From an optimization exercise on the open Yosys and OpenROAD flow, aimed at small area; shortcuts taken in it are not production practice. The RTL was checked by simulation tests, not by an equivalence proof against the original design. The series may have gaps, and a smaller design here may also do less where the tests do not look.

<file path="flow/constraint.sdc">
create_clock -name core_clock -period 10.0 [get_ports {clk}]
set_input_delay 2.0000 -clock core_clock [delete_from_list [all_inputs] [get_ports {clk}]]
set_output_delay 2.0000 -clock core_clock [all_outputs]
set_load 0.01 [all_outputs]
</file>
<file path="flow/design.v">
`timescale 1ns/1ps
module mac_mult (
	input logic signed [15:0] a,
	input logic signed [23:0] b,
	output logic signed [39:0] p
);
	assign p = a * b;
endmodule
`timescale 1ns/1ps
`timescale 1ns/1ps
module FIR_filter #(parameter order = 10)(
	input logic clk,
	input logic reset,
	input logic x_valid,
	input logic signed [23:0] x,
	input logic [16*order - 1:0] h,
	output logic signed [39:0] y
);
	logic [23:0] ring [0:order - 1];	 
	logic [23:0] hold;			 
	logic [3:0] age;			 
	logic pend;				 
	logic [3:0] left;			 
	logic [3:0] nvalid;			 
	logic signed [39:0] acc;
	wire accept = x_valid & ~reset;
	wire ins = pend & (age == order - 1);
	wire [23:0] smp = ins ? hold : ring[order - 1];
	wire [3:0] k = ins ? 4'd0 : pend ? age + 4'd1 : age;
	wire use_k = (left != 0) & (k < nvalid);
	logic [15:0] tap;
	always_comb begin
		tap = '0;
		for (int j = 0; j < order; j++)
			if (use_k && k == j) tap = tap | h[16*j +: 16];
	end
	logic signed [39:0] prod;
	mac_mult u_mult (.a(tap), .b(smp), .p(prod));
	always_ff @(posedge clk) begin
		ring[0] <= smp;
		for (int i = 1; i < order; i++) ring[i] <= ring[i - 1];
		if (x_valid) hold <= x;
		acc <= x_valid ? 40'sd0 : acc + prod;
		if (reset) begin
			pend <= 1'b0;
			left <= '0;
			nvalid <= '0;
			age <= order - 1;
		end else begin
			age <= (ins || age == 0) ? order - 1 : age - 4'd1;
			if (accept) begin
				pend <= 1'b1;
				left <= order;
				nvalid <= (nvalid == order) ? nvalid : nvalid + 4'd1;
			end else begin
				if (ins) pend <= 1'b0;
				if (left != 0) left <= left - 4'd1;
			end
		end
	end
	assign y = acc;
endmodule
</file>
<file path="flow/config.mk">
export PLATFORM = sky130hd
export DESIGN_NAME = FIR_filter
export DESIGN_NICKNAME = FIR_filter
export VERILOG_FILES = /design/flow/design.v
export SDC_FILE = /design/flow/constraint.sdc
export NUM_CORES = 4
export LEC_CHECK = 0
export CAP_MARGIN = 20
export CORE_MARGIN = 2
export CORE_UTILIZATION = 40
export SLEW_MARGIN = 20
</file>
<file path="flow/run.sh">
#!/bin/bash
# synth_recipe.tcl (not shown) runs the flow's synth.tcl, then flattens the netlist and writes it again
# the make line also repeats each setting of config.mk as NAME=value (left out here)
make -C /OpenROAD-flow-scripts/flow DESIGN_CONFIG=/design/flow/config.mk WORK_HOME=/design/flow/orfs CLKGATE_MAP_FILE= SYNTH_SCRIPT=/design/flow/synth_recipe.tcl finish
</file>
### M1 wires, run 1

Supply wires on this layer in grey.
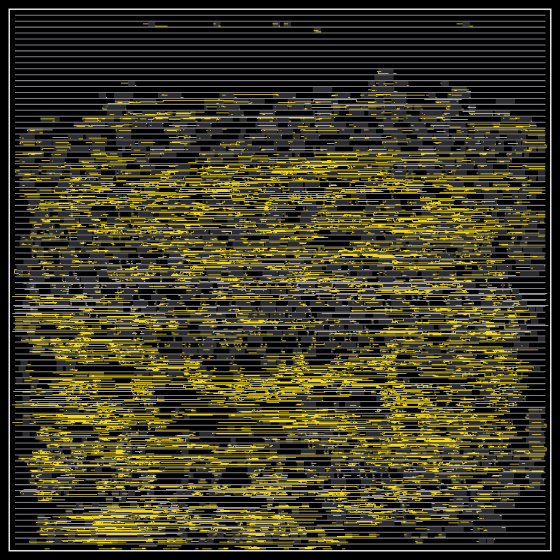
wire length on this layer: 26.8 mm
main direction: horizontal
nets with wire on the layer: 3048
longest straight run: 84.6 µm
share of all routed wire: 42%

### Signal wires on met2, run 1

Bar = 50 µm.
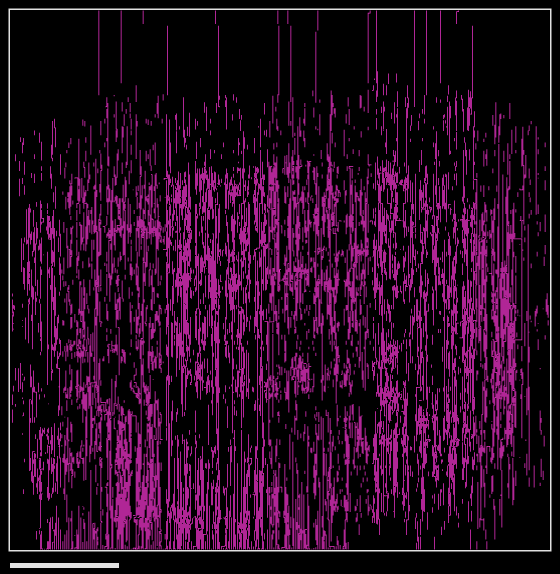
main direction: vertical
nets with wire on the layer: 2938
share of all routed wire: 49%
wire length on this layer: 31.3 mm
GR Util met2: 36.56%
number of vias in the routed layout: 16990

==> run summary, run 1 <==
* WS Path Type: register to register
* Drt drc at 0
* Post-synth cell types at 77
* Placed cells at 3331
* Initial antenna violation count at 3
* Routed vias/inst at 5.006
* Avg Inst Size Synth at 10.13 µm²
* Final global-route overflow total at 0
* Fin cells at 3394
* Synth Register Bits at 317
* Post-synth top area cell: fa_1
* Final nets at 3315
* Commonest cells post-synth: 485 x inv_1, 412 x fa_1, 293 x dfxtp_1
* Max-cap viol count at 0
* Top Family by Delay on Critical Path: adder cells
* DRT iter0 DRCs at 951
* Post-Syn Instances at 2336
* Number of I/O port buffers at 226
* First-pass GRT wire length at 100.9 mm
* Tcrit/Tclk final at 95.28%
* Crit-path slowest cell: and4_1
* Final setup viols at 0
* P&R area growth vs syn at 19.17%
* Vias in the first global route at 18100
* Gpl congestion at 0.9515
* Worst path depth at 31
* Max incr delay on CP at 840 ps
* Post-route core utilization at 47.95%
* Crit end category: register
* DR WL/cell at 18.99 µm
* Ranking of synthesized cells by area: fa_1 35%, dfxtp_1 25%, inv_1 7.7%, ha_1 6.5%, nor2_1 3.7%
* Outcome: complete, no violations
* Starting density of the core at 40.24%
* Final Hold Fails at 0
* Setup TNS at 0 ps
* CTS Sinks at 317
* CTS tree: done
* Crit-path most repeated cell: fa_1
* CTS clk-pin slew, worst paths at 70 ps
* Register-to-Register Path Depth at 31
* Clock buffer depth at 3
* Top FF cell, synth: dfxtp_1
* WP buf/inv at 5
* Rel. slew slack at 38.15%
* Total die area at 61110 µm²
* Post-synth EDFFs at 24
* I/O Pins at 227
* Root Buffer: clkbuf_16
* Arrival time at the worst endpoint at 10000 ps
* Async SR Flop Fraction at 0%
* Largest net degree at the start of global routing at 39
* Detail Route Antenna Nets at 0
* Hold Crit Class: register to register
* TritonCTS Buffers at 31
* RSZ-0062 raised after global routing: no
* Syn Std Cell Area at 23660 µm²
* Die height at 247.2 µm
* Worst Setup SP: age[1]$_SDFF_PP0_
* Minimum clock period at 9528 ps
* GR Util All Layers at 21.69%
* Die width at 247.2 µm
* Fmax at 0.1050 GHz
* Post-synth top area share at 34.86%
* HP Start: ring[1][13]$_DFF_P_
* CP Max Fanout at 16
* Max Clock Skew at 23.69 ps
* Hold Path Stages at 0
* Least-Margin Pin Slew at 901.9 ps
* Dpl hpwl at 52.12 mm
* CTS H-Tree Depth at 1
* Share of cells above drive strength 1 at 6.112%
* Startpoint Class: register
* Row cnt at 89
* Clk Latency, worst-skew pair at 600 ps
* Reg2Reg Launch Point: age[1]$_SDFF_PP0_
* Pre-antenna DRT Iters at 8
* Top-count cell post-synth: inv_1
### The metal 4 layer, run 1

Bar = 50 µm. Supply wires on this layer in grey.
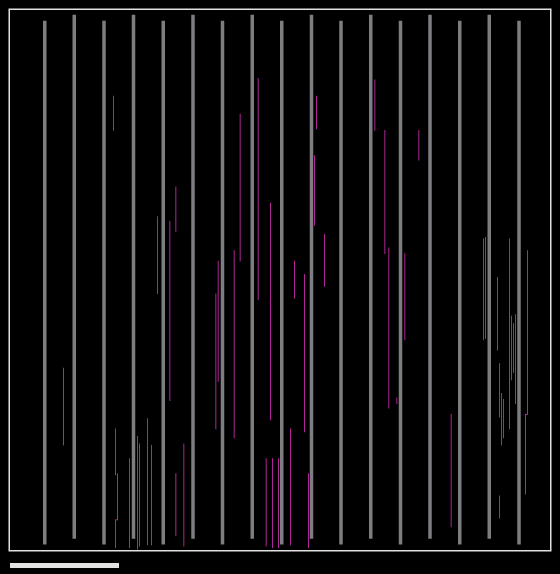
main direction: vertical
nets with wire on the layer: 36
share of all routed wire: 3.4%
longest straight run: 101 µm
final WL: 64.44 mm

-- run 1: logic make-up after synthesis --
logic type | count (synthesis) | share of synthesized area (%)
AOI/OAI and AO/OA | 230 | 7.023
xor gates and xnor gates | 41 | 1.518
adders and majority gates | 534 | 41.31
buffers and inverters | 580 | 9.625
DFF | 317 | 27.84
muxes | 39 | 1.661
and+or+nand+nor | 595 | 11.02
-- run 1: metal layers --
layer / vias up / GRT usage, % / wire, µm
li1: 7693 / - / -
met1: 8656 / 27.98 / 26800
met2: 537 / 36.56 / 31270
met3: 104 / 4.417 / 4209
met4: 0 / 6.816 / 2156
met5: - / 0 / 0
-- run 1: final cells by class --
cell class / count / area [µm²]
Timing Repair Buffer: 302 / 2850
Clock inverter: 12 / 141.4
Multi-Input combinational cell: 1439 / 14830
Inverter: 503 / 1888
Clock buffer: 45 / 920.9
Antenna cell: 3 / 7.507
Fill cell: 5543 / 30600
Sequential cell: 317 / 6586
Tap cell: 773 / 967.2
-- run 1: flip-flops by register name, summed over array words and instances (netlist names) --
register  cells
left          4
acc          40
ring        240
hold         24
pend          1
nvalid        4
age           4
-- run 1: final timing paths --
check	end	slack, ps
max	acc[37]$_SDFF_PP0_	470
min	ring[2][13]$_DFF_P_	300
max reg2reg	acc[37]$_SDFF_PP0_	470
min reg2reg	ring[2][13]$_DFF_P_	300
-- run 1: stage by stage --
| stage | setup WS (ps) | area [µm²] | hold slack [ps] |
|---|---|---|---|
| floorplan | 1308 | 23660 | 309.6 |
| global placement | 127.8 | 27060 | 309.5 |
| detailed placement | 69.28 | 27060 | 312.1 |
| CTS | 126.9 | 28120 | 272.9 |
| global route | 13.57 | 28190 | 303.2 |
| finish | 471.8 | 28190 | 300.1 |
-- run 1: layout by cell type (no fill, tap or decap), drive strengths merged, types with 14 or more instances in the layout --
cell	n
clkinv	23
clkdlybuf4s50	225
inv	488
xnor2	30
a22oi	32
nand2b	21
fa	412
and2	19
and3	17
clkbuf	45
mux2i	37
dfxtp	293
buf	77
a22o	14
nand2	217
o21ai	31
nor3	22
nor2	236
edfxtp	24
ha	122
a21oi	44
-- run 1: what timing repair did --
action / 4_1_cts / 5_1_grt
setup endpoints to repair: 1 / 13
cloned: 0 / 0
gates resized for setup: 1 / 16
pin swaps: 0 / 2
hold buffers: 0 / 0
buffers inserted: 0 / 3
### Top view of the die, run 1

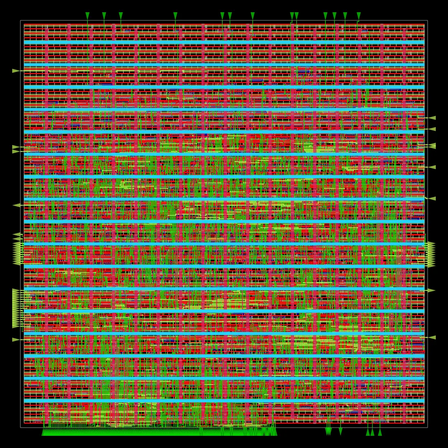

## Run 2: files that changed since run 1, shown whole
==> flow/design.v <==
`timescale 1ns/1ps
module mac_mult (
	input logic [15:0] a,
	input logic [23:0] b,
	input logic [39:0] acc,
	output logic [39:0] p
);
	wire one0 = a[0] ^ 1'b0;
	wire two0 = (a[1] & ~a[0] & ~1'b0) | (~a[1] & a[0] & 1'b0);
	wire neg0 = a[1];
	wire pp0_0;
	booth_sel u_pp0_0 (one0, two0, neg0, b[0], 1'b0, pp0_0);
	wire pp0_1;
	booth_sel u_pp0_1 (one0, two0, neg0, b[1], b[0], pp0_1);
	wire pp0_2;
	booth_sel u_pp0_2 (one0, two0, neg0, b[2], b[1], pp0_2);
	wire pp0_3;
	booth_sel u_pp0_3 (one0, two0, neg0, b[3], b[2], pp0_3);
	wire pp0_4;
	booth_sel u_pp0_4 (one0, two0, neg0, b[4], b[3], pp0_4);
	wire pp0_5;
	booth_sel u_pp0_5 (one0, two0, neg0, b[5], b[4], pp0_5);
	wire pp0_6;
	booth_sel u_pp0_6 (one0, two0, neg0, b[6], b[5], pp0_6);
	wire pp0_7;
	booth_sel u_pp0_7 (one0, two0, neg0, b[7], b[6], pp0_7);
	wire pp0_8;
	booth_sel u_pp0_8 (one0, two0, neg0, b[8], b[7], pp0_8);
	wire pp0_9;
	booth_sel u_pp0_9 (one0, two0, neg0, b[9], b[8], pp0_9);
	wire pp0_10;
	booth_sel u_pp0_10 (one0, two0, neg0, b[10], b[9], pp0_10);
	wire pp0_11;
	booth_sel u_pp0_11 (one0, two0, neg0, b[11], b[10], pp0_11);
	wire pp0_12;
	booth_sel u_pp0_12 (one0, two0, neg0, b[12], b[11], pp0_12);
	wire pp0_13;
	booth_sel u_pp0_13 (one0, two0, neg0, b[13], b[12], pp0_13);
	wire pp0_14;
	booth_sel u_pp0_14 (one0, two0, neg0, b[14], b[13], pp0_14);
	wire pp0_15;
	booth_sel u_pp0_15 (one0, two0, neg0, b[15], b[14], pp0_15);
	wire pp0_16;
	booth_sel u_pp0_16 (one0, two0, neg0, b[16], b[15], pp0_16);
	wire pp0_17;
	booth_sel u_pp0_17 (one0, two0, neg0, b[17], b[16], pp0_17);
	wire pp0_18;
	booth_sel u_pp0_18 (one0, two0, neg0, b[18], b[17], pp0_18);
	wire pp0_19;
	booth_sel u_pp0_19 (one0, two0, neg0, b[19], b[18], pp0_19);
	wire pp0_20;
	booth_sel u_pp0_20 (one0, two0, neg0, b[20], b[19], pp0_20);
	wire pp0_21;
	booth_sel u_pp0_21 (one0, two0, neg0, b[21], b[20], pp0_21);
	wire pp0_22;
	booth_sel u_pp0_22 (one0, two0, neg0, b[22], b[21], pp0_22);
	wire pp0_23;
	booth_sel u_pp0_23 (one0, two0, neg0, b[23], b[22], pp0_23);
	wire pp0_24;
	booth_sel_n u_pp0_24 (one0, two0, neg0, b[23], b[23], pp0_24);
	wire one1 = a[2] ^ a[1];
	wire two1 = (a[3] & ~a[2] & ~a[1]) | (~a[3] & a[2] & a[1]);
	wire neg1 = a[3];
	wire pp1_0;
	booth_sel u_pp1_0 (one1, two1, neg1, b[0], 1'b0, pp1_0);
	wire pp1_1;
	booth_sel u_pp1_1 (one1, two1, neg1, b[1], b[0], pp1_1);
	wire pp1_2;
	booth_sel u_pp1_2 (one1, two1, neg1, b[2], b[1], pp1_2);
	wire pp1_3;
	booth_sel u_pp1_3 (one1, two1, neg1, b[3], b[2], pp1_3);
	wire pp1_4;
	booth_sel u_pp1_4 (one1, two1, neg1, b[4], b[3], pp1_4);
	wire pp1_5;
	booth_sel u_pp1_5 (one1, two1, neg1, b[5], b[4], pp1_5);
	wire pp1_6;
	booth_sel u_pp1_6 (one1, two1, neg1, b[6], b[5], pp1_6);
	wire pp1_7;
	booth_sel u_pp1_7 (one1, two1, neg1, b[7], b[6], pp1_7);
	wire pp1_8;
	booth_sel u_pp1_8 (one1, two1, neg1, b[8], b[7], pp1_8);
	wire pp1_9;
	booth_sel u_pp1_9 (one1, two1, neg1, b[9], b[8], pp1_9);
	wire pp1_10;
	booth_sel u_pp1_10 (one1, two1, neg1, b[10], b[9], pp1_10);
	wire pp1_11;
	booth_sel u_pp1_11 (one1, two1, neg1, b[11], b[10], pp1_11);
	wire pp1_12;
	booth_sel u_pp1_12 (one1, two1, neg1, b[12], b[11], pp1_12);
	wire pp1_13;
	booth_sel u_pp1_13 (one1, two1, neg1, b[13], b[12], pp1_13);
	wire pp1_14;
	booth_sel u_pp1_14 (one1, two1, neg1, b[14], b[13], pp1_14);
	wire pp1_15;
	booth_sel u_pp1_15 (one1, two1, neg1, b[15], b[14], pp1_15);
	wire pp1_16;
	booth_sel u_pp1_16 (one1, two1, neg1, b[16], b[15], pp1_16);
	wire pp1_17;
	booth_sel u_pp1_17 (one1, two1, neg1, b[17], b[16], pp1_17);
	wire pp1_18;
	booth_sel u_pp1_18 (one1, two1, neg1, b[18], b[17], pp1_18);
	wire pp1_19;
	booth_sel u_pp1_19 (one1, two1, neg1, b[19], b[18], pp1_19);
	wire pp1_20;
	booth_sel u_pp1_20 (one1, two1, neg1, b[20], b[19], pp1_20);
	wire pp1_21;
	booth_sel u_pp1_21 (one1, two1, neg1, b[21], b[20], pp1_21);
	wire pp1_22;
	booth_sel u_pp1_22 (one1, two1, neg1, b[22], b[21], pp1_22);
	wire pp1_23;
	booth_sel u_pp1_23 (one1, two1, neg1, b[23], b[22], pp1_23);
	wire pp1_24;
	booth_sel_n u_pp1_24 (one1, two1, neg1, b[23], b[23], pp1_24);
	wire one2 = a[4] ^ a[3];
	wire two2 = (a[5] & ~a[4] & ~a[3]) | (~a[5] & a[4] & a[3]);
	wire neg2 = a[5];
	wire pp2_0;
	booth_sel u_pp2_0 (one2, two2, neg2, b[0], 1'b0, pp2_0);
	wire pp2_1;
	booth_sel u_pp2_1 (one2, two2, neg2, b[1], b[0], pp2_1);
	wire pp2_2;
	booth_sel u_pp2_2 (one2, two2, neg2, b[2], b[1], pp2_2);
	wire pp2_3;
	booth_sel u_pp2_3 (one2, two2, neg2, b[3], b[2], pp2_3);
	wire pp2_4;
	booth_sel u_pp2_4 (one2, two2, neg2, b[4], b[3], pp2_4);
	wire pp2_5;
	booth_sel u_pp2_5 (one2, two2, neg2, b[5], b[4], pp2_5);
	wire pp2_6;
	booth_sel u_pp2_6 (one2, two2, neg2, b[6], b[5], pp2_6);
	wire pp2_7;
	booth_sel u_pp2_7 (one2, two2, neg2, b[7], b[6], pp2_7);
	wire pp2_8;
	booth_sel u_pp2_8 (one2, two2, neg2, b[8], b[7], pp2_8);
	wire pp2_9;
	booth_sel u_pp2_9 (one2, two2, neg2, b[9], b[8], pp2_9);
	wire pp2_10;
	booth_sel u_pp2_10 (one2, two2, neg2, b[10], b[9], pp2_10);
	wire pp2_11;
	booth_sel u_pp2_11 (one2, two2, neg2, b[11], b[10], pp2_11);
	wire pp2_12;
	booth_sel u_pp2_12 (one2, two2, neg2, b[12], b[11], pp2_12);
	wire pp2_13;
	booth_sel u_pp2_13 (one2, two2, neg2, b[13], b[12], pp2_13);
	wire pp2_14;
	booth_sel u_pp2_14 (one2, two2, neg2, b[14], b[13], pp2_14);
	wire pp2_15;
	booth_sel u_pp2_15 (one2, two2, neg2, b[15], b[14], pp2_15);
	wire pp2_16;
	booth_sel u_pp2_16 (one2, two2, neg2, b[16], b[15], pp2_16);
	wire pp2_17;
	booth_sel u_pp2_17 (one2, two2, neg2, b[17], b[16], pp2_17);
	wire pp2_18;
	booth_sel u_pp2_18 (one2, two2, neg2, b[18], b[17], pp2_18);
	wire pp2_19;
	booth_sel u_pp2_19 (one2, two2, neg2, b[19], b[18], pp2_19);
	wire pp2_20;
	booth_sel u_pp2_20 (one2, two2, neg2, b[20], b[19], pp2_20);
	wire pp2_21;
	booth_sel u_pp2_21 (one2, two2, neg2, b[21], b[20], pp2_21);
	wire pp2_22;
	booth_sel u_pp2_22 (one2, two2, neg2, b[22], b[21], pp2_22);
	wire pp2_23;
	booth_sel u_pp2_23 (one2, two2, neg2, b[23], b[22], pp2_23);
	wire pp2_24;
	booth_sel_n u_pp2_24 (one2, two2, neg2, b[23], b[23], pp2_24);
	wire one3 = a[6] ^ a[5];
	wire two3 = (a[7] & ~a[6] & ~a[5]) | (~a[7] & a[6] & a[5]);
	wire neg3 = a[7];
	wire pp3_0;
	booth_sel u_pp3_0 (one3, two3, neg3, b[0], 1'b0, pp3_0);
	wire pp3_1;
	booth_sel u_pp3_1 (one3, two3, neg3, b[1], b[0], pp3_1);
	wire pp3_2;
	booth_sel u_pp3_2 (one3, two3, neg3, b[2], b[1], pp3_2);
	wire pp3_3;
	booth_sel u_pp3_3 (one3, two3, neg3, b[3], b[2], pp3_3);
	wire pp3_4;
	booth_sel u_pp3_4 (one3, two3, neg3, b[4], b[3], pp3_4);
	wire pp3_5;
	booth_sel u_pp3_5 (one3, two3, neg3, b[5], b[4], pp3_5);
	wire pp3_6;
	booth_sel u_pp3_6 (one3, two3, neg3, b[6], b[5], pp3_6);
	wire pp3_7;
	booth_sel u_pp3_7 (one3, two3, neg3, b[7], b[6], pp3_7);
	wire pp3_8;
	booth_sel u_pp3_8 (one3, two3, neg3, b[8], b[7], pp3_8);
	wire pp3_9;
	booth_sel u_pp3_9 (one3, two3, neg3, b[9], b[8], pp3_9);
	wire pp3_10;
	booth_sel u_pp3_10 (one3, two3, neg3, b[10], b[9], pp3_10);
	wire pp3_11;
	booth_sel u_pp3_11 (one3, two3, neg3, b[11], b[10], pp3_11);
	wire pp3_12;
	booth_sel u_pp3_12 (one3, two3, neg3, b[12], b[11], pp3_12);
	wire pp3_13;
	booth_sel u_pp3_13 (one3, two3, neg3, b[13], b[12], pp3_13);
	wire pp3_14;
	booth_sel u_pp3_14 (one3, two3, neg3, b[14], b[13], pp3_14);
	wire pp3_15;
	booth_sel u_pp3_15 (one3, two3, neg3, b[15], b[14], pp3_15);
	wire pp3_16;
	booth_sel u_pp3_16 (one3, two3, neg3, b[16], b[15], pp3_16);
	wire pp3_17;
	booth_sel u_pp3_17 (one3, two3, neg3, b[17], b[16], pp3_17);
	wire pp3_18;
	booth_sel u_pp3_18 (one3, two3, neg3, b[18], b[17], pp3_18);
	wire pp3_19;
	booth_sel u_pp3_19 (one3, two3, neg3, b[19], b[18], pp3_19);
	wire pp3_20;
	booth_sel u_pp3_20 (one3, two3, neg3, b[20], b[19], pp3_20);
	wire pp3_21;
	booth_sel u_pp3_21 (one3, two3, neg3, b[21], b[20], pp3_21);
	wire pp3_22;
	booth_sel u_pp3_22 (one3, two3, neg3, b[22], b[21], pp3_22);
	wire pp3_23;
	booth_sel u_pp3_23 (one3, two3, neg3, b[23], b[22], pp3_23);
	wire pp3_24;
	booth_sel_n u_pp3_24 (one3, two3, neg3, b[23], b[23], pp3_24);
	wire one4 = a[8] ^ a[7];
	wire two4 = (a[9] & ~a[8] & ~a[7]) | (~a[9] & a[8] & a[7]);
	wire neg4 = a[9];
	wire pp4_0;
	booth_sel u_pp4_0 (one4, two4, neg4, b[0], 1'b0, pp4_0);
	wire pp4_1;
	booth_sel u_pp4_1 (one4, two4, neg4, b[1], b[0], pp4_1);
	wire pp4_2;
	booth_sel u_pp4_2 (one4, two4, neg4, b[2], b[1], pp4_2);
	wire pp4_3;
	booth_sel u_pp4_3 (one4, two4, neg4, b[3], b[2], pp4_3);
	wire pp4_4;
	booth_sel u_pp4_4 (one4, two4, neg4, b[4], b[3], pp4_4);
	wire pp4_5;
	booth_sel u_pp4_5 (one4, two4, neg4, b[5], b[4], pp4_5);
	wire pp4_6;
	booth_sel u_pp4_6 (one4, two4, neg4, b[6], b[5], pp4_6);
	wire pp4_7;
	booth_sel u_pp4_7 (one4, two4, neg4, b[7], b[6], pp4_7);
	wire pp4_8;
	booth_sel u_pp4_8 (one4, two4, neg4, b[8], b[7], pp4_8);
	wire pp4_9;
	booth_sel u_pp4_9 (one4, two4, neg4, b[9], b[8], pp4_9);
	wire pp4_10;
	booth_sel u_pp4_10 (one4, two4, neg4, b[10], b[9], pp4_10);
	wire pp4_11;
	booth_sel u_pp4_11 (one4, two4, neg4, b[11], b[10], pp4_11);
	wire pp4_12;
	booth_sel u_pp4_12 (one4, two4, neg4, b[12], b[11], pp4_12);
	wire pp4_13;
	booth_sel u_pp4_13 (one4, two4, neg4, b[13], b[12], pp4_13);
	wire pp4_14;
	booth_sel u_pp4_14 (one4, two4, neg4, b[14], b[13], pp4_14);
	wire pp4_15;
	booth_sel u_pp4_15 (one4, two4, neg4, b[15], b[14], pp4_15);
	wire pp4_16;
	booth_sel u_pp4_16 (one4, two4, neg4, b[16], b[15], pp4_16);
	wire pp4_17;
	booth_sel u_pp4_17 (one4, two4, neg4, b[17], b[16], pp4_17);
	wire pp4_18;
	booth_sel u_pp4_18 (one4, two4, neg4, b[18], b[17], pp4_18);
	wire pp4_19;
	booth_sel u_pp4_19 (one4, two4, neg4, b[19], b[18], pp4_19);
	wire pp4_20;
	booth_sel u_pp4_20 (one4, two4, neg4, b[20], b[19], pp4_20);
	wire pp4_21;
	booth_sel u_pp4_21 (one4, two4, neg4, b[21], b[20], pp4_21);
	wire pp4_22;
	booth_sel u_pp4_22 (one4, two4, neg4, b[22], b[21], pp4_22);
	wire pp4_23;
	booth_sel u_pp4_23 (one4, two4, neg4, b[23], b[22], pp4_23);
	wire pp4_24;
	booth_sel_n u_pp4_24 (one4, two4, neg4, b[23], b[23], pp4_24);
	wire one5 = a[10] ^ a[9];
	wire two5 = (a[11] & ~a[10] & ~a[9]) | (~a[11] & a[10] & a[9]);
	wire neg5 = a[11];
	wire pp5_0;
	booth_sel u_pp5_0 (one5, two5, neg5, b[0], 1'b0, pp5_0);
	wire pp5_1;
	booth_sel u_pp5_1 (one5, two5, neg5, b[1], b[0], pp5_1);
	wire pp5_2;
	booth_sel u_pp5_2 (one5, two5, neg5, b[2], b[1], pp5_2);
	wire pp5_3;
	booth_sel u_pp5_3 (one5, two5, neg5, b[3], b[2], pp5_3);
	wire pp5_4;
	booth_sel u_pp5_4 (one5, two5, neg5, b[4], b[3], pp5_4);
	wire pp5_5;
	booth_sel u_pp5_5 (one5, two5, neg5, b[5], b[4], pp5_5);
	wire pp5_6;
	booth_sel u_pp5_6 (one5, two5, neg5, b[6], b[5], pp5_6);
	wire pp5_7;
	booth_sel u_pp5_7 (one5, two5, neg5, b[7], b[6], pp5_7);
	wire pp5_8;
	booth_sel u_pp5_8 (one5, two5, neg5, b[8], b[7], pp5_8);
	wire pp5_9;
	booth_sel u_pp5_9 (one5, two5, neg5, b[9], b[8], pp5_9);
	wire pp5_10;
	booth_sel u_pp5_10 (one5, two5, neg5, b[10], b[9], pp5_10);
	wire pp5_11;
	booth_sel u_pp5_11 (one5, two5, neg5, b[11], b[10], pp5_11);
	wire pp5_12;
	booth_sel u_pp5_12 (one5, two5, neg5, b[12], b[11], pp5_12);
	wire pp5_13;
	booth_sel u_pp5_13 (one5, two5, neg5, b[13], b[12], pp5_13);
	wire pp5_14;
	booth_sel u_pp5_14 (one5, two5, neg5, b[14], b[13], pp5_14);
	wire pp5_15;
	booth_sel u_pp5_15 (one5, two5, neg5, b[15], b[14], pp5_15);
	wire pp5_16;
	booth_sel u_pp5_16 (one5, two5, neg5, b[16], b[15], pp5_16);
	wire pp5_17;
	booth_sel u_pp5_17 (one5, two5, neg5, b[17], b[16], pp5_17);
	wire pp5_18;
	booth_sel u_pp5_18 (one5, two5, neg5, b[18], b[17], pp5_18);
	wire pp5_19;
	booth_sel u_pp5_19 (one5, two5, neg5, b[19], b[18], pp5_19);
	wire pp5_20;
	booth_sel u_pp5_20 (one5, two5, neg5, b[20], b[19], pp5_20);
	wire pp5_21;
	booth_sel u_pp5_21 (one5, two5, neg5, b[21], b[20], pp5_21);
	wire pp5_22;
	booth_sel u_pp5_22 (one5, two5, neg5, b[22], b[21], pp5_22);
	wire pp5_23;
	booth_sel u_pp5_23 (one5, two5, neg5, b[23], b[22], pp5_23);
	wire pp5_24;
	booth_sel_n u_pp5_24 (one5, two5, neg5, b[23], b[23], pp5_24);
	wire one6 = a[12] ^ a[11];
	wire two6 = (a[13] & ~a[12] & ~a[11]) | (~a[13] & a[12] & a[11]);
	wire neg6 = a[13];
	wire pp6_0;
	booth_sel u_pp6_0 (one6, two6, neg6, b[0], 1'b0, pp6_0);
	wire pp6_1;
	booth_sel u_pp6_1 (one6, two6, neg6, b[1], b[0], pp6_1);
	wire pp6_2;
	booth_sel u_pp6_2 (one6, two6, neg6, b[2], b[1], pp6_2);
	wire pp6_3;
	booth_sel u_pp6_3 (one6, two6, neg6, b[3], b[2], pp6_3);
	wire pp6_4;
	booth_sel u_pp6_4 (one6, two6, neg6, b[4], b[3], pp6_4);
	wire pp6_5;
	booth_sel u_pp6_5 (one6, two6, neg6, b[5], b[4], pp6_5);
	wire pp6_6;
	booth_sel u_pp6_6 (one6, two6, neg6, b[6], b[5], pp6_6);
	wire pp6_7;
	booth_sel u_pp6_7 (one6, two6, neg6, b[7], b[6], pp6_7);
	wire pp6_8;
	booth_sel u_pp6_8 (one6, two6, neg6, b[8], b[7], pp6_8);
	wire pp6_9;
	booth_sel u_pp6_9 (one6, two6, neg6, b[9], b[8], pp6_9);
	wire pp6_10;
	booth_sel u_pp6_10 (one6, two6, neg6, b[10], b[9], pp6_10);
	wire pp6_11;
	booth_sel u_pp6_11 (one6, two6, neg6, b[11], b[10], pp6_11);
	wire pp6_12;
	booth_sel u_pp6_12 (one6, two6, neg6, b[12], b[11], pp6_12);
	wire pp6_13;
	booth_sel u_pp6_13 (one6, two6, neg6, b[13], b[12], pp6_13);
	wire pp6_14;
	booth_sel u_pp6_14 (one6, two6, neg6, b[14], b[13], pp6_14);
	wire pp6_15;
	booth_sel u_pp6_15 (one6, two6, neg6, b[15], b[14], pp6_15);
	wire pp6_16;
	booth_sel u_pp6_16 (one6, two6, neg6, b[16], b[15], pp6_16);
	wire pp6_17;
	booth_sel u_pp6_17 (one6, two6, neg6, b[17], b[16], pp6_17);
	wire pp6_18;
	booth_sel u_pp6_18 (one6, two6, neg6, b[18], b[17], pp6_18);
	wire pp6_19;
	booth_sel u_pp6_19 (one6, two6, neg6, b[19], b[18], pp6_19);
	wire pp6_20;
	booth_sel u_pp6_20 (one6, two6, neg6, b[20], b[19], pp6_20);
	wire pp6_21;
	booth_sel u_pp6_21 (one6, two6, neg6, b[21], b[20], pp6_21);
	wire pp6_22;
	booth_sel u_pp6_22 (one6, two6, neg6, b[22], b[21], pp6_22);
	wire pp6_23;
	booth_sel u_pp6_23 (one6, two6, neg6, b[23], b[22], pp6_23);
	wire pp6_24;
	booth_sel_n u_pp6_24 (one6, two6, neg6, b[23], b[23], pp6_24);
	wire one7 = a[14] ^ a[13];
	wire two7 = (a[15] & ~a[14] & ~a[13]) | (~a[15] & a[14] & a[13]);
	wire neg7 = a[15];
	wire pp7_0;
	booth_sel u_pp7_0 (one7, two7, neg7, b[0], 1'b0, pp7_0);
	wire pp7_1;
	booth_sel u_pp7_1 (one7, two7, neg7, b[1], b[0], pp7_1);
	wire pp7_2;
	booth_sel u_pp7_2 (one7, two7, neg7, b[2], b[1], pp7_2);
	wire pp7_3;
	booth_sel u_pp7_3 (one7, two7, neg7, b[3], b[2], pp7_3);
	wire pp7_4;
	booth_sel u_pp7_4 (one7, two7, neg7, b[4], b[3], pp7_4);
	wire pp7_5;
	booth_sel u_pp7_5 (one7, two7, neg7, b[5], b[4], pp7_5);
	wire pp7_6;
	booth_sel u_pp7_6 (one7, two7, neg7, b[6], b[5], pp7_6);
	wire pp7_7;
	booth_sel u_pp7_7 (one7, two7, neg7, b[7], b[6], pp7_7);
	wire pp7_8;
	booth_sel u_pp7_8 (one7, two7, neg7, b[8], b[7], pp7_8);
	wire pp7_9;
	booth_sel u_pp7_9 (one7, two7, neg7, b[9], b[8], pp7_9);
	wire pp7_10;
	booth_sel u_pp7_10 (one7, two7, neg7, b[10], b[9], pp7_10);
	wire pp7_11;
	booth_sel u_pp7_11 (one7, two7, neg7, b[11], b[10], pp7_11);
	wire pp7_12;
	booth_sel u_pp7_12 (one7, two7, neg7, b[12], b[11], pp7_12);
	wire pp7_13;
	booth_sel u_pp7_13 (one7, two7, neg7, b[13], b[12], pp7_13);
	wire pp7_14;
	booth_sel u_pp7_14 (one7, two7, neg7, b[14], b[13], pp7_14);
	wire pp7_15;
	booth_sel u_pp7_15 (one7, two7, neg7, b[15], b[14], pp7_15);
	wire pp7_16;
	booth_sel u_pp7_16 (one7, two7, neg7, b[16], b[15], pp7_16);
	wire pp7_17;
	booth_sel u_pp7_17 (one7, two7, neg7, b[17], b[16], pp7_17);
	wire pp7_18;
	booth_sel u_pp7_18 (one7, two7, neg7, b[18], b[17], pp7_18);
	wire pp7_19;
	booth_sel u_pp7_19 (one7, two7, neg7, b[19], b[18], pp7_19);
	wire pp7_20;
	booth_sel u_pp7_20 (one7, two7, neg7, b[20], b[19], pp7_20);
	wire pp7_21;
	booth_sel u_pp7_21 (one7, two7, neg7, b[21], b[20], pp7_21);
	wire pp7_22;
	booth_sel u_pp7_22 (one7, two7, neg7, b[22], b[21], pp7_22);
	wire pp7_23;
	booth_sel u_pp7_23 (one7, two7, neg7, b[23], b[22], pp7_23);
	wire pp7_24;
	booth_sel_n u_pp7_24 (one7, two7, neg7, b[23], b[23], pp7_24);
	wire hs0, hc0;
	ha_cell u_hs0 (acc[14], neg7, hs0, hc0);
	wire hs1, hc1;
	ha_cell u_hs1 (acc[15], pp0_15, hs1, hc1);
	wire hs2, hc2;
	ha_cell u_hs2 (acc[16], pp0_16, hs2, hc2);
	wire hs3, hc3;
	ha_cell u_hs3 (acc[17], pp0_17, hs3, hc3);
	wire hs4, hc4;
	ha_cell u_hs4 (acc[18], pp0_18, hs4, hc4);
	wire hs5, hc5;
	ha_cell u_hs5 (acc[19], pp0_19, hs5, hc5);
	wire hs6, hc6;
	ha_cell u_hs6 (acc[20], pp0_20, hs6, hc6);
	wire hs7, hc7;
	ha_cell u_hs7 (acc[21], pp0_21, hs7, hc7);
	wire hs8, hc8;
	ha_cell u_hs8 (acc[22], pp0_22, hs8, hc8);
	wire hs9, hc9;
	ha_cell u_hs9 (acc[23], pp0_23, hs9, hc9);
	wire s0, c0;
	fa_cell u_s0 (acc[24], 1'b1, pp0_24, s0, c0);
	wire hs10, hc10;
	ha_cell u_hs10 (acc[25], 1'b1, hs10, hc10);
	wire hs11, hc11;
	ha_cell u_hs11 (acc[8], neg4, hs11, hc11);
	wire hs12, hc12;
	ha_cell u_hs12 (acc[9], pp0_9, hs12, hc12);
	wire s1, c1;
	fa_cell u_s1 (acc[10], neg5, pp0_10, s1, c1);
	wire hs13, hc13;
	ha_cell u_hs13 (pp1_8, pp2_6, hs13, hc13);
	wire s2, c2;
	fa_cell u_s2 (acc[11], pp0_11, pp1_9, s2, c2);
	wire hs14, hc14;
	ha_cell u_hs14 (pp2_7, pp3_5, hs14, hc14);
	wire s3, c3;
	fa_cell u_s3 (acc[12], neg6, pp0_12, s3, c3);
	wire s4, c4;
	fa_cell u_s4 (pp1_10, pp2_8, pp3_6, s4, c4);
	wire hs15, hc15;
	ha_cell u_hs15 (pp4_4, pp5_2, hs15, hc15);
	wire s5, c5;
	fa_cell u_s5 (acc[13], pp0_13, pp1_11, s5, c5);
	wire s6, c6;
	fa_cell u_s6 (pp2_9, pp3_7, pp4_5, s6, c6);
	wire hs16, hc16;
	ha_cell u_hs16 (pp5_3, pp6_1, hs16, hc16);
	wire s7, c7;
	fa_cell u_s7 (pp0_14, pp1_12, pp2_10, s7, c7);
	wire s8, c8;
	fa_cell u_s8 (pp3_8, pp4_6, pp5_4, s8, c8);
	wire s9, c9;
	fa_cell u_s9 (pp6_2, pp7_0, hs0, s9, c9);
	wire s10, c10;
	fa_cell u_s10 (pp1_13, pp2_11, pp3_9, s10, c10);
	wire s11, c11;
	fa_cell u_s11 (pp4_7, pp5_5, pp6_3, s11, c11);
	wire s12, c12;
	fa_cell u_s12 (pp7_1, hc0, hs1, s12, c12);
	wire s13, c13;
	fa_cell u_s13 (pp1_14, pp2_12, pp3_10, s13, c13);
	wire s14, c14;
	fa_cell u_s14 (pp4_8, pp5_6, pp6_4, s14, c14);
	wire s15, c15;
	fa_cell u_s15 (pp7_2, hc1, hs2, s15, c15);
	wire s16, c16;
	fa_cell u_s16 (pp1_15, pp2_13, pp3_11, s16, c16);
	wire s17, c17;
	fa_cell u_s17 (pp4_9, pp5_7, pp6_5, s17, c17);
	wire s18, c18;
	fa_cell u_s18 (pp7_3, hc2, hs3, s18, c18);
	wire s19, c19;
	fa_cell u_s19 (pp1_16, pp2_14, pp3_12, s19, c19);
	wire s20, c20;
	fa_cell u_s20 (pp4_10, pp5_8, pp6_6, s20, c20);
	wire s21, c21;
	fa_cell u_s21 (pp7_4, hc3, hs4, s21, c21);
	wire s22, c22;
	fa_cell u_s22 (pp1_17, pp2_15, pp3_13, s22, c22);
	wire s23, c23;
	fa_cell u_s23 (pp4_11, pp5_9, pp6_7, s23, c23);
	wire s24, c24;
	fa_cell u_s24 (pp7_5, hc4, hs5, s24, c24);
	wire s25, c25;
	fa_cell u_s25 (pp1_18, pp2_16, pp3_14, s25, c25);
	wire s26, c26;
	fa_cell u_s26 (pp4_12, pp5_10, pp6_8, s26, c26);
	wire s27, c27;
	fa_cell u_s27 (pp7_6, hc5, hs6, s27, c27);
	wire s28, c28;
	fa_cell u_s28 (pp1_19, pp2_17, pp3_15, s28, c28);
	wire s29, c29;
	fa_cell u_s29 (pp4_13, pp5_11, pp6_9, s29, c29);
	wire s30, c30;
	fa_cell u_s30 (pp7_7, hc6, hs7, s30, c30);
	wire s31, c31;
	fa_cell u_s31 (pp1_20, pp2_18, pp3_16, s31, c31);
	wire s32, c32;
	fa_cell u_s32 (pp4_14, pp5_12, pp6_10, s32, c32);
	wire s33, c33;
	fa_cell u_s33 (pp7_8, hc7, hs8, s33, c33);
	wire s34, c34;
	fa_cell u_s34 (pp1_21, pp2_19, pp3_17, s34, c34);
	wire s35, c35;
	fa_cell u_s35 (pp4_15, pp5_13, pp6_11, s35, c35);
	wire s36, c36;
	fa_cell u_s36 (pp7_9, hc8, hs9, s36, c36);
	wire s37, c37;
	fa_cell u_s37 (pp1_22, pp2_20, pp3_18, s37, c37);
	wire s38, c38;
	fa_cell u_s38 (pp4_16, pp5_14, pp6_12, s38, c38);
	wire s39, c39;
	fa_cell u_s39 (pp7_10, hc9, s0, s39, c39);
	wire s40, c40;
	fa_cell u_s40 (hs10, pp1_23, pp2_21, s40, c40);
	wire s41, c41;
	fa_cell u_s41 (pp3_19, pp4_17, pp5_15, s41, c41);
	wire s42, c42;
	fa_cell u_s42 (pp6_13, pp7_11, c0, s42, c42);
	wire s43, c43;
	fa_cell u_s43 (acc[26], hc10, pp1_24, s43, c43);
	wire s44, c44;
	fa_cell u_s44 (pp2_22, pp3_20, pp4_18, s44, c44);
	wire s45, c45;
	fa_cell u_s45 (pp5_16, pp6_14, pp7_12, s45, c45);
	wire s46, c46;
	fa_cell u_s46 (acc[27], 1'b1, pp2_23, s46, c46);
	wire s47, c47;
	fa_cell u_s47 (pp3_21, pp4_19, pp5_17, s47, c47);
	wire hs17, hc17;
	ha_cell u_hs17 (pp6_15, pp7_13, hs17, hc17);
	wire s48, c48;
	fa_cell u_s48 (acc[28], pp2_24, pp3_22, s48, c48);
	wire s49, c49;
	fa_cell u_s49 (pp4_20, pp5_18, pp6_16, s49, c49);
	wire s50, c50;
	fa_cell u_s50 (acc[29], 1'b1, pp3_23, s50, c50);
	wire hs18, hc18;
	ha_cell u_hs18 (pp4_21, pp5_19, hs18, hc18);
	wire s51, c51;
	fa_cell u_s51 (acc[30], pp3_24, pp4_22, s51, c51);
	wire hs19, hc19;
	ha_cell u_hs19 (acc[31], 1'b1, hs19, hc19);
	wire hs20, hc20;
	ha_cell u_hs20 (acc[4], neg2, hs20, hc20);
	wire hs21, hc21;
	ha_cell u_hs21 (acc[5], pp0_5, hs21, hc21);
	wire s52, c52;
	fa_cell u_s52 (acc[6], neg3, pp0_6, s52, c52);
	wire hs22, hc22;
	ha_cell u_hs22 (pp1_4, pp2_2, hs22, hc22);
	wire s53, c53;
	fa_cell u_s53 (acc[7], pp0_7, pp1_5, s53, c53);
	wire hs23, hc23;
	ha_cell u_hs23 (pp2_3, pp3_1, hs23, hc23);
	wire s54, c54;
	fa_cell u_s54 (pp0_8, pp1_6, pp2_4, s54, c54);
	wire s55, c55;
	fa_cell u_s55 (pp3_2, pp4_0, hs11, s55, c55);
	wire s56, c56;
	fa_cell u_s56 (pp1_7, pp2_5, pp3_3, s56, c56);
	wire s57, c57;
	fa_cell u_s57 (pp4_1, hc11, hs12, s57, c57);
	wire s58, c58;
	fa_cell u_s58 (pp3_4, pp4_2, pp5_0, s58, c58);
	wire s59, c59;
	fa_cell u_s59 (hc12, hs13, s1, s59, c59);
	wire s60, c60;
	fa_cell u_s60 (pp4_3, pp5_1, hc13, s60, c60);
	wire s61, c61;
	fa_cell u_s61 (hs14, c1, s2, s61, c61);
	wire s62, c62;
	fa_cell u_s62 (pp6_0, hc14, hs15, s62, c62);
	wire s63, c63;
	fa_cell u_s63 (c2, s3, s4, s63, c63);
	wire s64, c64;
	fa_cell u_s64 (hc15, hs16, c3, s64, c64);
	wire s65, c65;
	fa_cell u_s65 (c4, s5, s6, s65, c65);
	wire s66, c66;
	fa_cell u_s66 (hc16, c5, c6, s66, c66);
	wire s67, c67;
	fa_cell u_s67 (s7, s8, s9, s67, c67);
	wire s68, c68;
	fa_cell u_s68 (c7, c8, c9, s68, c68);
	wire s69, c69;
	fa_cell u_s69 (s10, s11, s12, s69, c69);
	wire s70, c70;
	fa_cell u_s70 (c10, c11, s13, s70, c70);
	wire s71, c71;
	fa_cell u_s71 (s14, c12, s15, s71, c71);
	wire s72, c72;
	fa_cell u_s72 (c13, c14, s16, s72, c72);
	wire s73, c73;
	fa_cell u_s73 (s17, c15, s18, s73, c73);
	wire s74, c74;
	fa_cell u_s74 (c16, c17, s19, s74, c74);
	wire s75, c75;
	fa_cell u_s75 (s20, c18, s21, s75, c75);
	wire s76, c76;
	fa_cell u_s76 (c19, c20, s22, s76, c76);
	wire s77, c77;
	fa_cell u_s77 (s23, c21, s24, s77, c77);
	wire s78, c78;
	fa_cell u_s78 (c22, c23, s25, s78, c78);
	wire s79, c79;
	fa_cell u_s79 (s26, c24, s27, s79, c79);
	wire s80, c80;
	fa_cell u_s80 (c25, c26, s28, s80, c80);
	wire s81, c81;
	fa_cell u_s81 (s29, c27, s30, s81, c81);
	wire s82, c82;
	fa_cell u_s82 (c28, c29, s31, s82, c82);
	wire s83, c83;
	fa_cell u_s83 (s32, c30, s33, s83, c83);
	wire s84, c84;
	fa_cell u_s84 (c31, c32, s34, s84, c84);
	wire s85, c85;
	fa_cell u_s85 (s35, c33, s36, s85, c85);
	wire s86, c86;
	fa_cell u_s86 (c34, c35, s37, s86, c86);
	wire s87, c87;
	fa_cell u_s87 (s38, c36, s39, s87, c87);
	wire s88, c88;
	fa_cell u_s88 (c37, c38, s40, s88, c88);
	wire s89, c89;
	fa_cell u_s89 (s41, c39, s42, s89, c89);
	wire s90, c90;
	fa_cell u_s90 (c40, c41, s43, s90, c90);
	wire s91, c91;
	fa_cell u_s91 (s44, s45, c42, s91, c91);
	wire s92, c92;
	fa_cell u_s92 (hs17, c43, c44, s92, c92);
	wire s93, c93;
	fa_cell u_s93 (c45, s46, s47, s93, c93);
	wire s94, c94;
	fa_cell u_s94 (pp7_14, hc17, c46, s94, c94);
	wire s95, c95;
	fa_cell u_s95 (c47, s48, s49, s95, c95);
	wire s96, c96;
	fa_cell u_s96 (pp6_17, pp7_15, hs18, s96, c96);
	wire s97, c97;
	fa_cell u_s97 (c48, c49, s50, s97, c97);
	wire s98, c98;
	fa_cell u_s98 (pp5_20, pp6_18, pp7_16, s98, c98);
	wire s99, c99;
	fa_cell u_s99 (hc18, c50, s51, s99, c99);
	wire s100, c100;
	fa_cell u_s100 (hs19, pp4_23, pp5_21, s100, c100);
	wire s101, c101;
	fa_cell u_s101 (pp6_19, pp7_17, c51, s101, c101);
	wire s102, c102;
	fa_cell u_s102 (acc[32], hc19, pp4_24, s102, c102);
	wire s103, c103;
	fa_cell u_s103 (pp5_22, pp6_20, pp7_18, s103, c103);
	wire s104, c104;
	fa_cell u_s104 (acc[33], 1'b1, pp5_23, s104, c104);
	wire hs24, hc24;
	ha_cell u_hs24 (pp6_21, pp7_19, hs24, hc24);
	wire s105, c105;
	fa_cell u_s105 (acc[34], pp5_24, pp6_22, s105, c105);
	wire hs25, hc25;
	ha_cell u_hs25 (acc[35], 1'b1, hs25, hc25);
	wire hs26, hc26;
	ha_cell u_hs26 (acc[2], neg1, hs26, hc26);
	wire hs27, hc27;
	ha_cell u_hs27 (acc[3], pp0_3, hs27, hc27);
	wire s106, c106;
	fa_cell u_s106 (pp0_4, pp1_2, pp2_0, s106, c106);
	wire s107, c107;
	fa_cell u_s107 (pp1_3, pp2_1, hc20, s107, c107);
	wire s108, c108;
	fa_cell u_s108 (pp3_0, hc21, hs22, s108, c108);
	wire s109, c109;
	fa_cell u_s109 (hc22, hs23, c52, s109, c109);
	wire s110, c110;
	fa_cell u_s110 (hc23, c53, s54, s110, c110);
	wire s111, c111;
	fa_cell u_s111 (c54, c55, s56, s111, c111);
	wire s112, c112;
	fa_cell u_s112 (c56, s58, c57, s112, c112);
	wire s113, c113;
	fa_cell u_s113 (c58, s60, c59, s113, c113);
	wire s114, c114;
	fa_cell u_s114 (c60, s62, c61, s114, c114);
	wire s115, c115;
	fa_cell u_s115 (c62, c63, s64, s115, c115);
	wire s116, c116;
	fa_cell u_s116 (c64, c65, s66, s116, c116);
	wire s117, c117;
	fa_cell u_s117 (c66, c67, s68, s117, c117);
	wire s118, c118;
	fa_cell u_s118 (c68, s70, c69, s118, c118);
	wire s119, c119;
	fa_cell u_s119 (c70, s72, c71, s119, c119);
	wire s120, c120;
	fa_cell u_s120 (c72, s74, c73, s120, c120);
	wire s121, c121;
	fa_cell u_s121 (c74, s76, c75, s121, c121);
	wire s122, c122;
	fa_cell u_s122 (c76, s78, c77, s122, c122);
	wire s123, c123;
	fa_cell u_s123 (c78, s80, c79, s123, c123);
	wire s124, c124;
	fa_cell u_s124 (c80, s82, c81, s124, c124);
	wire s125, c125;
	fa_cell u_s125 (c82, s84, c83, s125, c125);
	wire s126, c126;
	fa_cell u_s126 (c84, s86, c85, s126, c126);
	wire s127, c127;
	fa_cell u_s127 (c86, s88, s89, s127, c127);
	wire s128, c128;
	fa_cell u_s128 (c88, s90, c89, s128, c128);
	wire s129, c129;
	fa_cell u_s129 (c90, s92, s93, s129, c129);
	wire s130, c130;
	fa_cell u_s130 (c92, c93, s94, s130, c130);
	wire s131, c131;
	fa_cell u_s131 (c94, s96, c95, s131, c131);
	wire s132, c132;
	fa_cell u_s132 (s98, c96, c97, s132, c132);
	wire s133, c133;
	fa_cell u_s133 (c98, s100, c99, s133, c133);
	wire s134, c134;
	fa_cell u_s134 (c100, s102, s103, s134, c134);
	wire s135, c135;
	fa_cell u_s135 (hs24, c102, c103, s135, c135);
	wire s136, c136;
	fa_cell u_s136 (pp7_20, hc24, c104, s136, c136);
	wire s137, c137;
	fa_cell u_s137 (hs25, pp6_23, pp7_21, s137, c137);
	wire s138, c138;
	fa_cell u_s138 (acc[36], hc25, pp6_24, s138, c138);
	wire hs28, hc28;
	ha_cell u_hs28 (acc[37], 1'b1, hs28, hc28);
	wire hs29, hc29;
	ha_cell u_hs29 (acc[0], neg0, hs29, hc29);
	wire hs30, hc30;
	ha_cell u_hs30 (acc[1], pp0_1, hs30, hc30);
	wire s139, c139;
	fa_cell u_s139 (pp0_2, pp1_0, hs26, s139, c139);
	wire s140, c140;
	fa_cell u_s140 (pp1_1, hc26, hs27, s140, c140);
	wire s141, c141;
	fa_cell u_s141 (hs20, hc27, s106, s141, c141);
	wire s142, c142;
	fa_cell u_s142 (hs21, c106, s107, s142, c142);
	wire s143, c143;
	fa_cell u_s143 (c107, s52, s108, s143, c143);
	wire s144, c144;
	fa_cell u_s144 (s53, c108, s109, s144, c144);
	wire s145, c145;
	fa_cell u_s145 (s55, c109, s110, s145, c145);
	wire s146, c146;
	fa_cell u_s146 (s57, c110, s111, s146, c146);
	wire s147, c147;
	fa_cell u_s147 (c111, s59, s112, s147, c147);
	wire s148, c148;
	fa_cell u_s148 (s61, c112, s113, s148, c148);
	wire s149, c149;
	fa_cell u_s149 (s63, c113, s114, s149, c149);
	wire s150, c150;
	fa_cell u_s150 (s65, c114, s115, s150, c150);
	wire s151, c151;
	fa_cell u_s151 (s67, c115, s116, s151, c151);
	wire s152, c152;
	fa_cell u_s152 (c116, s69, s117, s152, c152);
	wire s153, c153;
	fa_cell u_s153 (s71, c117, s118, s153, c153);
	wire s154, c154;
	fa_cell u_s154 (s73, c118, s119, s154, c154);
	wire s155, c155;
	fa_cell u_s155 (s75, c119, s120, s155, c155);
	wire s156, c156;
	fa_cell u_s156 (s77, c120, s121, s156, c156);
	wire s157, c157;
	fa_cell u_s157 (s79, c121, s122, s157, c157);
	wire s158, c158;
	fa_cell u_s158 (s81, c122, s123, s158, c158);
	wire s159, c159;
	fa_cell u_s159 (s83, c123, s124, s159, c159);
	wire s160, c160;
	fa_cell u_s160 (s85, c124, s125, s160, c160);
	wire s161, c161;
	fa_cell u_s161 (s87, c125, s126, s161, c161);
	wire s162, c162;
	fa_cell u_s162 (c87, c126, s127, s162, c162);
	wire s163, c163;
	fa_cell u_s163 (s91, c127, s128, s163, c163);
	wire s164, c164;
	fa_cell u_s164 (c91, s129, c128, s164, c164);
	wire s165, c165;
	fa_cell u_s165 (s95, s130, c129, s165, c165);
	wire s166, c166;
	fa_cell u_s166 (s97, c130, s131, s166, c166);
	wire s167, c167;
	fa_cell u_s167 (s99, c131, s132, s167, c167);
	wire s168, c168;
	fa_cell u_s168 (s101, c132, s133, s168, c168);
	wire s169, c169;
	fa_cell u_s169 (c101, s134, c133, s169, c169);
	wire s170, c170;
	fa_cell u_s170 (s104, c134, s135, s170, c170);
	wire s171, c171;
	fa_cell u_s171 (s105, c135, s136, s171, c171);
	wire s172, c172;
	fa_cell u_s172 (c105, s137, c136, s172, c172);
	wire s173, c173;
	fa_cell u_s173 (pp7_22, c137, s138, s173, c173);
	wire s174, c174;
	fa_cell u_s174 (hs28, pp7_23, c138, s174, c174);
	wire s175, c175;
	fa_cell u_s175 (acc[38], hc28, pp7_24, s175, c175);
	wire hs31, hc31;
	ha_cell u_hs31 (acc[39], 1'b1, hs31, hc31);
	wire hs32, hc32;
	ha_cell u_hs32 (pp0_0, hs29, hs32, hc32);
	assign p[0] = hs32;
	wire s176, c176;
	fa_cell u_s176 (hc29, hs30, hc32, s176, c176);
	assign p[1] = s176;
	wire s177, c177;
	fa_cell u_s177 (hc30, s139, c176, s177, c177);
	assign p[2] = s177;
	wire s178, c178;
	fa_cell u_s178 (c139, s140, c177, s178, c178);
	assign p[3] = s178;
	wire s179, c179;
	fa_cell u_s179 (c140, s141, c178, s179, c179);
	assign p[4] = s179;
	wire s180, c180;
	fa_cell u_s180 (c141, s142, c179, s180, c180);
	assign p[5] = s180;
	wire s181, c181;
	fa_cell u_s181 (c142, s143, c180, s181, c181);
	assign p[6] = s181;
	wire s182, c182;
	fa_cell u_s182 (c143, s144, c181, s182, c182);
	assign p[7] = s182;
	wire g8, p8;
	assign {g8, p8} = c144 + s145;
	wire g9, p9;
	assign {g9, p9} = c145 + s146;
	wire g10, p10;
	assign {g10, p10} = c146 + s147;
	wire g11, p11;
	assign {g11, p11} = c147 + s148;
	wire g12, p12;
	assign {g12, p12} = c148 + s149;
	wire g13, p13;
	assign {g13, p13} = c149 + s150;
	wire g14, p14;
	assign {g14, p14} = c150 + s151;
	wire g15, p15;
	assign {g15, p15} = c151 + s152;
	wire g16, p16;
	assign {g16, p16} = c152 + s153;
	wire g17, p17;
	assign {g17, p17} = c153 + s154;
	wire g18, p18;
	assign {g18, p18} = c154 + s155;
	wire g19, p19;
	assign {g19, p19} = c155 + s156;
	wire g20, p20;
	assign {g20, p20} = c156 + s157;
	wire g21, p21;
	assign {g21, p21} = c157 + s158;
	wire g22, p22;
	assign {g22, p22} = c158 + s159;
	wire g23, p23;
	assign {g23, p23} = c159 + s160;
	wire g24, p24;
	assign {g24, p24} = c160 + s161;
	wire g25, p25;
	assign {g25, p25} = c161 + s162;
	wire g26, p26;
	assign {g26, p26} = c162 + s163;
	wire g27, p27;
	assign {g27, p27} = c163 + s164;
	wire g28, p28;
	assign {g28, p28} = s165 + c164;
	wire g29, p29;
	assign {g29, p29} = c165 + s166;
	wire g30, p30;
	assign {g30, p30} = c166 + s167;
	wire g31, p31;
	assign {g31, p31} = c167 + s168;
	wire g32, p32;
	assign {g32, p32} = c168 + s169;
	wire g33, p33;
	assign {g33, p33} = s170 + c169;
	wire g34, p34;
	assign {g34, p34} = c170 + s171;
	wire g35, p35;
	assign {g35, p35} = c171 + s172;
	wire g36, p36;
	assign {g36, p36} = s173 + c172;
	wire g37, p37;
	assign {g37, p37} = c173 + s174;
	wire g38, p38;
	assign {g38, p38} = s175 + c174;
	wire g39, p39;
	assign {g39, p39} = hs31 + c175;
	wire G0 = g8 | (p8 & c182);
	wire P0 = p8 & 1'b0;
	wire G1 = g10 | (p10 & g9);
	wire P1 = p10 & p9;
	wire G2 = g12 | (p12 & g11);
	wire P2 = p12 & p11;
	wire G3 = g14 | (p14 & g13);
	wire P3 = p14 & p13;
	wire G4 = g16 | (p16 & g15);
	wire P4 = p16 & p15;
	wire G5 = g18 | (p18 & g17);
	wire P5 = p18 & p17;
	wire G6 = g20 | (p20 & g19);
	wire P6 = p20 & p19;
	wire G7 = g22 | (p22 & g21);
	wire P7 = p22 & p21;
	wire G8 = g24 | (p24 & g23);
	wire P8 = p24 & p23;
	wire G9 = g26 | (p26 & g25);
	wire P9 = p26 & p25;
	wire G10 = g28 | (p28 & g27);
	wire P10 = p28 & p27;
	wire G11 = g30 | (p30 & g29);
	wire P11 = p30 & p29;
	wire G12 = g32 | (p32 & g31);
	wire P12 = p32 & p31;
	wire G13 = g34 | (p34 & g33);
	wire P13 = p34 & p33;
	wire G14 = g36 | (p36 & g35);
	wire P14 = p36 & p35;
	wire G15 = g38 | (p38 & g37);
	wire P15 = p38 & p37;
	wire G16 = G1 | (P1 & G0);
	wire P16 = P1 & P0;
	wire G17 = G3 | (P3 & G2);
	wire P17 = P3 & P2;
	wire G18 = G5 | (P5 & G4);
	wire P18 = P5 & P4;
	wire G19 = G7 | (P7 & G6);
	wire P19 = P7 & P6;
	wire G20 = G9 | (P9 & G8);
	wire P20 = P9 & P8;
	wire G21 = G11 | (P11 & G10);
	wire P21 = P11 & P10;
	wire G22 = G13 | (P13 & G12);
	wire P22 = P13 & P12;
	wire G23 = G15 | (P15 & G14);
	wire P23 = P15 & P14;
	wire G24 = G17 | (P17 & G16);
	wire P24 = P17 & P16;
	wire G25 = G19 | (P19 & G18);
	wire P25 = P19 & P18;
	wire G26 = G21 | (P21 & G20);
	wire P26 = P21 & P20;
	wire G27 = G23 | (P23 & G22);
	wire P27 = P23 & P22;
	wire G28 = G25 | (P25 & G24);
	wire P28 = P25 & P24;
	wire G29 = G27 | (P27 & G26);
	wire P29 = P27 & P26;
	wire G30 = G29 | (P29 & G28);
	wire P30 = P29 & P28;
	wire G31 = G26 | (P26 & G28);
	wire P31 = P26 & P28;
	wire G32 = G18 | (P18 & G24);
	wire P32 = P18 & P24;
	wire G33 = G20 | (P20 & G28);
	wire P33 = P20 & P28;
	wire G34 = G22 | (P22 & G31);
	wire P34 = P22 & P31;
	wire G35 = G2 | (P2 & G16);
	wire P35 = P2 & P16;
	wire G36 = G4 | (P4 & G24);
	wire P36 = P4 & P24;
	wire G37 = G6 | (P6 & G32);
	wire P37 = P6 & P32;
	wire G38 = G8 | (P8 & G28);
	wire P38 = P8 & P28;
	wire G39 = G10 | (P10 & G33);
	wire P39 = P10 & P33;
	wire G40 = G12 | (P12 & G31);
	wire P40 = P12 & P31;
	wire G41 = G14 | (P14 & G34);
	wire P41 = P14 & P34;
	wire G42 = g9 | (p9 & G0);
	wire P42 = p9 & P0;
	wire G43 = g11 | (p11 & G16);
	wire P43 = p11 & P16;
	wire G44 = g13 | (p13 & G35);
	wire P44 = p13 & P35;
	wire G45 = g15 | (p15 & G24);
	wire P45 = p15 & P24;
	wire G46 = g17 | (p17 & G36);
	wire P46 = p17 & P36;
	wire G47 = g19 | (p19 & G32);
	wire P47 = p19 & P32;
	wire G48 = g21 | (p21 & G37);
	wire P48 = p21 & P37;
	wire G49 = g23 | (p23 & G28);
	wire P49 = p23 & P28;
	wire G50 = g25 | (p25 & G38);
	wire P50 = p25 & P38;
	wire G51 = g27 | (p27 & G33);
	wire P51 = p27 & P33;
	wire G52 = g29 | (p29 & G39);
	wire P52 = p29 & P39;
	wire G53 = g31 | (p31 & G31);
	wire P53 = p31 & P31;
	wire G54 = g33 | (p33 & G40);
	wire P54 = p33 & P40;
	wire G55 = g35 | (p35 & G34);
	wire P55 = p35 & P34;
	wire G56 = g37 | (p37 & G41);
	wire P56 = p37 & P41;
	wire G57 = g39 | (p39 & G30);
	wire P57 = p39 & P30;
	assign p[8] = p8 ^ c182;
	assign p[9] = p9 ^ G0;
	assign p[10] = p10 ^ G42;
	assign p[11] = p11 ^ G16;
	assign p[12] = p12 ^ G43;
	assign p[13] = p13 ^ G35;
	assign p[14] = p14 ^ G44;
	assign p[15] = p15 ^ G24;
	assign p[16] = p16 ^ G45;
	assign p[17] = p17 ^ G36;
	assign p[18] = p18 ^ G46;
	assign p[19] = p19 ^ G32;
	assign p[20] = p20 ^ G47;
	assign p[21] = p21 ^ G37;
	assign p[22] = p22 ^ G48;
	assign p[23] = p23 ^ G28;
	assign p[24] = p24 ^ G49;
	assign p[25] = p25 ^ G38;
	assign p[26] = p26 ^ G50;
	assign p[27] = p27 ^ G33;
	assign p[28] = p28 ^ G51;
	assign p[29] = p29 ^ G39;
	assign p[30] = p30 ^ G52;
	assign p[31] = p31 ^ G31;
	assign p[32] = p32 ^ G53;
	assign p[33] = p33 ^ G40;
	assign p[34] = p34 ^ G54;
	assign p[35] = p35 ^ G34;
	assign p[36] = p36 ^ G55;
	assign p[37] = p37 ^ G41;
	assign p[38] = p38 ^ G56;
	assign p[39] = p39 ^ G30;
endmodule
`timescale 1ns/1ps
module fa_cell (
	input logic a,
	input logic b,
	input logic c,
	output logic s,
	output logic co
);
	assign {co, s} = a + b + c;
endmodule
module ha_cell (
	input logic a,
	input logic b,
	output logic s,
	output logic co
);
	assign {co, s} = a + b;
endmodule
module booth_sel (
	input logic one,
	input logic two,
	input logic neg,
	input logic b0,
	input logic b1,
	output logic p
);
	assign p = ((one & b0) | (two & b1)) ^ neg;
endmodule
module booth_sel_n (
	input logic one,
	input logic two,
	input logic neg,
	input logic b0,
	input logic b1,
	output logic p
);
	assign p = ~(((one & b0) | (two & b1)) ^ neg);
endmodule
`timescale 1ns/1ps
module FIR_filter #(parameter order = 10)(
	input logic clk,
	input logic reset,
	input logic x_valid,
	input logic signed [23:0] x,
	input logic [16*order - 1:0] h,
	output logic signed [39:0] y
);
	logic [23:0] ring [0:order - 1];	 
	logic [23:0] hold;			 
	logic [3:0] age;			 
	logic pend;				 
	logic [3:0] left;			 
	logic [3:0] nvalid;			 
	logic [15:0] tap;			 
	logic [39:0] acc;
	wire ins = pend & (age == order - 1);
	wire [23:0] smp = ins ? hold : ring[order - 1];
	logic [3:0] age_n, left_n, nvalid_n, k_n;
	logic pend_n, use_n;
	always_comb begin
		if (reset) begin
			pend_n = 1'b0;
			left_n = '0;
			nvalid_n = '0;
			age_n = order - 1;
		end else begin
			age_n = (ins || age == 0) ? order - 1 : age - 4'd1;
			if (x_valid) begin
				pend_n = 1'b1;
				left_n = order;
				nvalid_n = (nvalid == order) ? nvalid : nvalid + 4'd1;
			end else begin
				pend_n = pend & ~ins;
				left_n = (left != 0) ? left - 4'd1 : left;
				nvalid_n = nvalid;
			end
		end
		k_n = (pend_n && age_n == order - 1) ? 4'd0 : pend_n ? age_n + 4'd1 : age_n;
		use_n = (left_n != 0) && (k_n < nvalid_n);
	end
	logic [15:0] tap_n;
	always_comb begin
		tap_n = '0;
		for (int j = 0; j < order; j++)
			if (use_n && k_n == j) tap_n = tap_n | h[16*j +: 16];
	end
	logic [39:0] sum;
	mac_mult u_mult (.a(tap), .b(smp), .acc(acc), .p(sum));
	always_ff @(posedge clk) begin
		ring[0] <= smp;
		for (int i = 1; i < order; i++) ring[i] <= ring[i - 1];
		if (x_valid) hold <= x;
		acc <= x_valid ? 40'd0 : sum;
		tap <= tap_n;
		pend <= pend_n;
		left <= left_n;
		nvalid <= nvalid_n;
		age <= age_n;
	end
	assign y = acc;
endmodule
==> flow/config.mk <==
export PLATFORM = sky130hd
export DESIGN_NAME = FIR_filter
export DESIGN_NICKNAME = FIR_filter
export VERILOG_FILES = /design/flow/design.v
export SDC_FILE = /design/flow/constraint.sdc
export NUM_CORES = 4
export LEC_CHECK = 0
export CAP_MARGIN = 20
export CORE_MARGIN = 2
export CORE_UTILIZATION = 40
export CTS_BUF_LIST = sky130_fd_sc_hd__clkbuf_4
export SLEW_MARGIN = 20
export SYNTH_HIERARCHICAL = 1
### Top view of the die, run 2

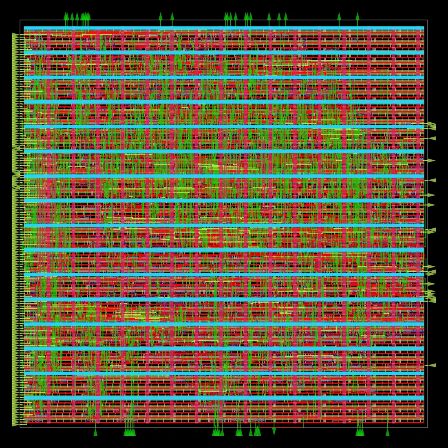
die height: 224.7 µm
fin cells: 2621
fin area: 24040 µm²
die width: 224.7 µm

### M1 wires, run 2

Supply wires on this layer in grey.
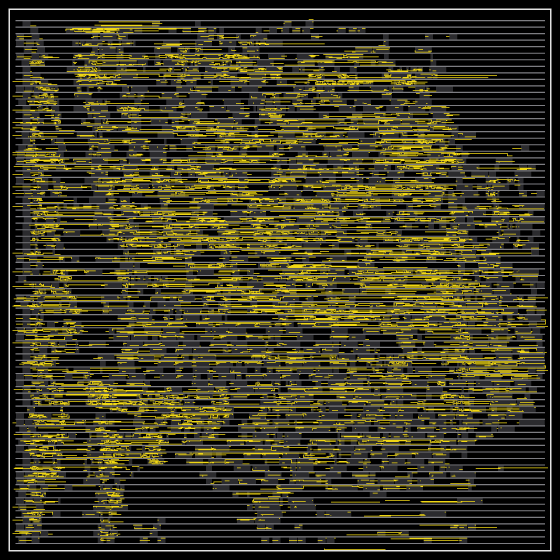
wire length on this layer: 22.0 mm
nets with wire on the layer: 2122
share of all routed wire: 40%
main direction: horizontal

### Signal wires on met2, run 2

Bar = 50 µm.
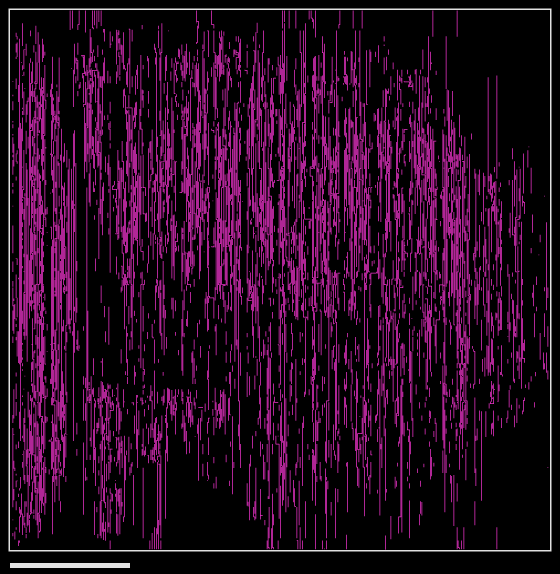
wire length on this layer: 28.2 mm
nets with wire on the layer: 2092
main direction: vertical
longest straight run: 135 µm
share of all routed wire: 51%
number of vias in the routed layout: 13790
GR Util met2: 39.98%
final WL: 55.40 mm

### I/O nets highlighted, run 2

Bar = 50 µm.
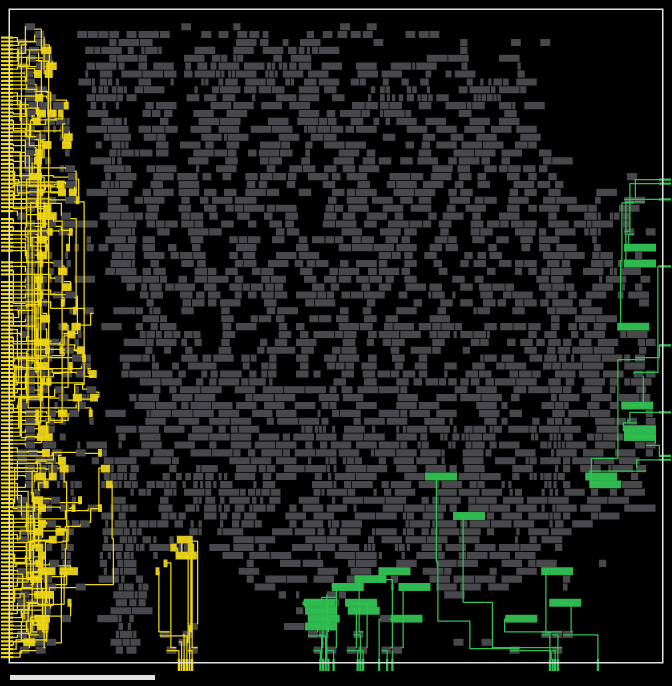
[green] x | bits: 24 | direction: input | edge: 16 bottom, 8 right | end cells: 24 | buffers: 24 | wire: 948 µm
[yellow] h | bits: 160 | direction: input | edge: 154 left, 6 bottom | end cells: 111 | buffers: 160 | wire: 4150 µm
number of I/O port buffers: 226
I/O Pins: 227

==> run summary, run 2 <==
* Outcome: complete, no violations
* Multi-In Gates at 1198 (-17%)
* Largest net degree at the start of global routing at 59 (+51%)
* End of the worst hold path: ring[8][19]$_DFF_P_
* RSZ-0062 raised after global routing: no
* Clk Latency, worst-skew pair at 830 ps (+230 ps)
* Crit-path slowest cell: nand2_1
* Share of cells above drive strength 1 at 22.02% (+16 points)
* Reg2Reg Launch Point: age[0]$_DFF_P_
* Final nets at 2394 (-28%)
* Post-Place Setup Slack at 1711 ps (+1642 ps)
* WS Path Type: register to register
* Storage cell area at 6915 µm² (+5.0%)
* Postcts setup bufs at 0 (unchanged)
* DR WL/cell at 21.14 µm (+11%)
* Tcrit/Tclk final at 83.08% (-12 points)
* Vias in the first global route at 15190 (-16%)
* Starting density of the core at 40.64% (+0.40 points)
* Ranking of synthesized cells by area: dfxtp_1 32%, fa_1 20%, a22oi_2 13%, xnor2_1 9.1%, ha_1 4.8%
* CTS clk-pin slew, worst paths at 70 ps (about the same)
* Clk_buf instances at 122 (+170%)
* Routed vias/inst at 5.262 (+5.1%)
* Max-cap viol count at 0 (unchanged)
* Post-synth cell types at 73 (-5.2%)
* Setup TNS at 0 ps (unchanged)
* Drt drc at 0 (unchanged)
* Syn Std Cell Area at 19480 µm² (-18%)
* Arrival time at the worst endpoint at 8970 ps (-1030 ps)
* Signal buffers at 278 (-7.9%)
* CTS tree: done
* TritonCTS Buffers at 85 (+170%)
* Post-CTS resize count at 0 (-1)
* Logic inverters at 38 (-92%)
* Top Family by Delay on Critical Path: adder cells
* WP buf/inv at 0 (-5)
* P&R area growth vs syn at 23.36%
* Post-synth top area share at 31.75% (-3.1 points)
* CP Max Fanout at 17 (+1)
* Multi-input gate share of total cell area at 51.67% (-0.94 points)
* Clock buffer depth at 3 (unchanged)
* Filler Cells Inserted at 4310 (-22%)
* Top FF cell, synth: dfxtp_1
* Final setup viols at 0 (unchanged)
* Max reg flops at 240 (unchanged)
* Crit end category: register
* GR Util All Layers at 22.60% (+0.91 points)
* Final global-route overflow total at 0 (unchanged)
* Post-Syn Instances at 1590 (-32%)
* DRT iter0 DRCs at 605 (-36%)
* ClkCell Share at 4.602% (+0.83 points)
* Area of the multi-input gates at 12420 µm² (-16%)
* Root Buffer: clkbuf_4
* HP Start: ring[7][19]$_DFF_P_
* Largest class: multi-input combinational cells
* Row cnt at 80 (-10%)
* Avg Inst Size Synth at 12.25 µm² (+21%)
* Post-synth EDFFs at 24 (unchanged)
* Startpoint Class: register
* Synth Register Bits at 333 (+5.0%)
* Most common cell after layout, fill and taps aside: dfxtp_1
[run 2: cell types whose count changed in the layout (fill, tap and decap cells not counted), moves of 122 or more]
cell,delta
fa_1,-213
inv_1,-447
a22oi_2,+200
xnor2_1,+173
nor2_1,-204
clkbuf_4,+122
[run 2: worst max path at each step]
stage	from	endpoint	slack (ps)	cells past startpoint
5_1_grt	age[1]$_DFF_P_	acc[38]$_SDFF_PP0_	1140	25
2_1_floorplan	tap[3]$_DFF_P_	acc[26]$_SDFF_PP0_	1260	20
3_5_place_dp	age[0]$_DFF_P_	acc[38]$_SDFF_PP0_	1710	24
6_report	age[0]$_DFF_P_	acc[38]$_SDFF_PP0_	1690	24
4_1_cts	age[0]$_DFF_P_	acc[38]$_SDFF_PP0_	1720	24
3_3_place_gp	age[1]$_DFF_P_	acc[38]$_SDFF_PP0_	1860	25
[run 2: Yosys stat by module (local to each module, per instance)]
| module | flops+latches | times used | cell area, µm² | cells inside |
|---|---|---|---|---|
| ha_cell | 0 | 33 | 12.51 | 1 |
| booth_sel_n | 0 | 8 | 21.27 | 2 |
| FIR_filter | 333 | 1 | 9599 | 782 |
| mac_mult | 0 | 1 | 1555 | 192 |
| fa_cell | 0 | 183 | 20.02 | 1 |
| booth_sel | 0 | 192 | 21.27 | 2 |
[run 2: cell families after synthesis]
| logic type | Yosys count | synth area share [%] |
|---|---|---|
| adders and majority gates | 273 | 25.20 |
| xor gates and xnor gates | 230 | 10.34 |
| DFF | 333 | 35.45 |
| buffers and inverters | 74 | 1.708 |
| other | 2 | 0.03854 |
| AOI/OAI and AO/OA | 365 | 18.74 |
| and+or+nand+nor | 298 | 7.712 |
| muxes | 15 | 0.8156 |
[run 2: routing by layer]
layer	global-route usage, %	vias up	wire length, µm
met3	4.193	110	2867
met2	39.98	452	28200
li1	-	6368	-
met5	0	-	0
met4	12.11	0	2349
met1	25.89	6861	21980
[run 2: stage by stage]
step                      hold WS, ps  std cells
after detailed placement        312.1       2459
after global placement          309.8       2458
after global routing            303.3       2620
after CTS                       283.1       2615
after floorplan                 309.6       1605
final                           276.2       2621
### The metal 4 layer, run 2

Bar = 50 µm. Supply wires on this layer in grey.
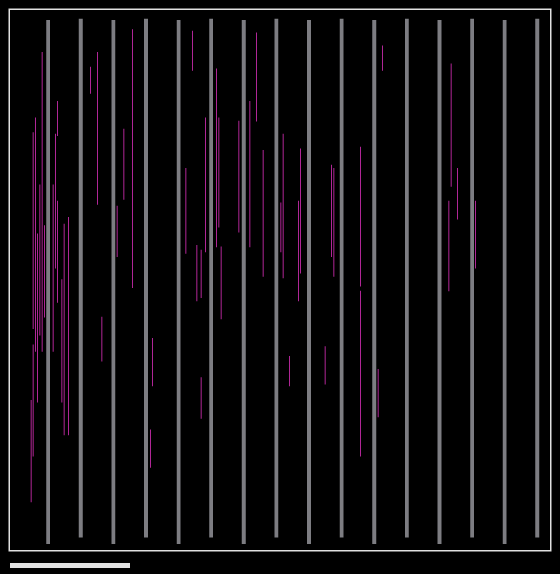

==> inputs of run 3 (changes only) <==
--- a/flow/config.mk
+++ b/flow/config.mk
@@ -8,6 +8,5 @@
 export CAP_MARGIN = 20
 export CORE_MARGIN = 2
 export CORE_UTILIZATION = 40
-export CTS_BUF_LIST = sky130_fd_sc_hd__clkbuf_4
 export SLEW_MARGIN = 20
 export SYNTH_HIERARCHICAL = 1
### The metal 4 layer, run 3

Bar = 50 µm. Supply wires on this layer in grey.
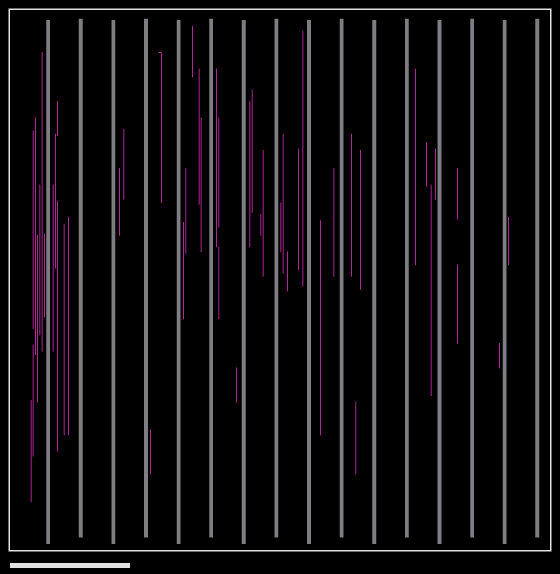
share of all routed wire: 4.5%
nets with wire on the layer: 43

### M1 wires, run 3

Supply wires on this layer in grey.
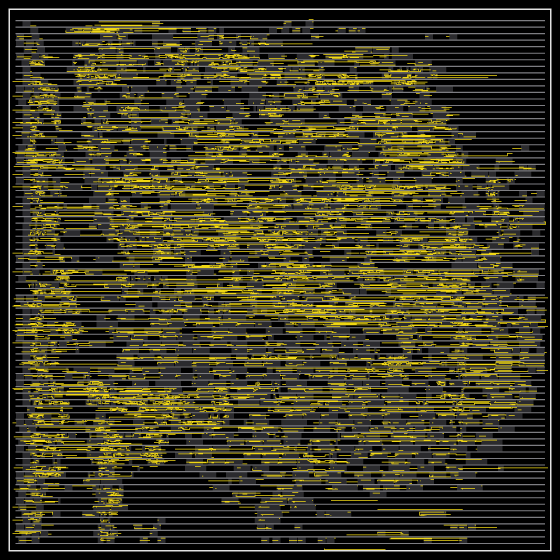
nets with wire on the layer: 2066
main direction: horizontal
share of all routed wire: 40%
wire length on this layer: 21.9 mm

### I/O nets highlighted, run 3

Bar = 50 µm.
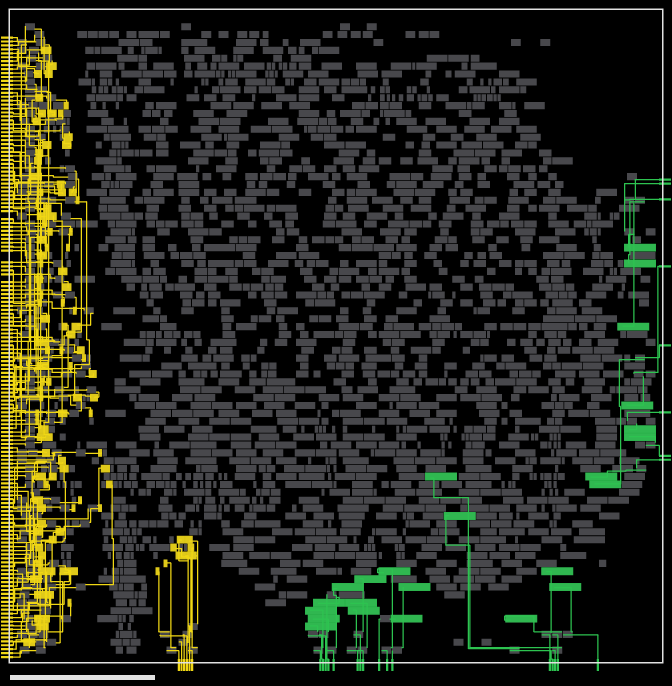
[green] x | bits: 24 | direction: input | edge: 16 bottom, 8 right | end cells: 24 | buffers: 24 | wire: 944 µm
[yellow] h | bits: 160 | direction: input | edge: 154 left, 6 bottom | end cells: 111 | buffers: 160 | wire: 4160 µm

### Top view of the die, run 3

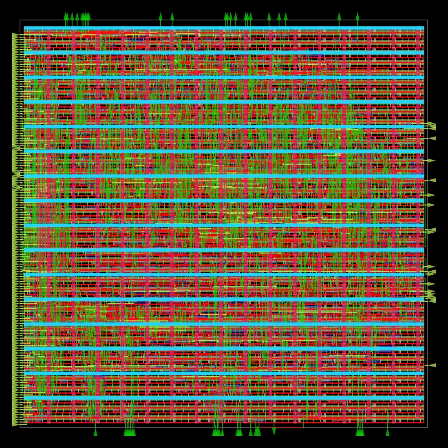
total die area: 50490 µm²
final WL: 55.13 mm

==> run summary, run 3 <==
* Crit-path most repeated cell: fa_1
* Number of vias in the routed layout at 13460 (-2.4%)
* CP Max Fanout at 17 (unchanged)
* Hold Crit Class: register to register
* Least-Margin Pin Slew at 1106 ps
* I/O Pins at 227 (unchanged)
* Synth Register Bits at 333 (unchanged)
* Critical Path RT at 10430 ps
* Post-CTS resize count at 0 (unchanged)
* Clk Latency, worst-skew pair at 570 ps (-260 ps)
* Post-synth EDFFs at 24 (unchanged)
* Rel. slew slack at 26.00%
* Max-cap viol count at 0 (unchanged)
* Final setup viols at 0 (unchanged)
* Seq/Total Area, Yosys at 35.45%
* TritonCTS Buffers at 36 (-58%)
* CTS Sinks at 333
* Final Hold Fails at 0
* WS Path Type: register to register
* Diode count at 0
* Storage cell area at 6915 µm² (unchanged)
* Setup TNS at 0 ps (unchanged)
* CTS H-Tree Depth at 2
* Async SR Flop Fraction at 0%
* Crit-path slowest cell: nand2_1
* Fin area at 24190 µm² (+0.64%)
* Detail Route Antenna Nets at 0
* Root Buffer: clkbuf_16
* Die width at 224.7 µm (unchanged)
* Most frequent cells in the layout: 302 x dfxtp_1, 225 x clkdlybuf4s50_1, 203 x xnor2_1
* Initial antenna violation count at 0
* Slew Limit Fails at 0
* Max incr delay on CP at 650 ps
* Number of I/O port buffers at 226 (unchanged)
* Post-synth top area cell: dfxtp_1
* Minimum clock period at 8325 ps
* Top FF cell, synth: dfxtp_1
* Post-synth cell types at 73 (unchanged)
* Avg Inst Size Synth at 12.25 µm² (unchanged)
* Drt drc at 0 (unchanged)
* Syn Std Cell Area at 19480 µm² (unchanged)
* Routed vias/inst at 5.325 (+1.2%)
* Filler Cells Inserted at 4213 (-2.3%)
* Outcome: complete, no violations
* CP cell instances: ha_1, and4b_1, nand2_1, nand2_1, a22oi_2, xnor2_1, ha_1, fa_1, fa_1, fa_1, fa_1, fa_1, fa_1, fa_1, fa_1, a211oi_1, o21ai_1, o211ai_1, a21oi_1, o21ai_0, a32oi_1, fa_1, xor2_1, nor2b_1
* Row cnt at 80 (unchanged)
* Commonest cells post-synth: 309 x dfxtp_1, 203 x xnor2_1, 200 x a22oi_2
* Final global-route overflow total at 0 (unchanged)
* Post-route core utilization at 50.45%
* Most common cell after layout, fill and taps aside: dfxtp_1
* Share of cells above drive strength 1 at 19.45% (-2.6 points)
* Final nets at 2346 (-2.0%)
* Startpoint Class: register
* Max reg flops at 240 (unchanged)
* Fmax at 0.1201 GHz
* Dpl hpwl at 40.43 mm
* Tcrit/Tclk final at 83.25% (+0.17 points)
* Gpl congestion at 0.8766
* Crit end category: register
* DR WL/cell at 21.81 µm (+3.2%)
* Ranking of synthesized cells by area: dfxtp_1 32%, fa_1 20%, a22oi_2 13%, xnor2_1 9.1%, ha_1 4.8%
* Clock buffer depth at 3 (unchanged)
* Core Footprint at 47950 µm²
* CTS clk-pin slew, worst paths at 60 ps (about the same)
* Placed inst area at 22880 µm²
* Largest Register: ring
* Top-count cell post-synth: dfxtp_1
* Post-synth top area share at 31.75% (unchanged)
* Pre-antenna DRT Iters at 5
* Postcts setup bufs at 0 (unchanged)
* CTS tree: done
* DRT iter0 DRCs at 545 (-9.9%)
* Starting density of the core at 40.64% (unchanged)
* Hold WS at 301.3 ps (+25.06 ps)
* First-pass GRT wire length at 85.35 mm
* Largest net degree at the start of global routing at 59 (unchanged)
* Arrival time at the worst endpoint at 8750 ps (-220 ps)
* RSZ-0062 raised after global routing: no
* Vias in the first global route at 14750 (-2.9%)
* Largest registers: ring x240, acc x40, hold x24
* Hold buffer count at cts at 0
* Max Clock Skew at 31.91 ps
* Area of the multi-input gates at 12420 µm² (unchanged)
* GR Util All Layers at 22.36% (-0.24 points)
* Synthesis Warnings at 8
* Post-Syn Instances at 1590 (unchanged)
* P&R area growth vs syn at 24.15%
* Die height at 224.7 µm (unchanged)
==> run 3: cell counts after synthesis <==
No cell type changed its count.
==> run 3: through the flow <==
step,cells,setup WS (ps)
after global routing,2528,1113
after global placement,2458,1861
after detailed placement,2459,1711
after CTS,2524,1685
after floorplan,1605,1258
final,2528,1675
==> run 3: layout make-up <==
type	instances	share of cell area, %
timing repair buffer	279	11.08
tap	615	3.181
sequential	333	28.59
inverter	38	0.5896
clock buffer	41	4.014
multi-input combinational	1198	51.34
clock inverter	24	1.210
==> run 3: path summary, 6_finish.rpt <==
kind                                     startpoint                  end  slack [ps]  depth (start not counted)
worst max-delay path                 age[0]$_DFF_P_   acc[38]$_SDFF_PP0_        1670                         24
worst min-delay path            ring[7][11]$_DFF_P_  ring[8][11]$_DFF_P_         300                          0
worst max register to register       age[0]$_DFF_P_   acc[38]$_SDFF_PP0_        1670                         24
worst min register to register  ring[7][11]$_DFF_P_  ring[8][11]$_DFF_P_         300                          0
==> run 3: cell families (layout without fill, tap and decap cells) <==
kind of cell	Yosys count	after routing	synth area share, %
simple gates	298	298	7.712
fa+ha+maj	273	273	25.20
xor+xnor	230	230	10.34
mux	15	15	0.8156
other cells	2	17	0.03854
flops	333	333	35.45
compound gates	365	365	18.74
buf+inv	74	382	1.708
==> run 3: Yosys stat by module (local to each module, per instance) <==
module	area, µm²	copies in the design
FIR_filter	9599	1
ha_cell	12.51	33
mac_mult	1555	1
booth_sel_n	21.27	8
fa_cell	20.02	183
booth_sel	21.27	192
==> run 3: worst max-delay path: cells and delay by family, from the launching register on <==
family                     cells  cell delay (ps)
DFF                            1              390
xor gates and xnor gates       2              310
AOI/OAI and AO/OA              7             1780
and+or+nand+nor                4             1490
adders and majority gates     11             4220
==> run 3: routing by layer <==
| layer | up-vias | part of all wire [%] | global-route usage [%] |
|---|---|---|---|
| met5 | - | 0 | 0 |
| met4 | 0 | 4.5 | 10.43 |
| met3 | 104 | 5.3 | 3.867 |
| met2 | 450 | 50 | 39.70 |
| met1 | 6712 | 40 | 26.29 |
| li1 | 6195 | - | - |
### Signal wires on met2, run 3

Bar = 50 µm.
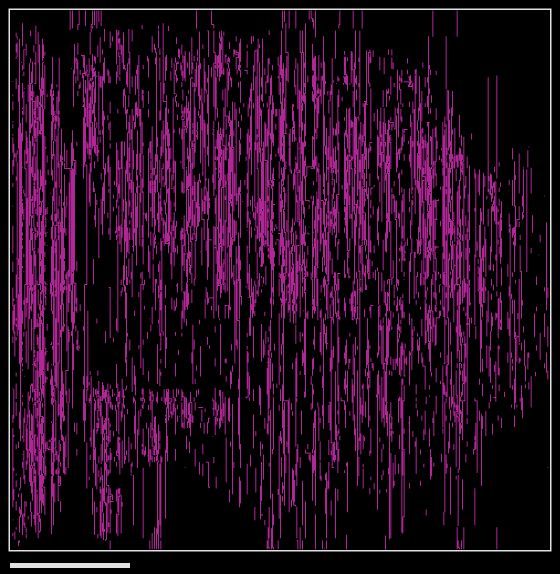

==> inputs of run 4 (changes only) <==
==> flow/flow/run.sh (new file) <==
#!/bin/bash
# The standard layout, with two changes to how it is made:
#  - ports are buffered with the smallest buffer (buf_1) instead of the default choice;
#  - before floorplanning, combinational cells that synthesis upsized are set back to their
#    smallest size (downsize.tcl); the flow's timing repair upsizes again where needed.
# make's full output goes to flow_make.log; each step's log is under orfs/logs/.
set -euo pipefail
here=$(pwd)
bash standard.sh \
  "BUFFER_PORTS_ARGS=-buffer_cell sky130_fd_sc_hd__buf_1" \
  "PRE_FLOORPLAN_TCL=$here/flow/downsize.tcl" \
  finish > "$here/flow_make.log" 2>&1
==> flow/flow/downsize.tcl (new file) <==
# Set every combinational cell that is not a buffer, delay or clock cell to the smallest
# size of its kind (for example a22oi_2 -> a22oi_1). Sequential cells are left alone.
set db [ord::get_db]
set n 0
foreach inst [[ord::get_db_block] getInsts] {
  set master [$inst getMaster]
  set name [$master getName]
  if { ![regexp {^sky130_fd_sc_hd__([a-z0-9]+)_([0-9]+)$} $name -> base drive] } { continue }
  if { [regexp {^(df|edf|sdf|sedf|dl|clk|buf|dly|conb|tap|fill|decap|diode|probe|lpflow)} $base] } { continue }
  set best $master
  foreach d {0 1 2} {
    set cand [$db findMaster "sky130_fd_sc_hd__${base}_$d"]
    if { $cand ne "NULL" && [$cand getWidth] < [[set best] getWidth] } { set best $cand }
  }
  if { $best ne $master } {
    replace_cell [$inst getName] [$best getName]
    incr n
  }
}
puts "downsize.tcl: resized $n instances"
==> flow/standard.sh (new file) <==
#!/bin/bash
# synth_recipe.tcl (not shown) runs the flow's synth.tcl, then flattens the netlist and writes it again
# the make line also repeats each setting of config.mk as NAME=value (left out here)
make -C /OpenROAD-flow-scripts/flow DESIGN_CONFIG=/design/flow/config.mk WORK_HOME=/design/flow/orfs CLKGATE_MAP_FILE= SYNTH_SCRIPT=/design/flow/synth_recipe.tcl "${@:-finish}"
--- a/flow/config.mk
+++ b/flow/config.mk
@@ -8,5 +8,8 @@
 export CAP_MARGIN = 20
 export CORE_MARGIN = 2
 export CORE_UTILIZATION = 40
+export CTS_BUF_LIST = sky130_fd_sc_hd__clkbuf_8
+export CTS_CLUSTER_DIAMETER = 50
+export CTS_CLUSTER_SIZE = 16
 export SLEW_MARGIN = 20
 export SYNTH_HIERARCHICAL = 1
removed: flow/run.sh
### Signal wires on met2, run 4

Bar = 50 µm.
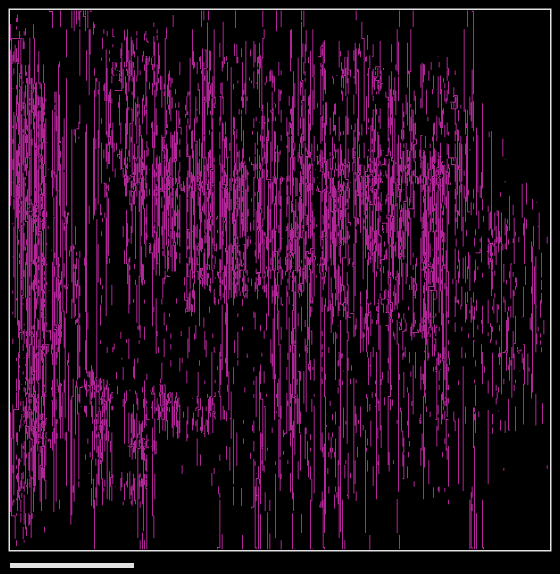
main direction: vertical
nets with wire on the layer: 1943
wire length on this layer: 26.6 mm

### The metal 4 layer, run 4

Bar = 50 µm. Supply wires on this layer in grey.
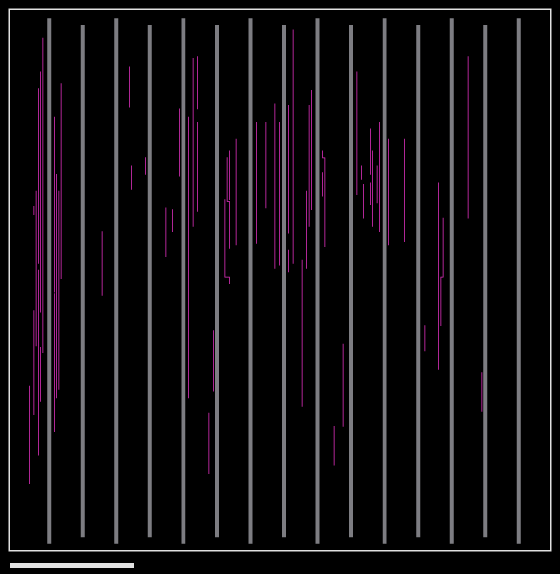
share of all routed wire: 4.8%
longest straight run: 127 µm
main direction: vertical
wire length on this layer: 2580 µm

### Top view of the die, run 4

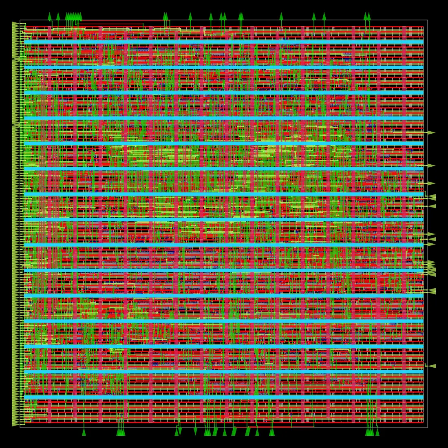
post-route core utilization: 46.04%
die width: 218.5 µm
die height: 218.5 µm
total die area: 47740 µm²
fin cells: 2486

### I/O nets highlighted, run 4

Bar = 50 µm.
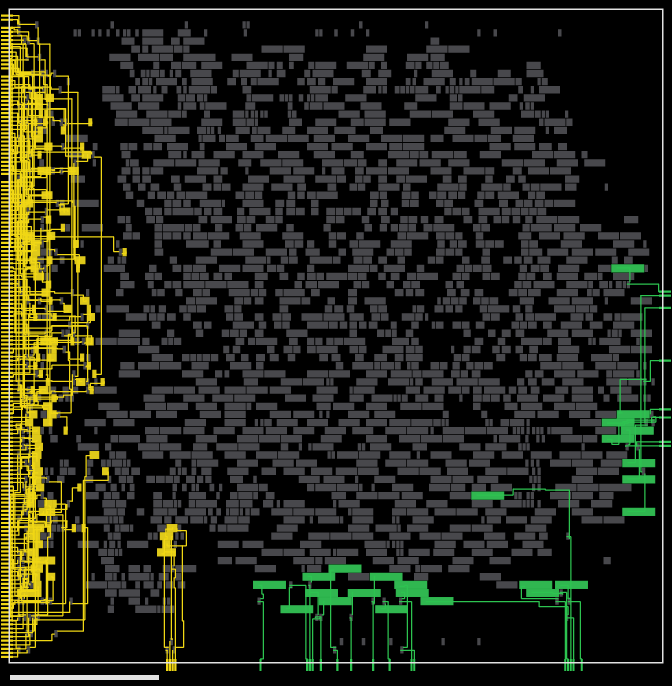
[green] x | bits: 24 | direction: input | edge: 16 bottom, 8 right | end cells: 24 | buffers: 24 | wire: 894 µm
[yellow] h | bits: 160 | direction: input | edge: 156 left, 4 bottom | end cells: 111 | buffers: 160 | wire: 5170 µm

==> run summary, run 4 <==
* Outcome: complete, no violations
* DR WL/cell at 21.63 µm (-0.81%)
* Row cnt at 78 (-2.5%)
* Final nets at 2324 (-0.94%)
* Clk Latency, worst-skew pair at 600 ps (+30 ps)
* Max-cap viol count at 0 (unchanged)
* Tcrit/Tclk final at 82.51% (-0.74 points)
* HP Start: ring[2][14]$_DFF_P_
* TritonCTS Buffers at 37 (+2.8%)
* Number of vias in the routed layout at 13510 (+0.36%)
* Largest registers: ring x240, acc x40, hold x24
* Hold buffer count at cts at 0 (unchanged)
* Final Hold Fails at 0 (unchanged)
* Max incr delay on CP at 570 ps (-80 ps)
* Arrival time at the worst endpoint at 8720 ps (-30 ps)
* Final setup margin at 1749 ps (+74.17 ps)
* Routed vias/inst at 5.434 (+2.1%)
* Gpl congestion at 0.8959 (+2.2%)
* CTS tree: done
* Root Buffer: clkbuf_8
* Post-CTS resize count at 0 (unchanged)
* Setup TNS at 0 ps (unchanged)
* WP buf/inv at 0 (unchanged)
* CTS Sinks at 333 (unchanged)
* Critical Path RT at 10470 ps (+40 ps)
* Minimum clock period at 8251 ps (-74.17 ps)
* Final setup viols at 0 (unchanged)
* Slew Limit Fails at 0 (unchanged)
* Diode count at 0 (unchanged)
* Max reg flops at 240 (unchanged)
* Max Clock Skew at 20.57 ps (-11.34 ps)
* DRT iter0 DRCs at 1090 (+100%)
* Most frequent cells in the layout: 302 x dfxtp_1, 235 x a22oi_1, 225 x buf_1
* Rel. slew slack at 26.85% (+0.85 points)
* Final WL at 53.77 mm (-2.5%)
* Initial antenna violation count at 0 (unchanged)
* Core Footprint at 45380 µm² (-5.3%)
* Most common cell after layout, fill and taps aside: dfxtp_1
* End of the worst hold path: ring[3][14]$_DFF_P_
* Top Family by Delay on Critical Path: adder cells
* RSZ-0062 raised after global routing: no
* Postcts setup bufs at 0 (unchanged)
* Synthesis Warnings at 8 (unchanged)
* CP Max Fanout at 17 (unchanged)
* Crit-path most repeated cell: fa_1
* I/O Pins at 227 (unchanged)
* Dpl hpwl at 39.14 mm (-3.2%)
* Pre-antenna DRT Iters at 6 (+1)
* Vias in the first global route at 14430 (-2.1%)
* Share of cells above drive strength 1 at 6.045% (-13 points)
* Reg2Reg Launch Point: age[0]$_DFF_P_
* CTS clk-pin slew, worst paths at 90 ps (+30 ps)
* Crit end category: register
* Register-to-Register Path Depth at 24 (unchanged)
* R2R Setup Slk at 1750 ps (+70 ps)
* First-pass GRT wire length at 83.03 mm (-2.7%)
* Least-Margin Pin Slew at 1097 ps (-8.732 ps)
* Starting density of the core at 40.55% (-0.091 points)
* Crit-path slowest cell: nand4b_1
* Fmax at 0.1212 GHz (+0.90%)
* Drt drc at 0 (unchanged)
* Hold Crit Class: register to register
* Critical R2R Capture: acc[38]$_SDFF_PP0_
* Post-Syn Instances at 1590 (unchanged)
* CP cell instances: ha_1, nand4b_1, nand2_1, nand2_1, a22oi_1, xnor2_1, ha_1, fa_1, fa_1, fa_1, fa_1, fa_1, fa_1, fa_1, fa_1, a211oi_1, o21ai_1, o211ai_1, a21oi_1, o21ai_0, a32oi_1, fa_1, xor2_1, nor2b_1
* Hold Path Stages at 0 (unchanged)
* Largest net degree at the start of global routing at 58 (-1.7%)
* Detail Route Antenna Nets at 0 (unchanged)
* Post-Place Setup Slack at 1884 ps (+173.0 ps)
* Clock buffer depth at 3 (unchanged)
* WS Path Type: register to register
* Final global-route overflow total at 0 (unchanged)
* GR Util All Layers at 23.03% (+0.67 points)
* CTS H-Tree Depth at 2 (unchanged)
* Number of I/O port buffers at 226 (unchanged)
* Startpoint Class: register
* Largest Register: ring
==> run 4: how the worst max path moves through the flow <==
stage	startpoint	end	slack (ps)	cells after the start
3_3_place_gp	age[0]$_DFF_P_	acc[38]$_SDFF_PP0_	1970	24
4_1_cts	age[0]$_DFF_P_	acc[38]$_SDFF_PP0_	1770	24
2_1_floorplan	tap[3]$_DFF_P_	acc[26]$_SDFF_PP0_	2270	20
6_report	age[0]$_DFF_P_	acc[38]$_SDFF_PP0_	1750	24
3_5_place_dp	age[0]$_DFF_P_	acc[38]$_SDFF_PP0_	1880	24
5_1_grt	age[0]$_DFF_P_	acc[38]$_SDFF_PP0_	1300	24
==> run 4: cell type report <==
cell class,instances,area [µm²]
timing repair buffer,256,1077
sequential,333,6915
clock inverter,24,246.5
inverter,38,142.6
fill,4307,24490
tap,600,750.7
clock buffer,37,509.2
multi-input combinational,1198,11250
==> run 4: metal layers <==
layer  GRT usage, %  up-vias  wire, µm
met5              0        -         0
met4          11.04        0      2583
met3          4.495      129      4049
met2          39.89      661     26600
met1          27.35     6573     20540
li1               -     6146         -
==> run 4: worst reg2reg max path, stage by stage, from the launching register on <==
cell	delay, ps
dfxtp_1	420
ha_1	250
nand4b_1	570
nand2_1	250
nand2_1	390
a22oi_1	320
xnor2_1	160
ha_1	280
fa_1	430
fa_1	400
fa_1	410
fa_1	450
fa_1	410
fa_1	410
fa_1	390
fa_1	420
a211oi_1	240
o21ai_1	220
o211ai_1	390
a21oi_1	200
o21ai_0	290
a32oi_1	160
fa_1	390
xor2_1	140
nor2b_1	120
==> run 4: metrics by stage <==
stage	hold slack (ps)	area, µm²	std cells	util (%)
floorplan	309.6	18460	1605	-
global placement	309.7	20130	2425	44.35
detailed placement	312.1	20130	2425	44.35
CTS	322.8	20880	2486	46.02
global route	321.6	20890	2486	46.04
finish	324.8	20890	2486	46.04
### M1 wires, run 4

Supply wires on this layer in grey.
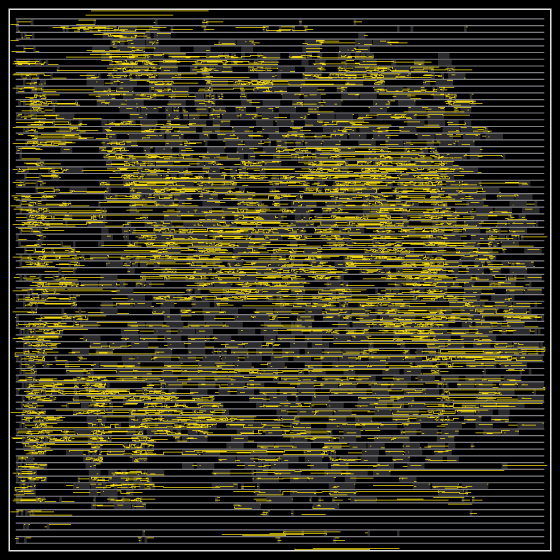

==> inputs of run 5 (changes only) <==
--- a/flow/config.mk
+++ b/flow/config.mk
@@ -8,8 +8,5 @@
 export CAP_MARGIN = 20
 export CORE_MARGIN = 2
 export CORE_UTILIZATION = 40
-export CTS_BUF_LIST = sky130_fd_sc_hd__clkbuf_8
-export CTS_CLUSTER_DIAMETER = 50
-export CTS_CLUSTER_SIZE = 16
 export SLEW_MARGIN = 20
 export SYNTH_HIERARCHICAL = 1
### M1 wires, run 5

Supply wires on this layer in grey.
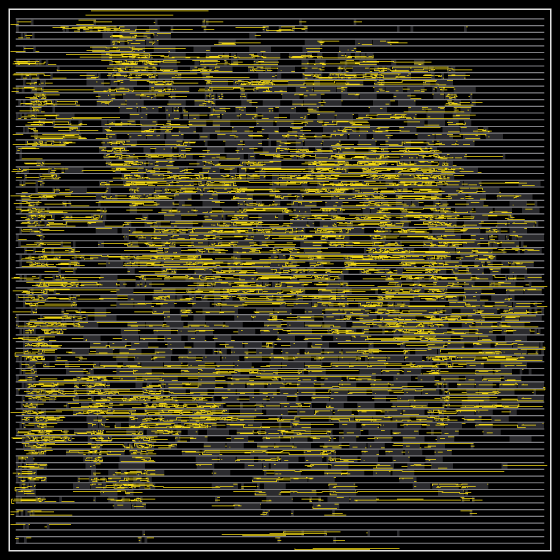
main direction: horizontal
wire length on this layer: 20.6 mm
nets with wire on the layer: 2040

### Top view of the die, run 5

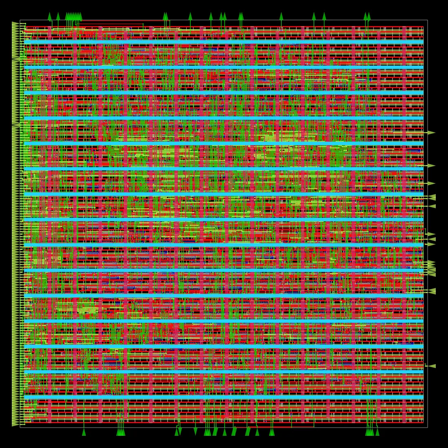
row cnt: 78
fin cells: 2493
fin area: 21450 µm²
post-route core utilization: 47.27%

### I/O nets highlighted, run 5

Bar = 50 µm.
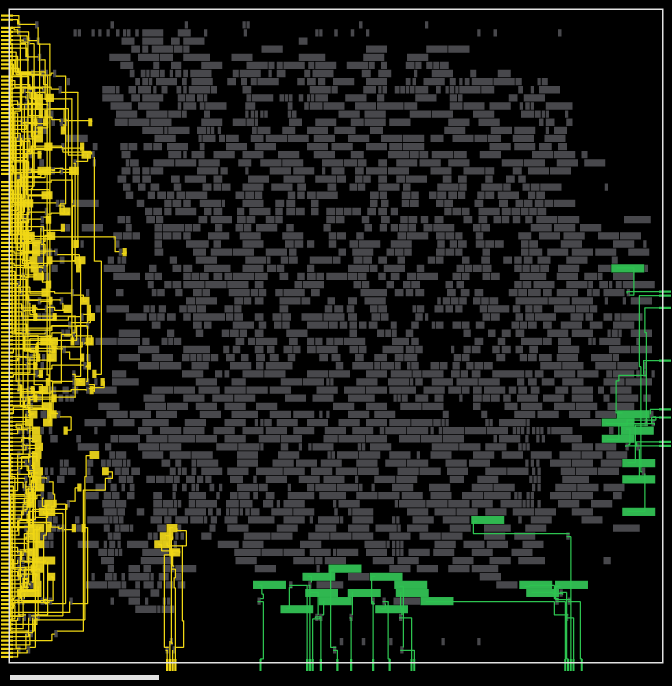
[green] x | bits: 24 | direction: input | edge: 16 bottom, 8 right | end cells: 24 | buffers: 24 | wire: 886 µm
[yellow] h | bits: 160 | direction: input | edge: 156 left, 4 bottom | end cells: 111 | buffers: 160 | wire: 5190 µm

### Signal wires on met2, run 5

Bar = 50 µm.
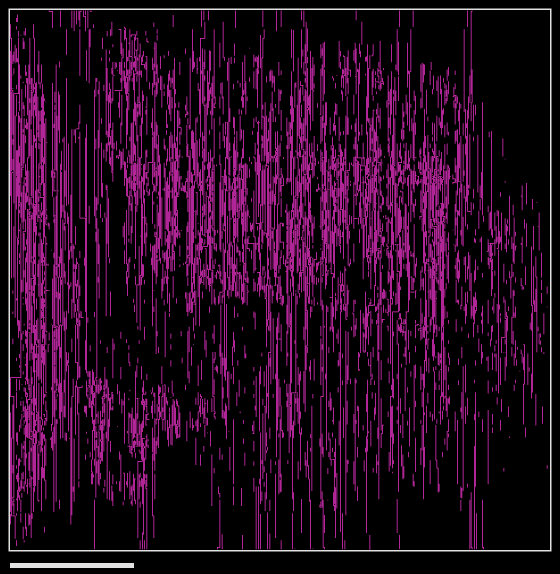
wire length on this layer: 26.6 mm
share of all routed wire: 49%
main direction: vertical

==> run summary, run 5 <==
* Max-cap viol count at 0 (unchanged)
* Routed vias/inst at 5.436 (about the same)
* Number of vias in the routed layout at 13550 (+0.33%)
* I/O Pins at 227 (unchanged)
* Gpl congestion at 0.8959 (unchanged)
* Die width at 218.5 µm (unchanged)
* CP cell instances: ha_1, nand4b_1, nand2_1, nand2_1, a22oi_1, xnor2_1, ha_1, fa_1, fa_1, fa_1, fa_1, fa_1, fa_1, fa_1, fa_1, a211oi_1, o21ai_1, o211ai_1, a21oi_1, o21ai_0, a32oi_1, fa_1, xor2_1, nor2b_1
* Synthesis Warnings at 8 (unchanged)
* Reg2Reg Launch Point: age[0]$_DFF_P_
* Clk Latency, worst-skew pair at 560 ps (-40 ps)
* HP Start: ring[8][6]$_DFF_P_
* Root Buffer: clkbuf_16
* Max reg flops at 240 (unchanged)
* Arrival time at the worst endpoint at 8560 ps (-160 ps)
* Max incr delay on CP at 550 ps (-20 ps)
* Tcrit/Tclk final at 81.28% (-1.2 points)
* Outcome: complete, no violations
* Final setup viols at 0 (unchanged)
* CTS Sinks at 333 (unchanged)
* Largest registers: ring x240, acc x40, hold x24
* Vias in the first global route at 14560 (+0.89%)
* Final nets at 2324 (unchanged)
* Hold WS at 319.7 ps (-5.097 ps)
* Most common cell after layout, fill and taps aside: dfxtp_1
* R2R Setup Slk at 1870 ps (+120 ps)
* Top Family by Delay on Critical Path: adder cells
* Core Footprint at 45380 µm² (unchanged)
* Placed cells at 2425 (unchanged)
* Largest net degree at the start of global routing at 58 (unchanged)
* WS Path Type: register to register
* Initial antenna violation count at 0 (unchanged)
* CP Max Fanout at 17 (unchanged)
* DRT iter0 DRCs at 1023 (-6.1%)
* Post-Syn Instances at 1590 (unchanged)
* Final global-route overflow total at 0 (unchanged)
* GR Util All Layers at 23.19% (+0.15 points)
* RSZ-0062 raised after global routing: no
* Number of I/O port buffers at 226 (unchanged)
* Least-Margin Pin Slew at 1093 ps (-4.292 ps)
* Hold Path Stages at 0 (unchanged)
* Clock buffer depth at 3 (unchanged)
* Crit-path most repeated cell: fa_1
* Dpl hpwl at 39.14 mm (unchanged)
* WP buf/inv at 0 (unchanged)
* Pre-antenna DRT Iters at 6 (unchanged)
* Worst Setup SP: age[0]$_DFF_P_
* Register-to-Register Path Depth at 24 (unchanged)
* Die height at 218.5 µm (unchanged)
* Hold Crit Class: register to register
* Final setup margin at 1872 ps (+123.8 ps)
* Final WL at 53.95 mm (+0.34%)
* Most frequent cells in the layout: 302 x dfxtp_1, 235 x a22oi_1, 225 x buf_1
* Critical R2R Capture: acc[38]$_SDFF_PP0_
* Post-CTS resize count at 0 (unchanged)
* Diode count at 0 (unchanged)
* Crit end category: register
* TritonCTS Buffers at 37 (unchanged)
* Starting density of the core at 40.55% (unchanged)
* DR WL/cell at 21.64 µm (about the same)
* First-pass GRT wire length at 83.69 mm (+0.79%)
* Final Hold Fails at 0 (unchanged)
* Setup TNS at 0 ps (unchanged)
* CTS tree: done
* End of the worst hold path: ring[9][6]$_DFF_P_
* Placed inst area at 20130 µm² (unchanged)
* Total die area at 47740 µm² (unchanged)
* Detail Route Antenna Nets at 0 (unchanged)
* Postcts setup bufs at 0 (unchanged)
* Max Clock Skew at 15.90 ps (-4.673 ps)
* Startpoint Class: register
* Largest Register: ring
* Share of cells above drive strength 1 at 6.181% (+0.14 points)
* Slew Limit Fails at 0 (unchanged)
* Hold buffer count at cts at 0 (unchanged)
==> run 5: changes by cell type in the layout (fill, tap and decap cells not counted), sizes merged <==
| cell | delta |
|---|---|
| inv | -10 |
| bufinv | +1 |
| clkinvlp | -1 |
| clkbuf | +16 |
| clkinv | +1 |
==> run 5: final cells by class <==
| cell class | instances | area (µm²) |
|---|---|---|
| fillers | 4263 | 23930 |
| multi-input cells | 1198 | 11250 |
| flip-flops and latches | 333 | 6915 |
| clock buffers | 53 | 1089 |
| repair buffers | 256 | 1077 |
| well taps | 600 | 750.7 |
| clock inverters | 15 | 225.2 |
| inverters | 38 | 142.6 |
==> run 5: worst max-delay path by stage <==
stage,end,slack [ps],cells after the start
after floorplan,acc[26]$_SDFF_PP0_,2270,20
after global routing,acc[38]$_SDFF_PP0_,1350,24
final,acc[38]$_SDFF_PP0_,1870,24
after global placement,acc[38]$_SDFF_PP0_,1970,24
after detailed placement,acc[38]$_SDFF_PP0_,1880,24
after CTS,acc[38]$_SDFF_PP0_,1840,24
==> run 5: per-layer routing <==
layer / up-vias / global-route usage [%] / routed length [µm]
met1: 6628 / 27.41 / 20560
met4: 0 / 12.47 / 2883
li1: 6159 / - / -
met3: 136 / 4.120 / 3882
met2: 630 / 39.99 / 26630
met5: - / 0 / 0
### The metal 4 layer, run 5

Bar = 50 µm. Supply wires on this layer in grey.
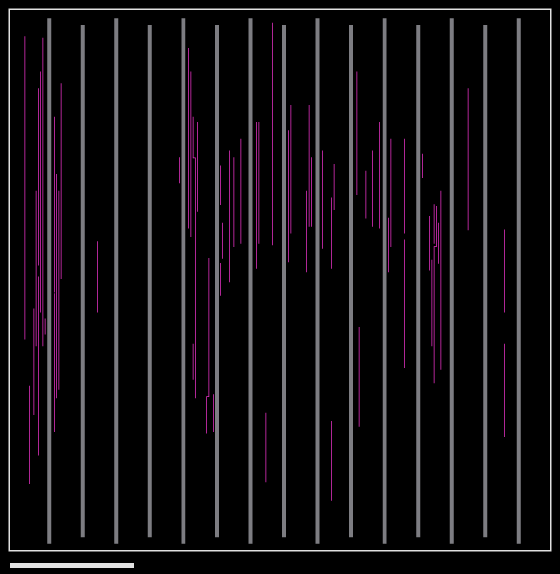

==> inputs of run 6 (changes only) <==
--- a/flow/config.mk
+++ b/flow/config.mk
@@ -8,5 +8,8 @@
 export CAP_MARGIN = 20
 export CORE_MARGIN = 2
 export CORE_UTILIZATION = 40
+export CTS_BUF_LIST = sky130_fd_sc_hd__clkbuf_4
+export CTS_CLUSTER_DIAMETER = 40
+export CTS_CLUSTER_SIZE = 10
 export SLEW_MARGIN = 20
 export SYNTH_HIERARCHICAL = 1
### The metal 4 layer, run 6

Bar = 50 µm. Supply wires on this layer in grey.
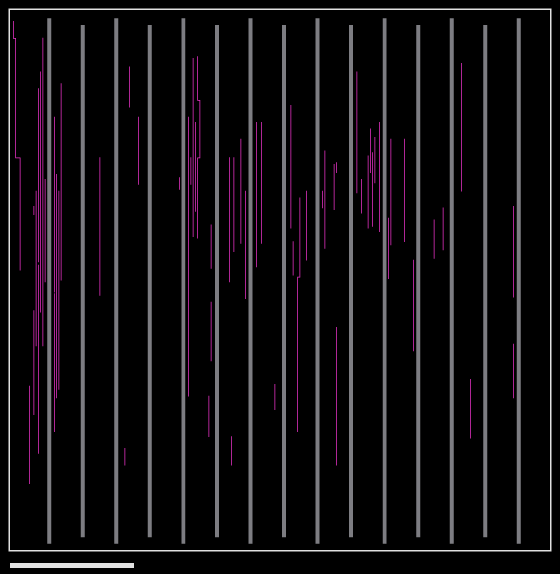
longest straight run: 124 µm
nets with wire on the layer: 49

### Top view of the die, run 6

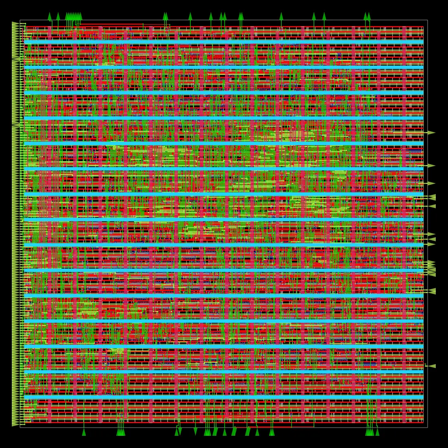
post-route core utilization: 46.00%
final WL: 53.78 mm
fin cells: 2516

### I/O nets highlighted, run 6

Bar = 50 µm.
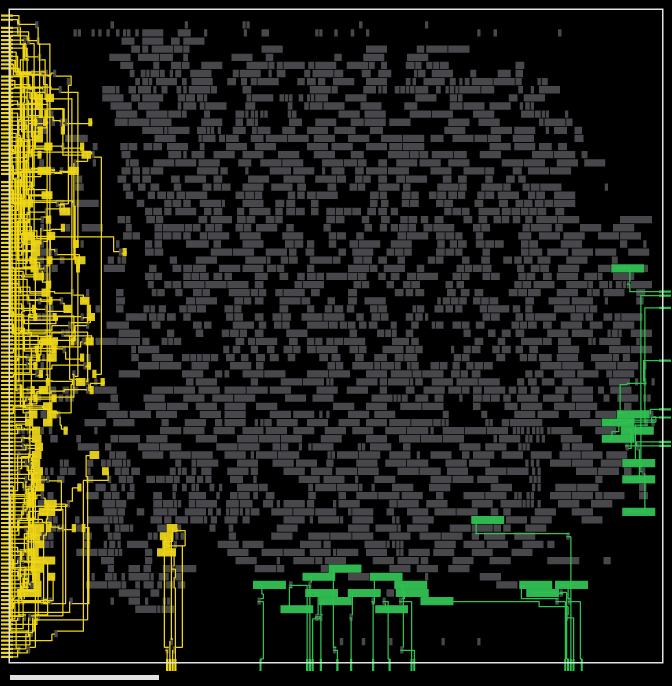
[yellow] h | bits: 160 | direction: input | edge: 156 left, 4 bottom | end cells: 111 | buffers: 160 | wire: 5160 µm
[green] x | bits: 24 | direction: input | edge: 16 bottom, 8 right | end cells: 24 | buffers: 24 | wire: 874 µm

### Signal wires on met2, run 6

Bar = 50 µm.
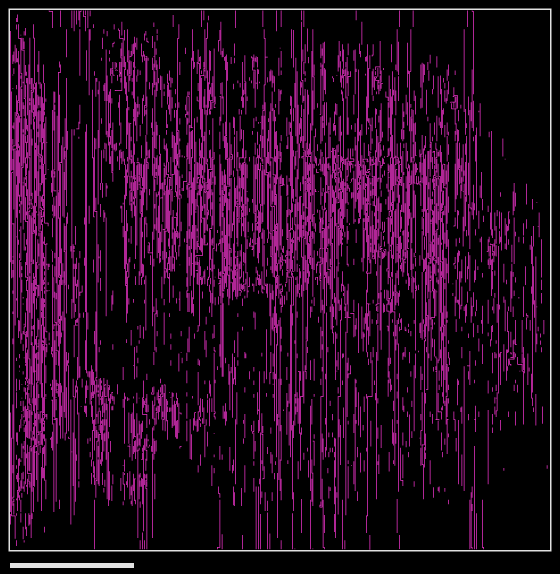
nets with wire on the layer: 1952
main direction: vertical
share of all routed wire: 50%
wire length on this layer: 26.7 mm
longest straight run: 111 µm

==> run summary, run 6 <==
* Most common cell after layout, fill and taps aside: dfxtp_1
* Hold Crit Class: register to register
* Setup TNS at 0 ps (unchanged)
* Starting density of the core at 40.55% (unchanged)
* Vias in the first global route at 14650 (+0.61%)
* Post-CTS resize count at 0 (unchanged)
* Largest registers: ring x240, acc x40, hold x24
* Final nets at 2340 (+0.69%)
* Least-Margin Pin Slew at 1102 ps (+9.030 ps)
* Crit-path most repeated cell: fa_1
* GR Util All Layers at 23.07% (-0.12 points)
* I/O Pins at 227 (unchanged)
* CTS tree: done
* TritonCTS Buffers at 53 (+43%)
* Placed inst area at 20130 µm² (unchanged)
* Tcrit/Tclk final at 81.49% (+0.22 points)
* WS Path Type: register to register
* First-pass GRT wire length at 83.32 mm (-0.45%)
* Clk Latency, worst-skew pair at 810 ps (+250 ps)
* Post-Place Setup Slack at 1884 ps
* Fin area at 20870 µm² (-2.7%)
* Pre-antenna DRT Iters at 5 (-1)
* CP cell instances: ha_1, nand4b_1, nand2_1, nand2_1, a22oi_1, xnor2_1, ha_1, fa_1, fa_1, fa_1, fa_1, fa_1, fa_1, fa_1, fa_1, a211oi_1, o21ai_1, o211ai_1, a21oi_1, o21ai_0, a32oi_1, fa_1, xor2_1, nor2b_1
* RSZ-0062 raised after global routing: no
* Die height at 218.5 µm (unchanged)
* Root Buffer: clkbuf_4
* Initial antenna violation count at 2 (+2)
* Final setup margin at 1851 ps (-21.89 ps)
* Top Family by Delay on Critical Path: adder cells
* Share of cells above drive strength 1 at 7.471% (+1.3 points)
* Detail Route Antenna Nets at 0 (unchanged)
* Largest net degree at the start of global routing at 58 (unchanged)
* Max-cap viol count at 0 (unchanged)
* Drt drc at 0
* Max Clock Skew at 57.59 ps (+41.69 ps)
* Final setup viols at 0 (unchanged)
* Post-Syn Instances at 1590 (unchanged)
* Total die area at 47740 µm² (unchanged)
* Filler Cells Inserted at 4329 (+1.5%)
* Dpl hpwl at 39.14 mm (unchanged)
* Arrival time at the worst endpoint at 8840 ps (+280 ps)
* Outcome: complete, no violations
* Startpoint Class: register
* Max incr delay on CP at 560 ps (about the same)
* Final global-route overflow total at 0 (unchanged)
* Row cnt at 78 (unchanged)
* Largest Register: ring
* CTS Sinks at 333 (unchanged)
* CTS H-Tree Depth at 2
* Most frequent cells in the layout: 302 x dfxtp_1, 235 x a22oi_1, 225 x buf_1
* Number of vias in the routed layout at 13620 (+0.48%)
* Number of I/O port buffers at 226 (unchanged)
* Die width at 218.5 µm (unchanged)
* Routed vias/inst at 5.413 (-0.44%)
* Postcts setup bufs at 0 (unchanged)
* Crit-path slowest cell: nand4b_1
* Clock buffer depth at 3 (unchanged)
* Rel. slew slack at 26.53%
* CP Max Fanout at 17 (unchanged)
* Fmax at 0.1227 GHz
* WP buf/inv at 0 (unchanged)
* Synthesis Warnings at 8 (unchanged)
* Crit end category: register
* Max reg flops at 240 (unchanged)
* Hold WS at 292.3 ps (-27.39 ps)
* Core Footprint at 45380 µm² (unchanged)
* Gpl congestion at 0.8959 (unchanged)
* Slew Limit Fails at 0 (unchanged)
* DRT iter0 DRCs at 1059 (+3.5%)
* Minimum clock period at 8149 ps
* Final Hold Fails at 0 (unchanged)
* DR WL/cell at 21.38 µm (-1.2%)
* Critical Path RT at 10690 ps
* CTS clk-pin slew, worst paths at 100 ps
* Hold buffer count at cts at 0 (unchanged)
run 6: path summary, 6_finish.rpt:
| path | startpoint | to | slack (ps) | depth (start not counted) |
|---|---|---|---|---|
| worst max-delay path | age[0]$_DFF_P_ | acc[38]$_SDFF_PP0_ | 1850 | 24 |
| worst min register to register | ring[5][2]$_DFF_P_ | ring[6][2]$_DFF_P_ | 290 | 0 |
| worst max register to register | age[0]$_DFF_P_ | acc[38]$_SDFF_PP0_ | 1850 | 24 |
| worst min-delay path | ring[5][2]$_DFF_P_ | ring[6][2]$_DFF_P_ | 290 | 0 |
run 6: cell type report:
cell class | instances | area [µm²] | area share [%]
Antenna cell | 2 | 5.005 | 0.02398
Tap cell | 600 | 750.7 | 3.596
Timing Repair Buffer | 256 | 1077 | 5.161
Clock buffer | 61 | 457.9 | 2.194
Clock inverter | 28 | 275.3 | 1.319
Multi-Input combinational cell | 1198 | 11250 | 53.89
Sequential cell | 333 | 6915 | 33.13
Inverter | 38 | 142.6 | 0.6833
run 6: stage by stage:
stage / cells / util, %
final: 2516 / 46.00
after global routing: 2516 / 46.00
after global placement: 2425 / 44.35
after CTS: 2514 / 45.97
after detailed placement: 2425 / 44.35
after floorplan: 1605 / -
run 6: layer usage:
layer	vias to the layer above	track usage (%)	part of all wire, %
met4	0	11.07	4.9
met2	671	40.16	50
met1	6604	27.11	38
li1	6201	-	-
met5	-	0	0
met3	142	4.676	7.3

## afterwards: timing with drivers on the ports
The flow's constraints put no driver on any port. The routed layouts listed below were extracted and timed again, unchanged, in two steps. Step 1 sets driving cells, clkbuf_16 on the clock port and buf_2 on the other inputs (assumed; they add their load-dependent delay and slew). Step 2, shift: input delay + t, output delay - t, t = (earliest + latest rising clock arrival at the registers) / 2. This alone moves slack from input paths to output paths. Three values: ideal ports, drivers, drivers and shift; two values: the first two.
run | t (ns) | setup WS [ns] | worst setup path at the end | clock arrival spread, ns
run 1 | 0.645 | 0.472 / 0.472 / 0.286 | input to register | 0.025 / 0.025
run 2 | 0.846 | 1.692 / 1.692 / 1.692 | register to register | 0.088 / 0.088
run 3 | 0.618 | 1.675 / 1.675 / 1.675 | register to register | 0.032 / 0.032
run 4 | 0.643 | 1.749 / 1.749 / 1.749 | register to register | 0.021 / 0.021
run 5 | 0.606 | 1.872 / 1.872 / 1.872 | register to register | 0.016 / 0.016
run 6 | 0.841 | 1.851 / 1.851 / 1.851 | register to register | 0.058 / 0.058
After both steps setup and hold are still met in every run listed. For run 1, which loses most, drivers alone change the setup slack by 0.000 ns; drivers and shift together by -0.186 ns.
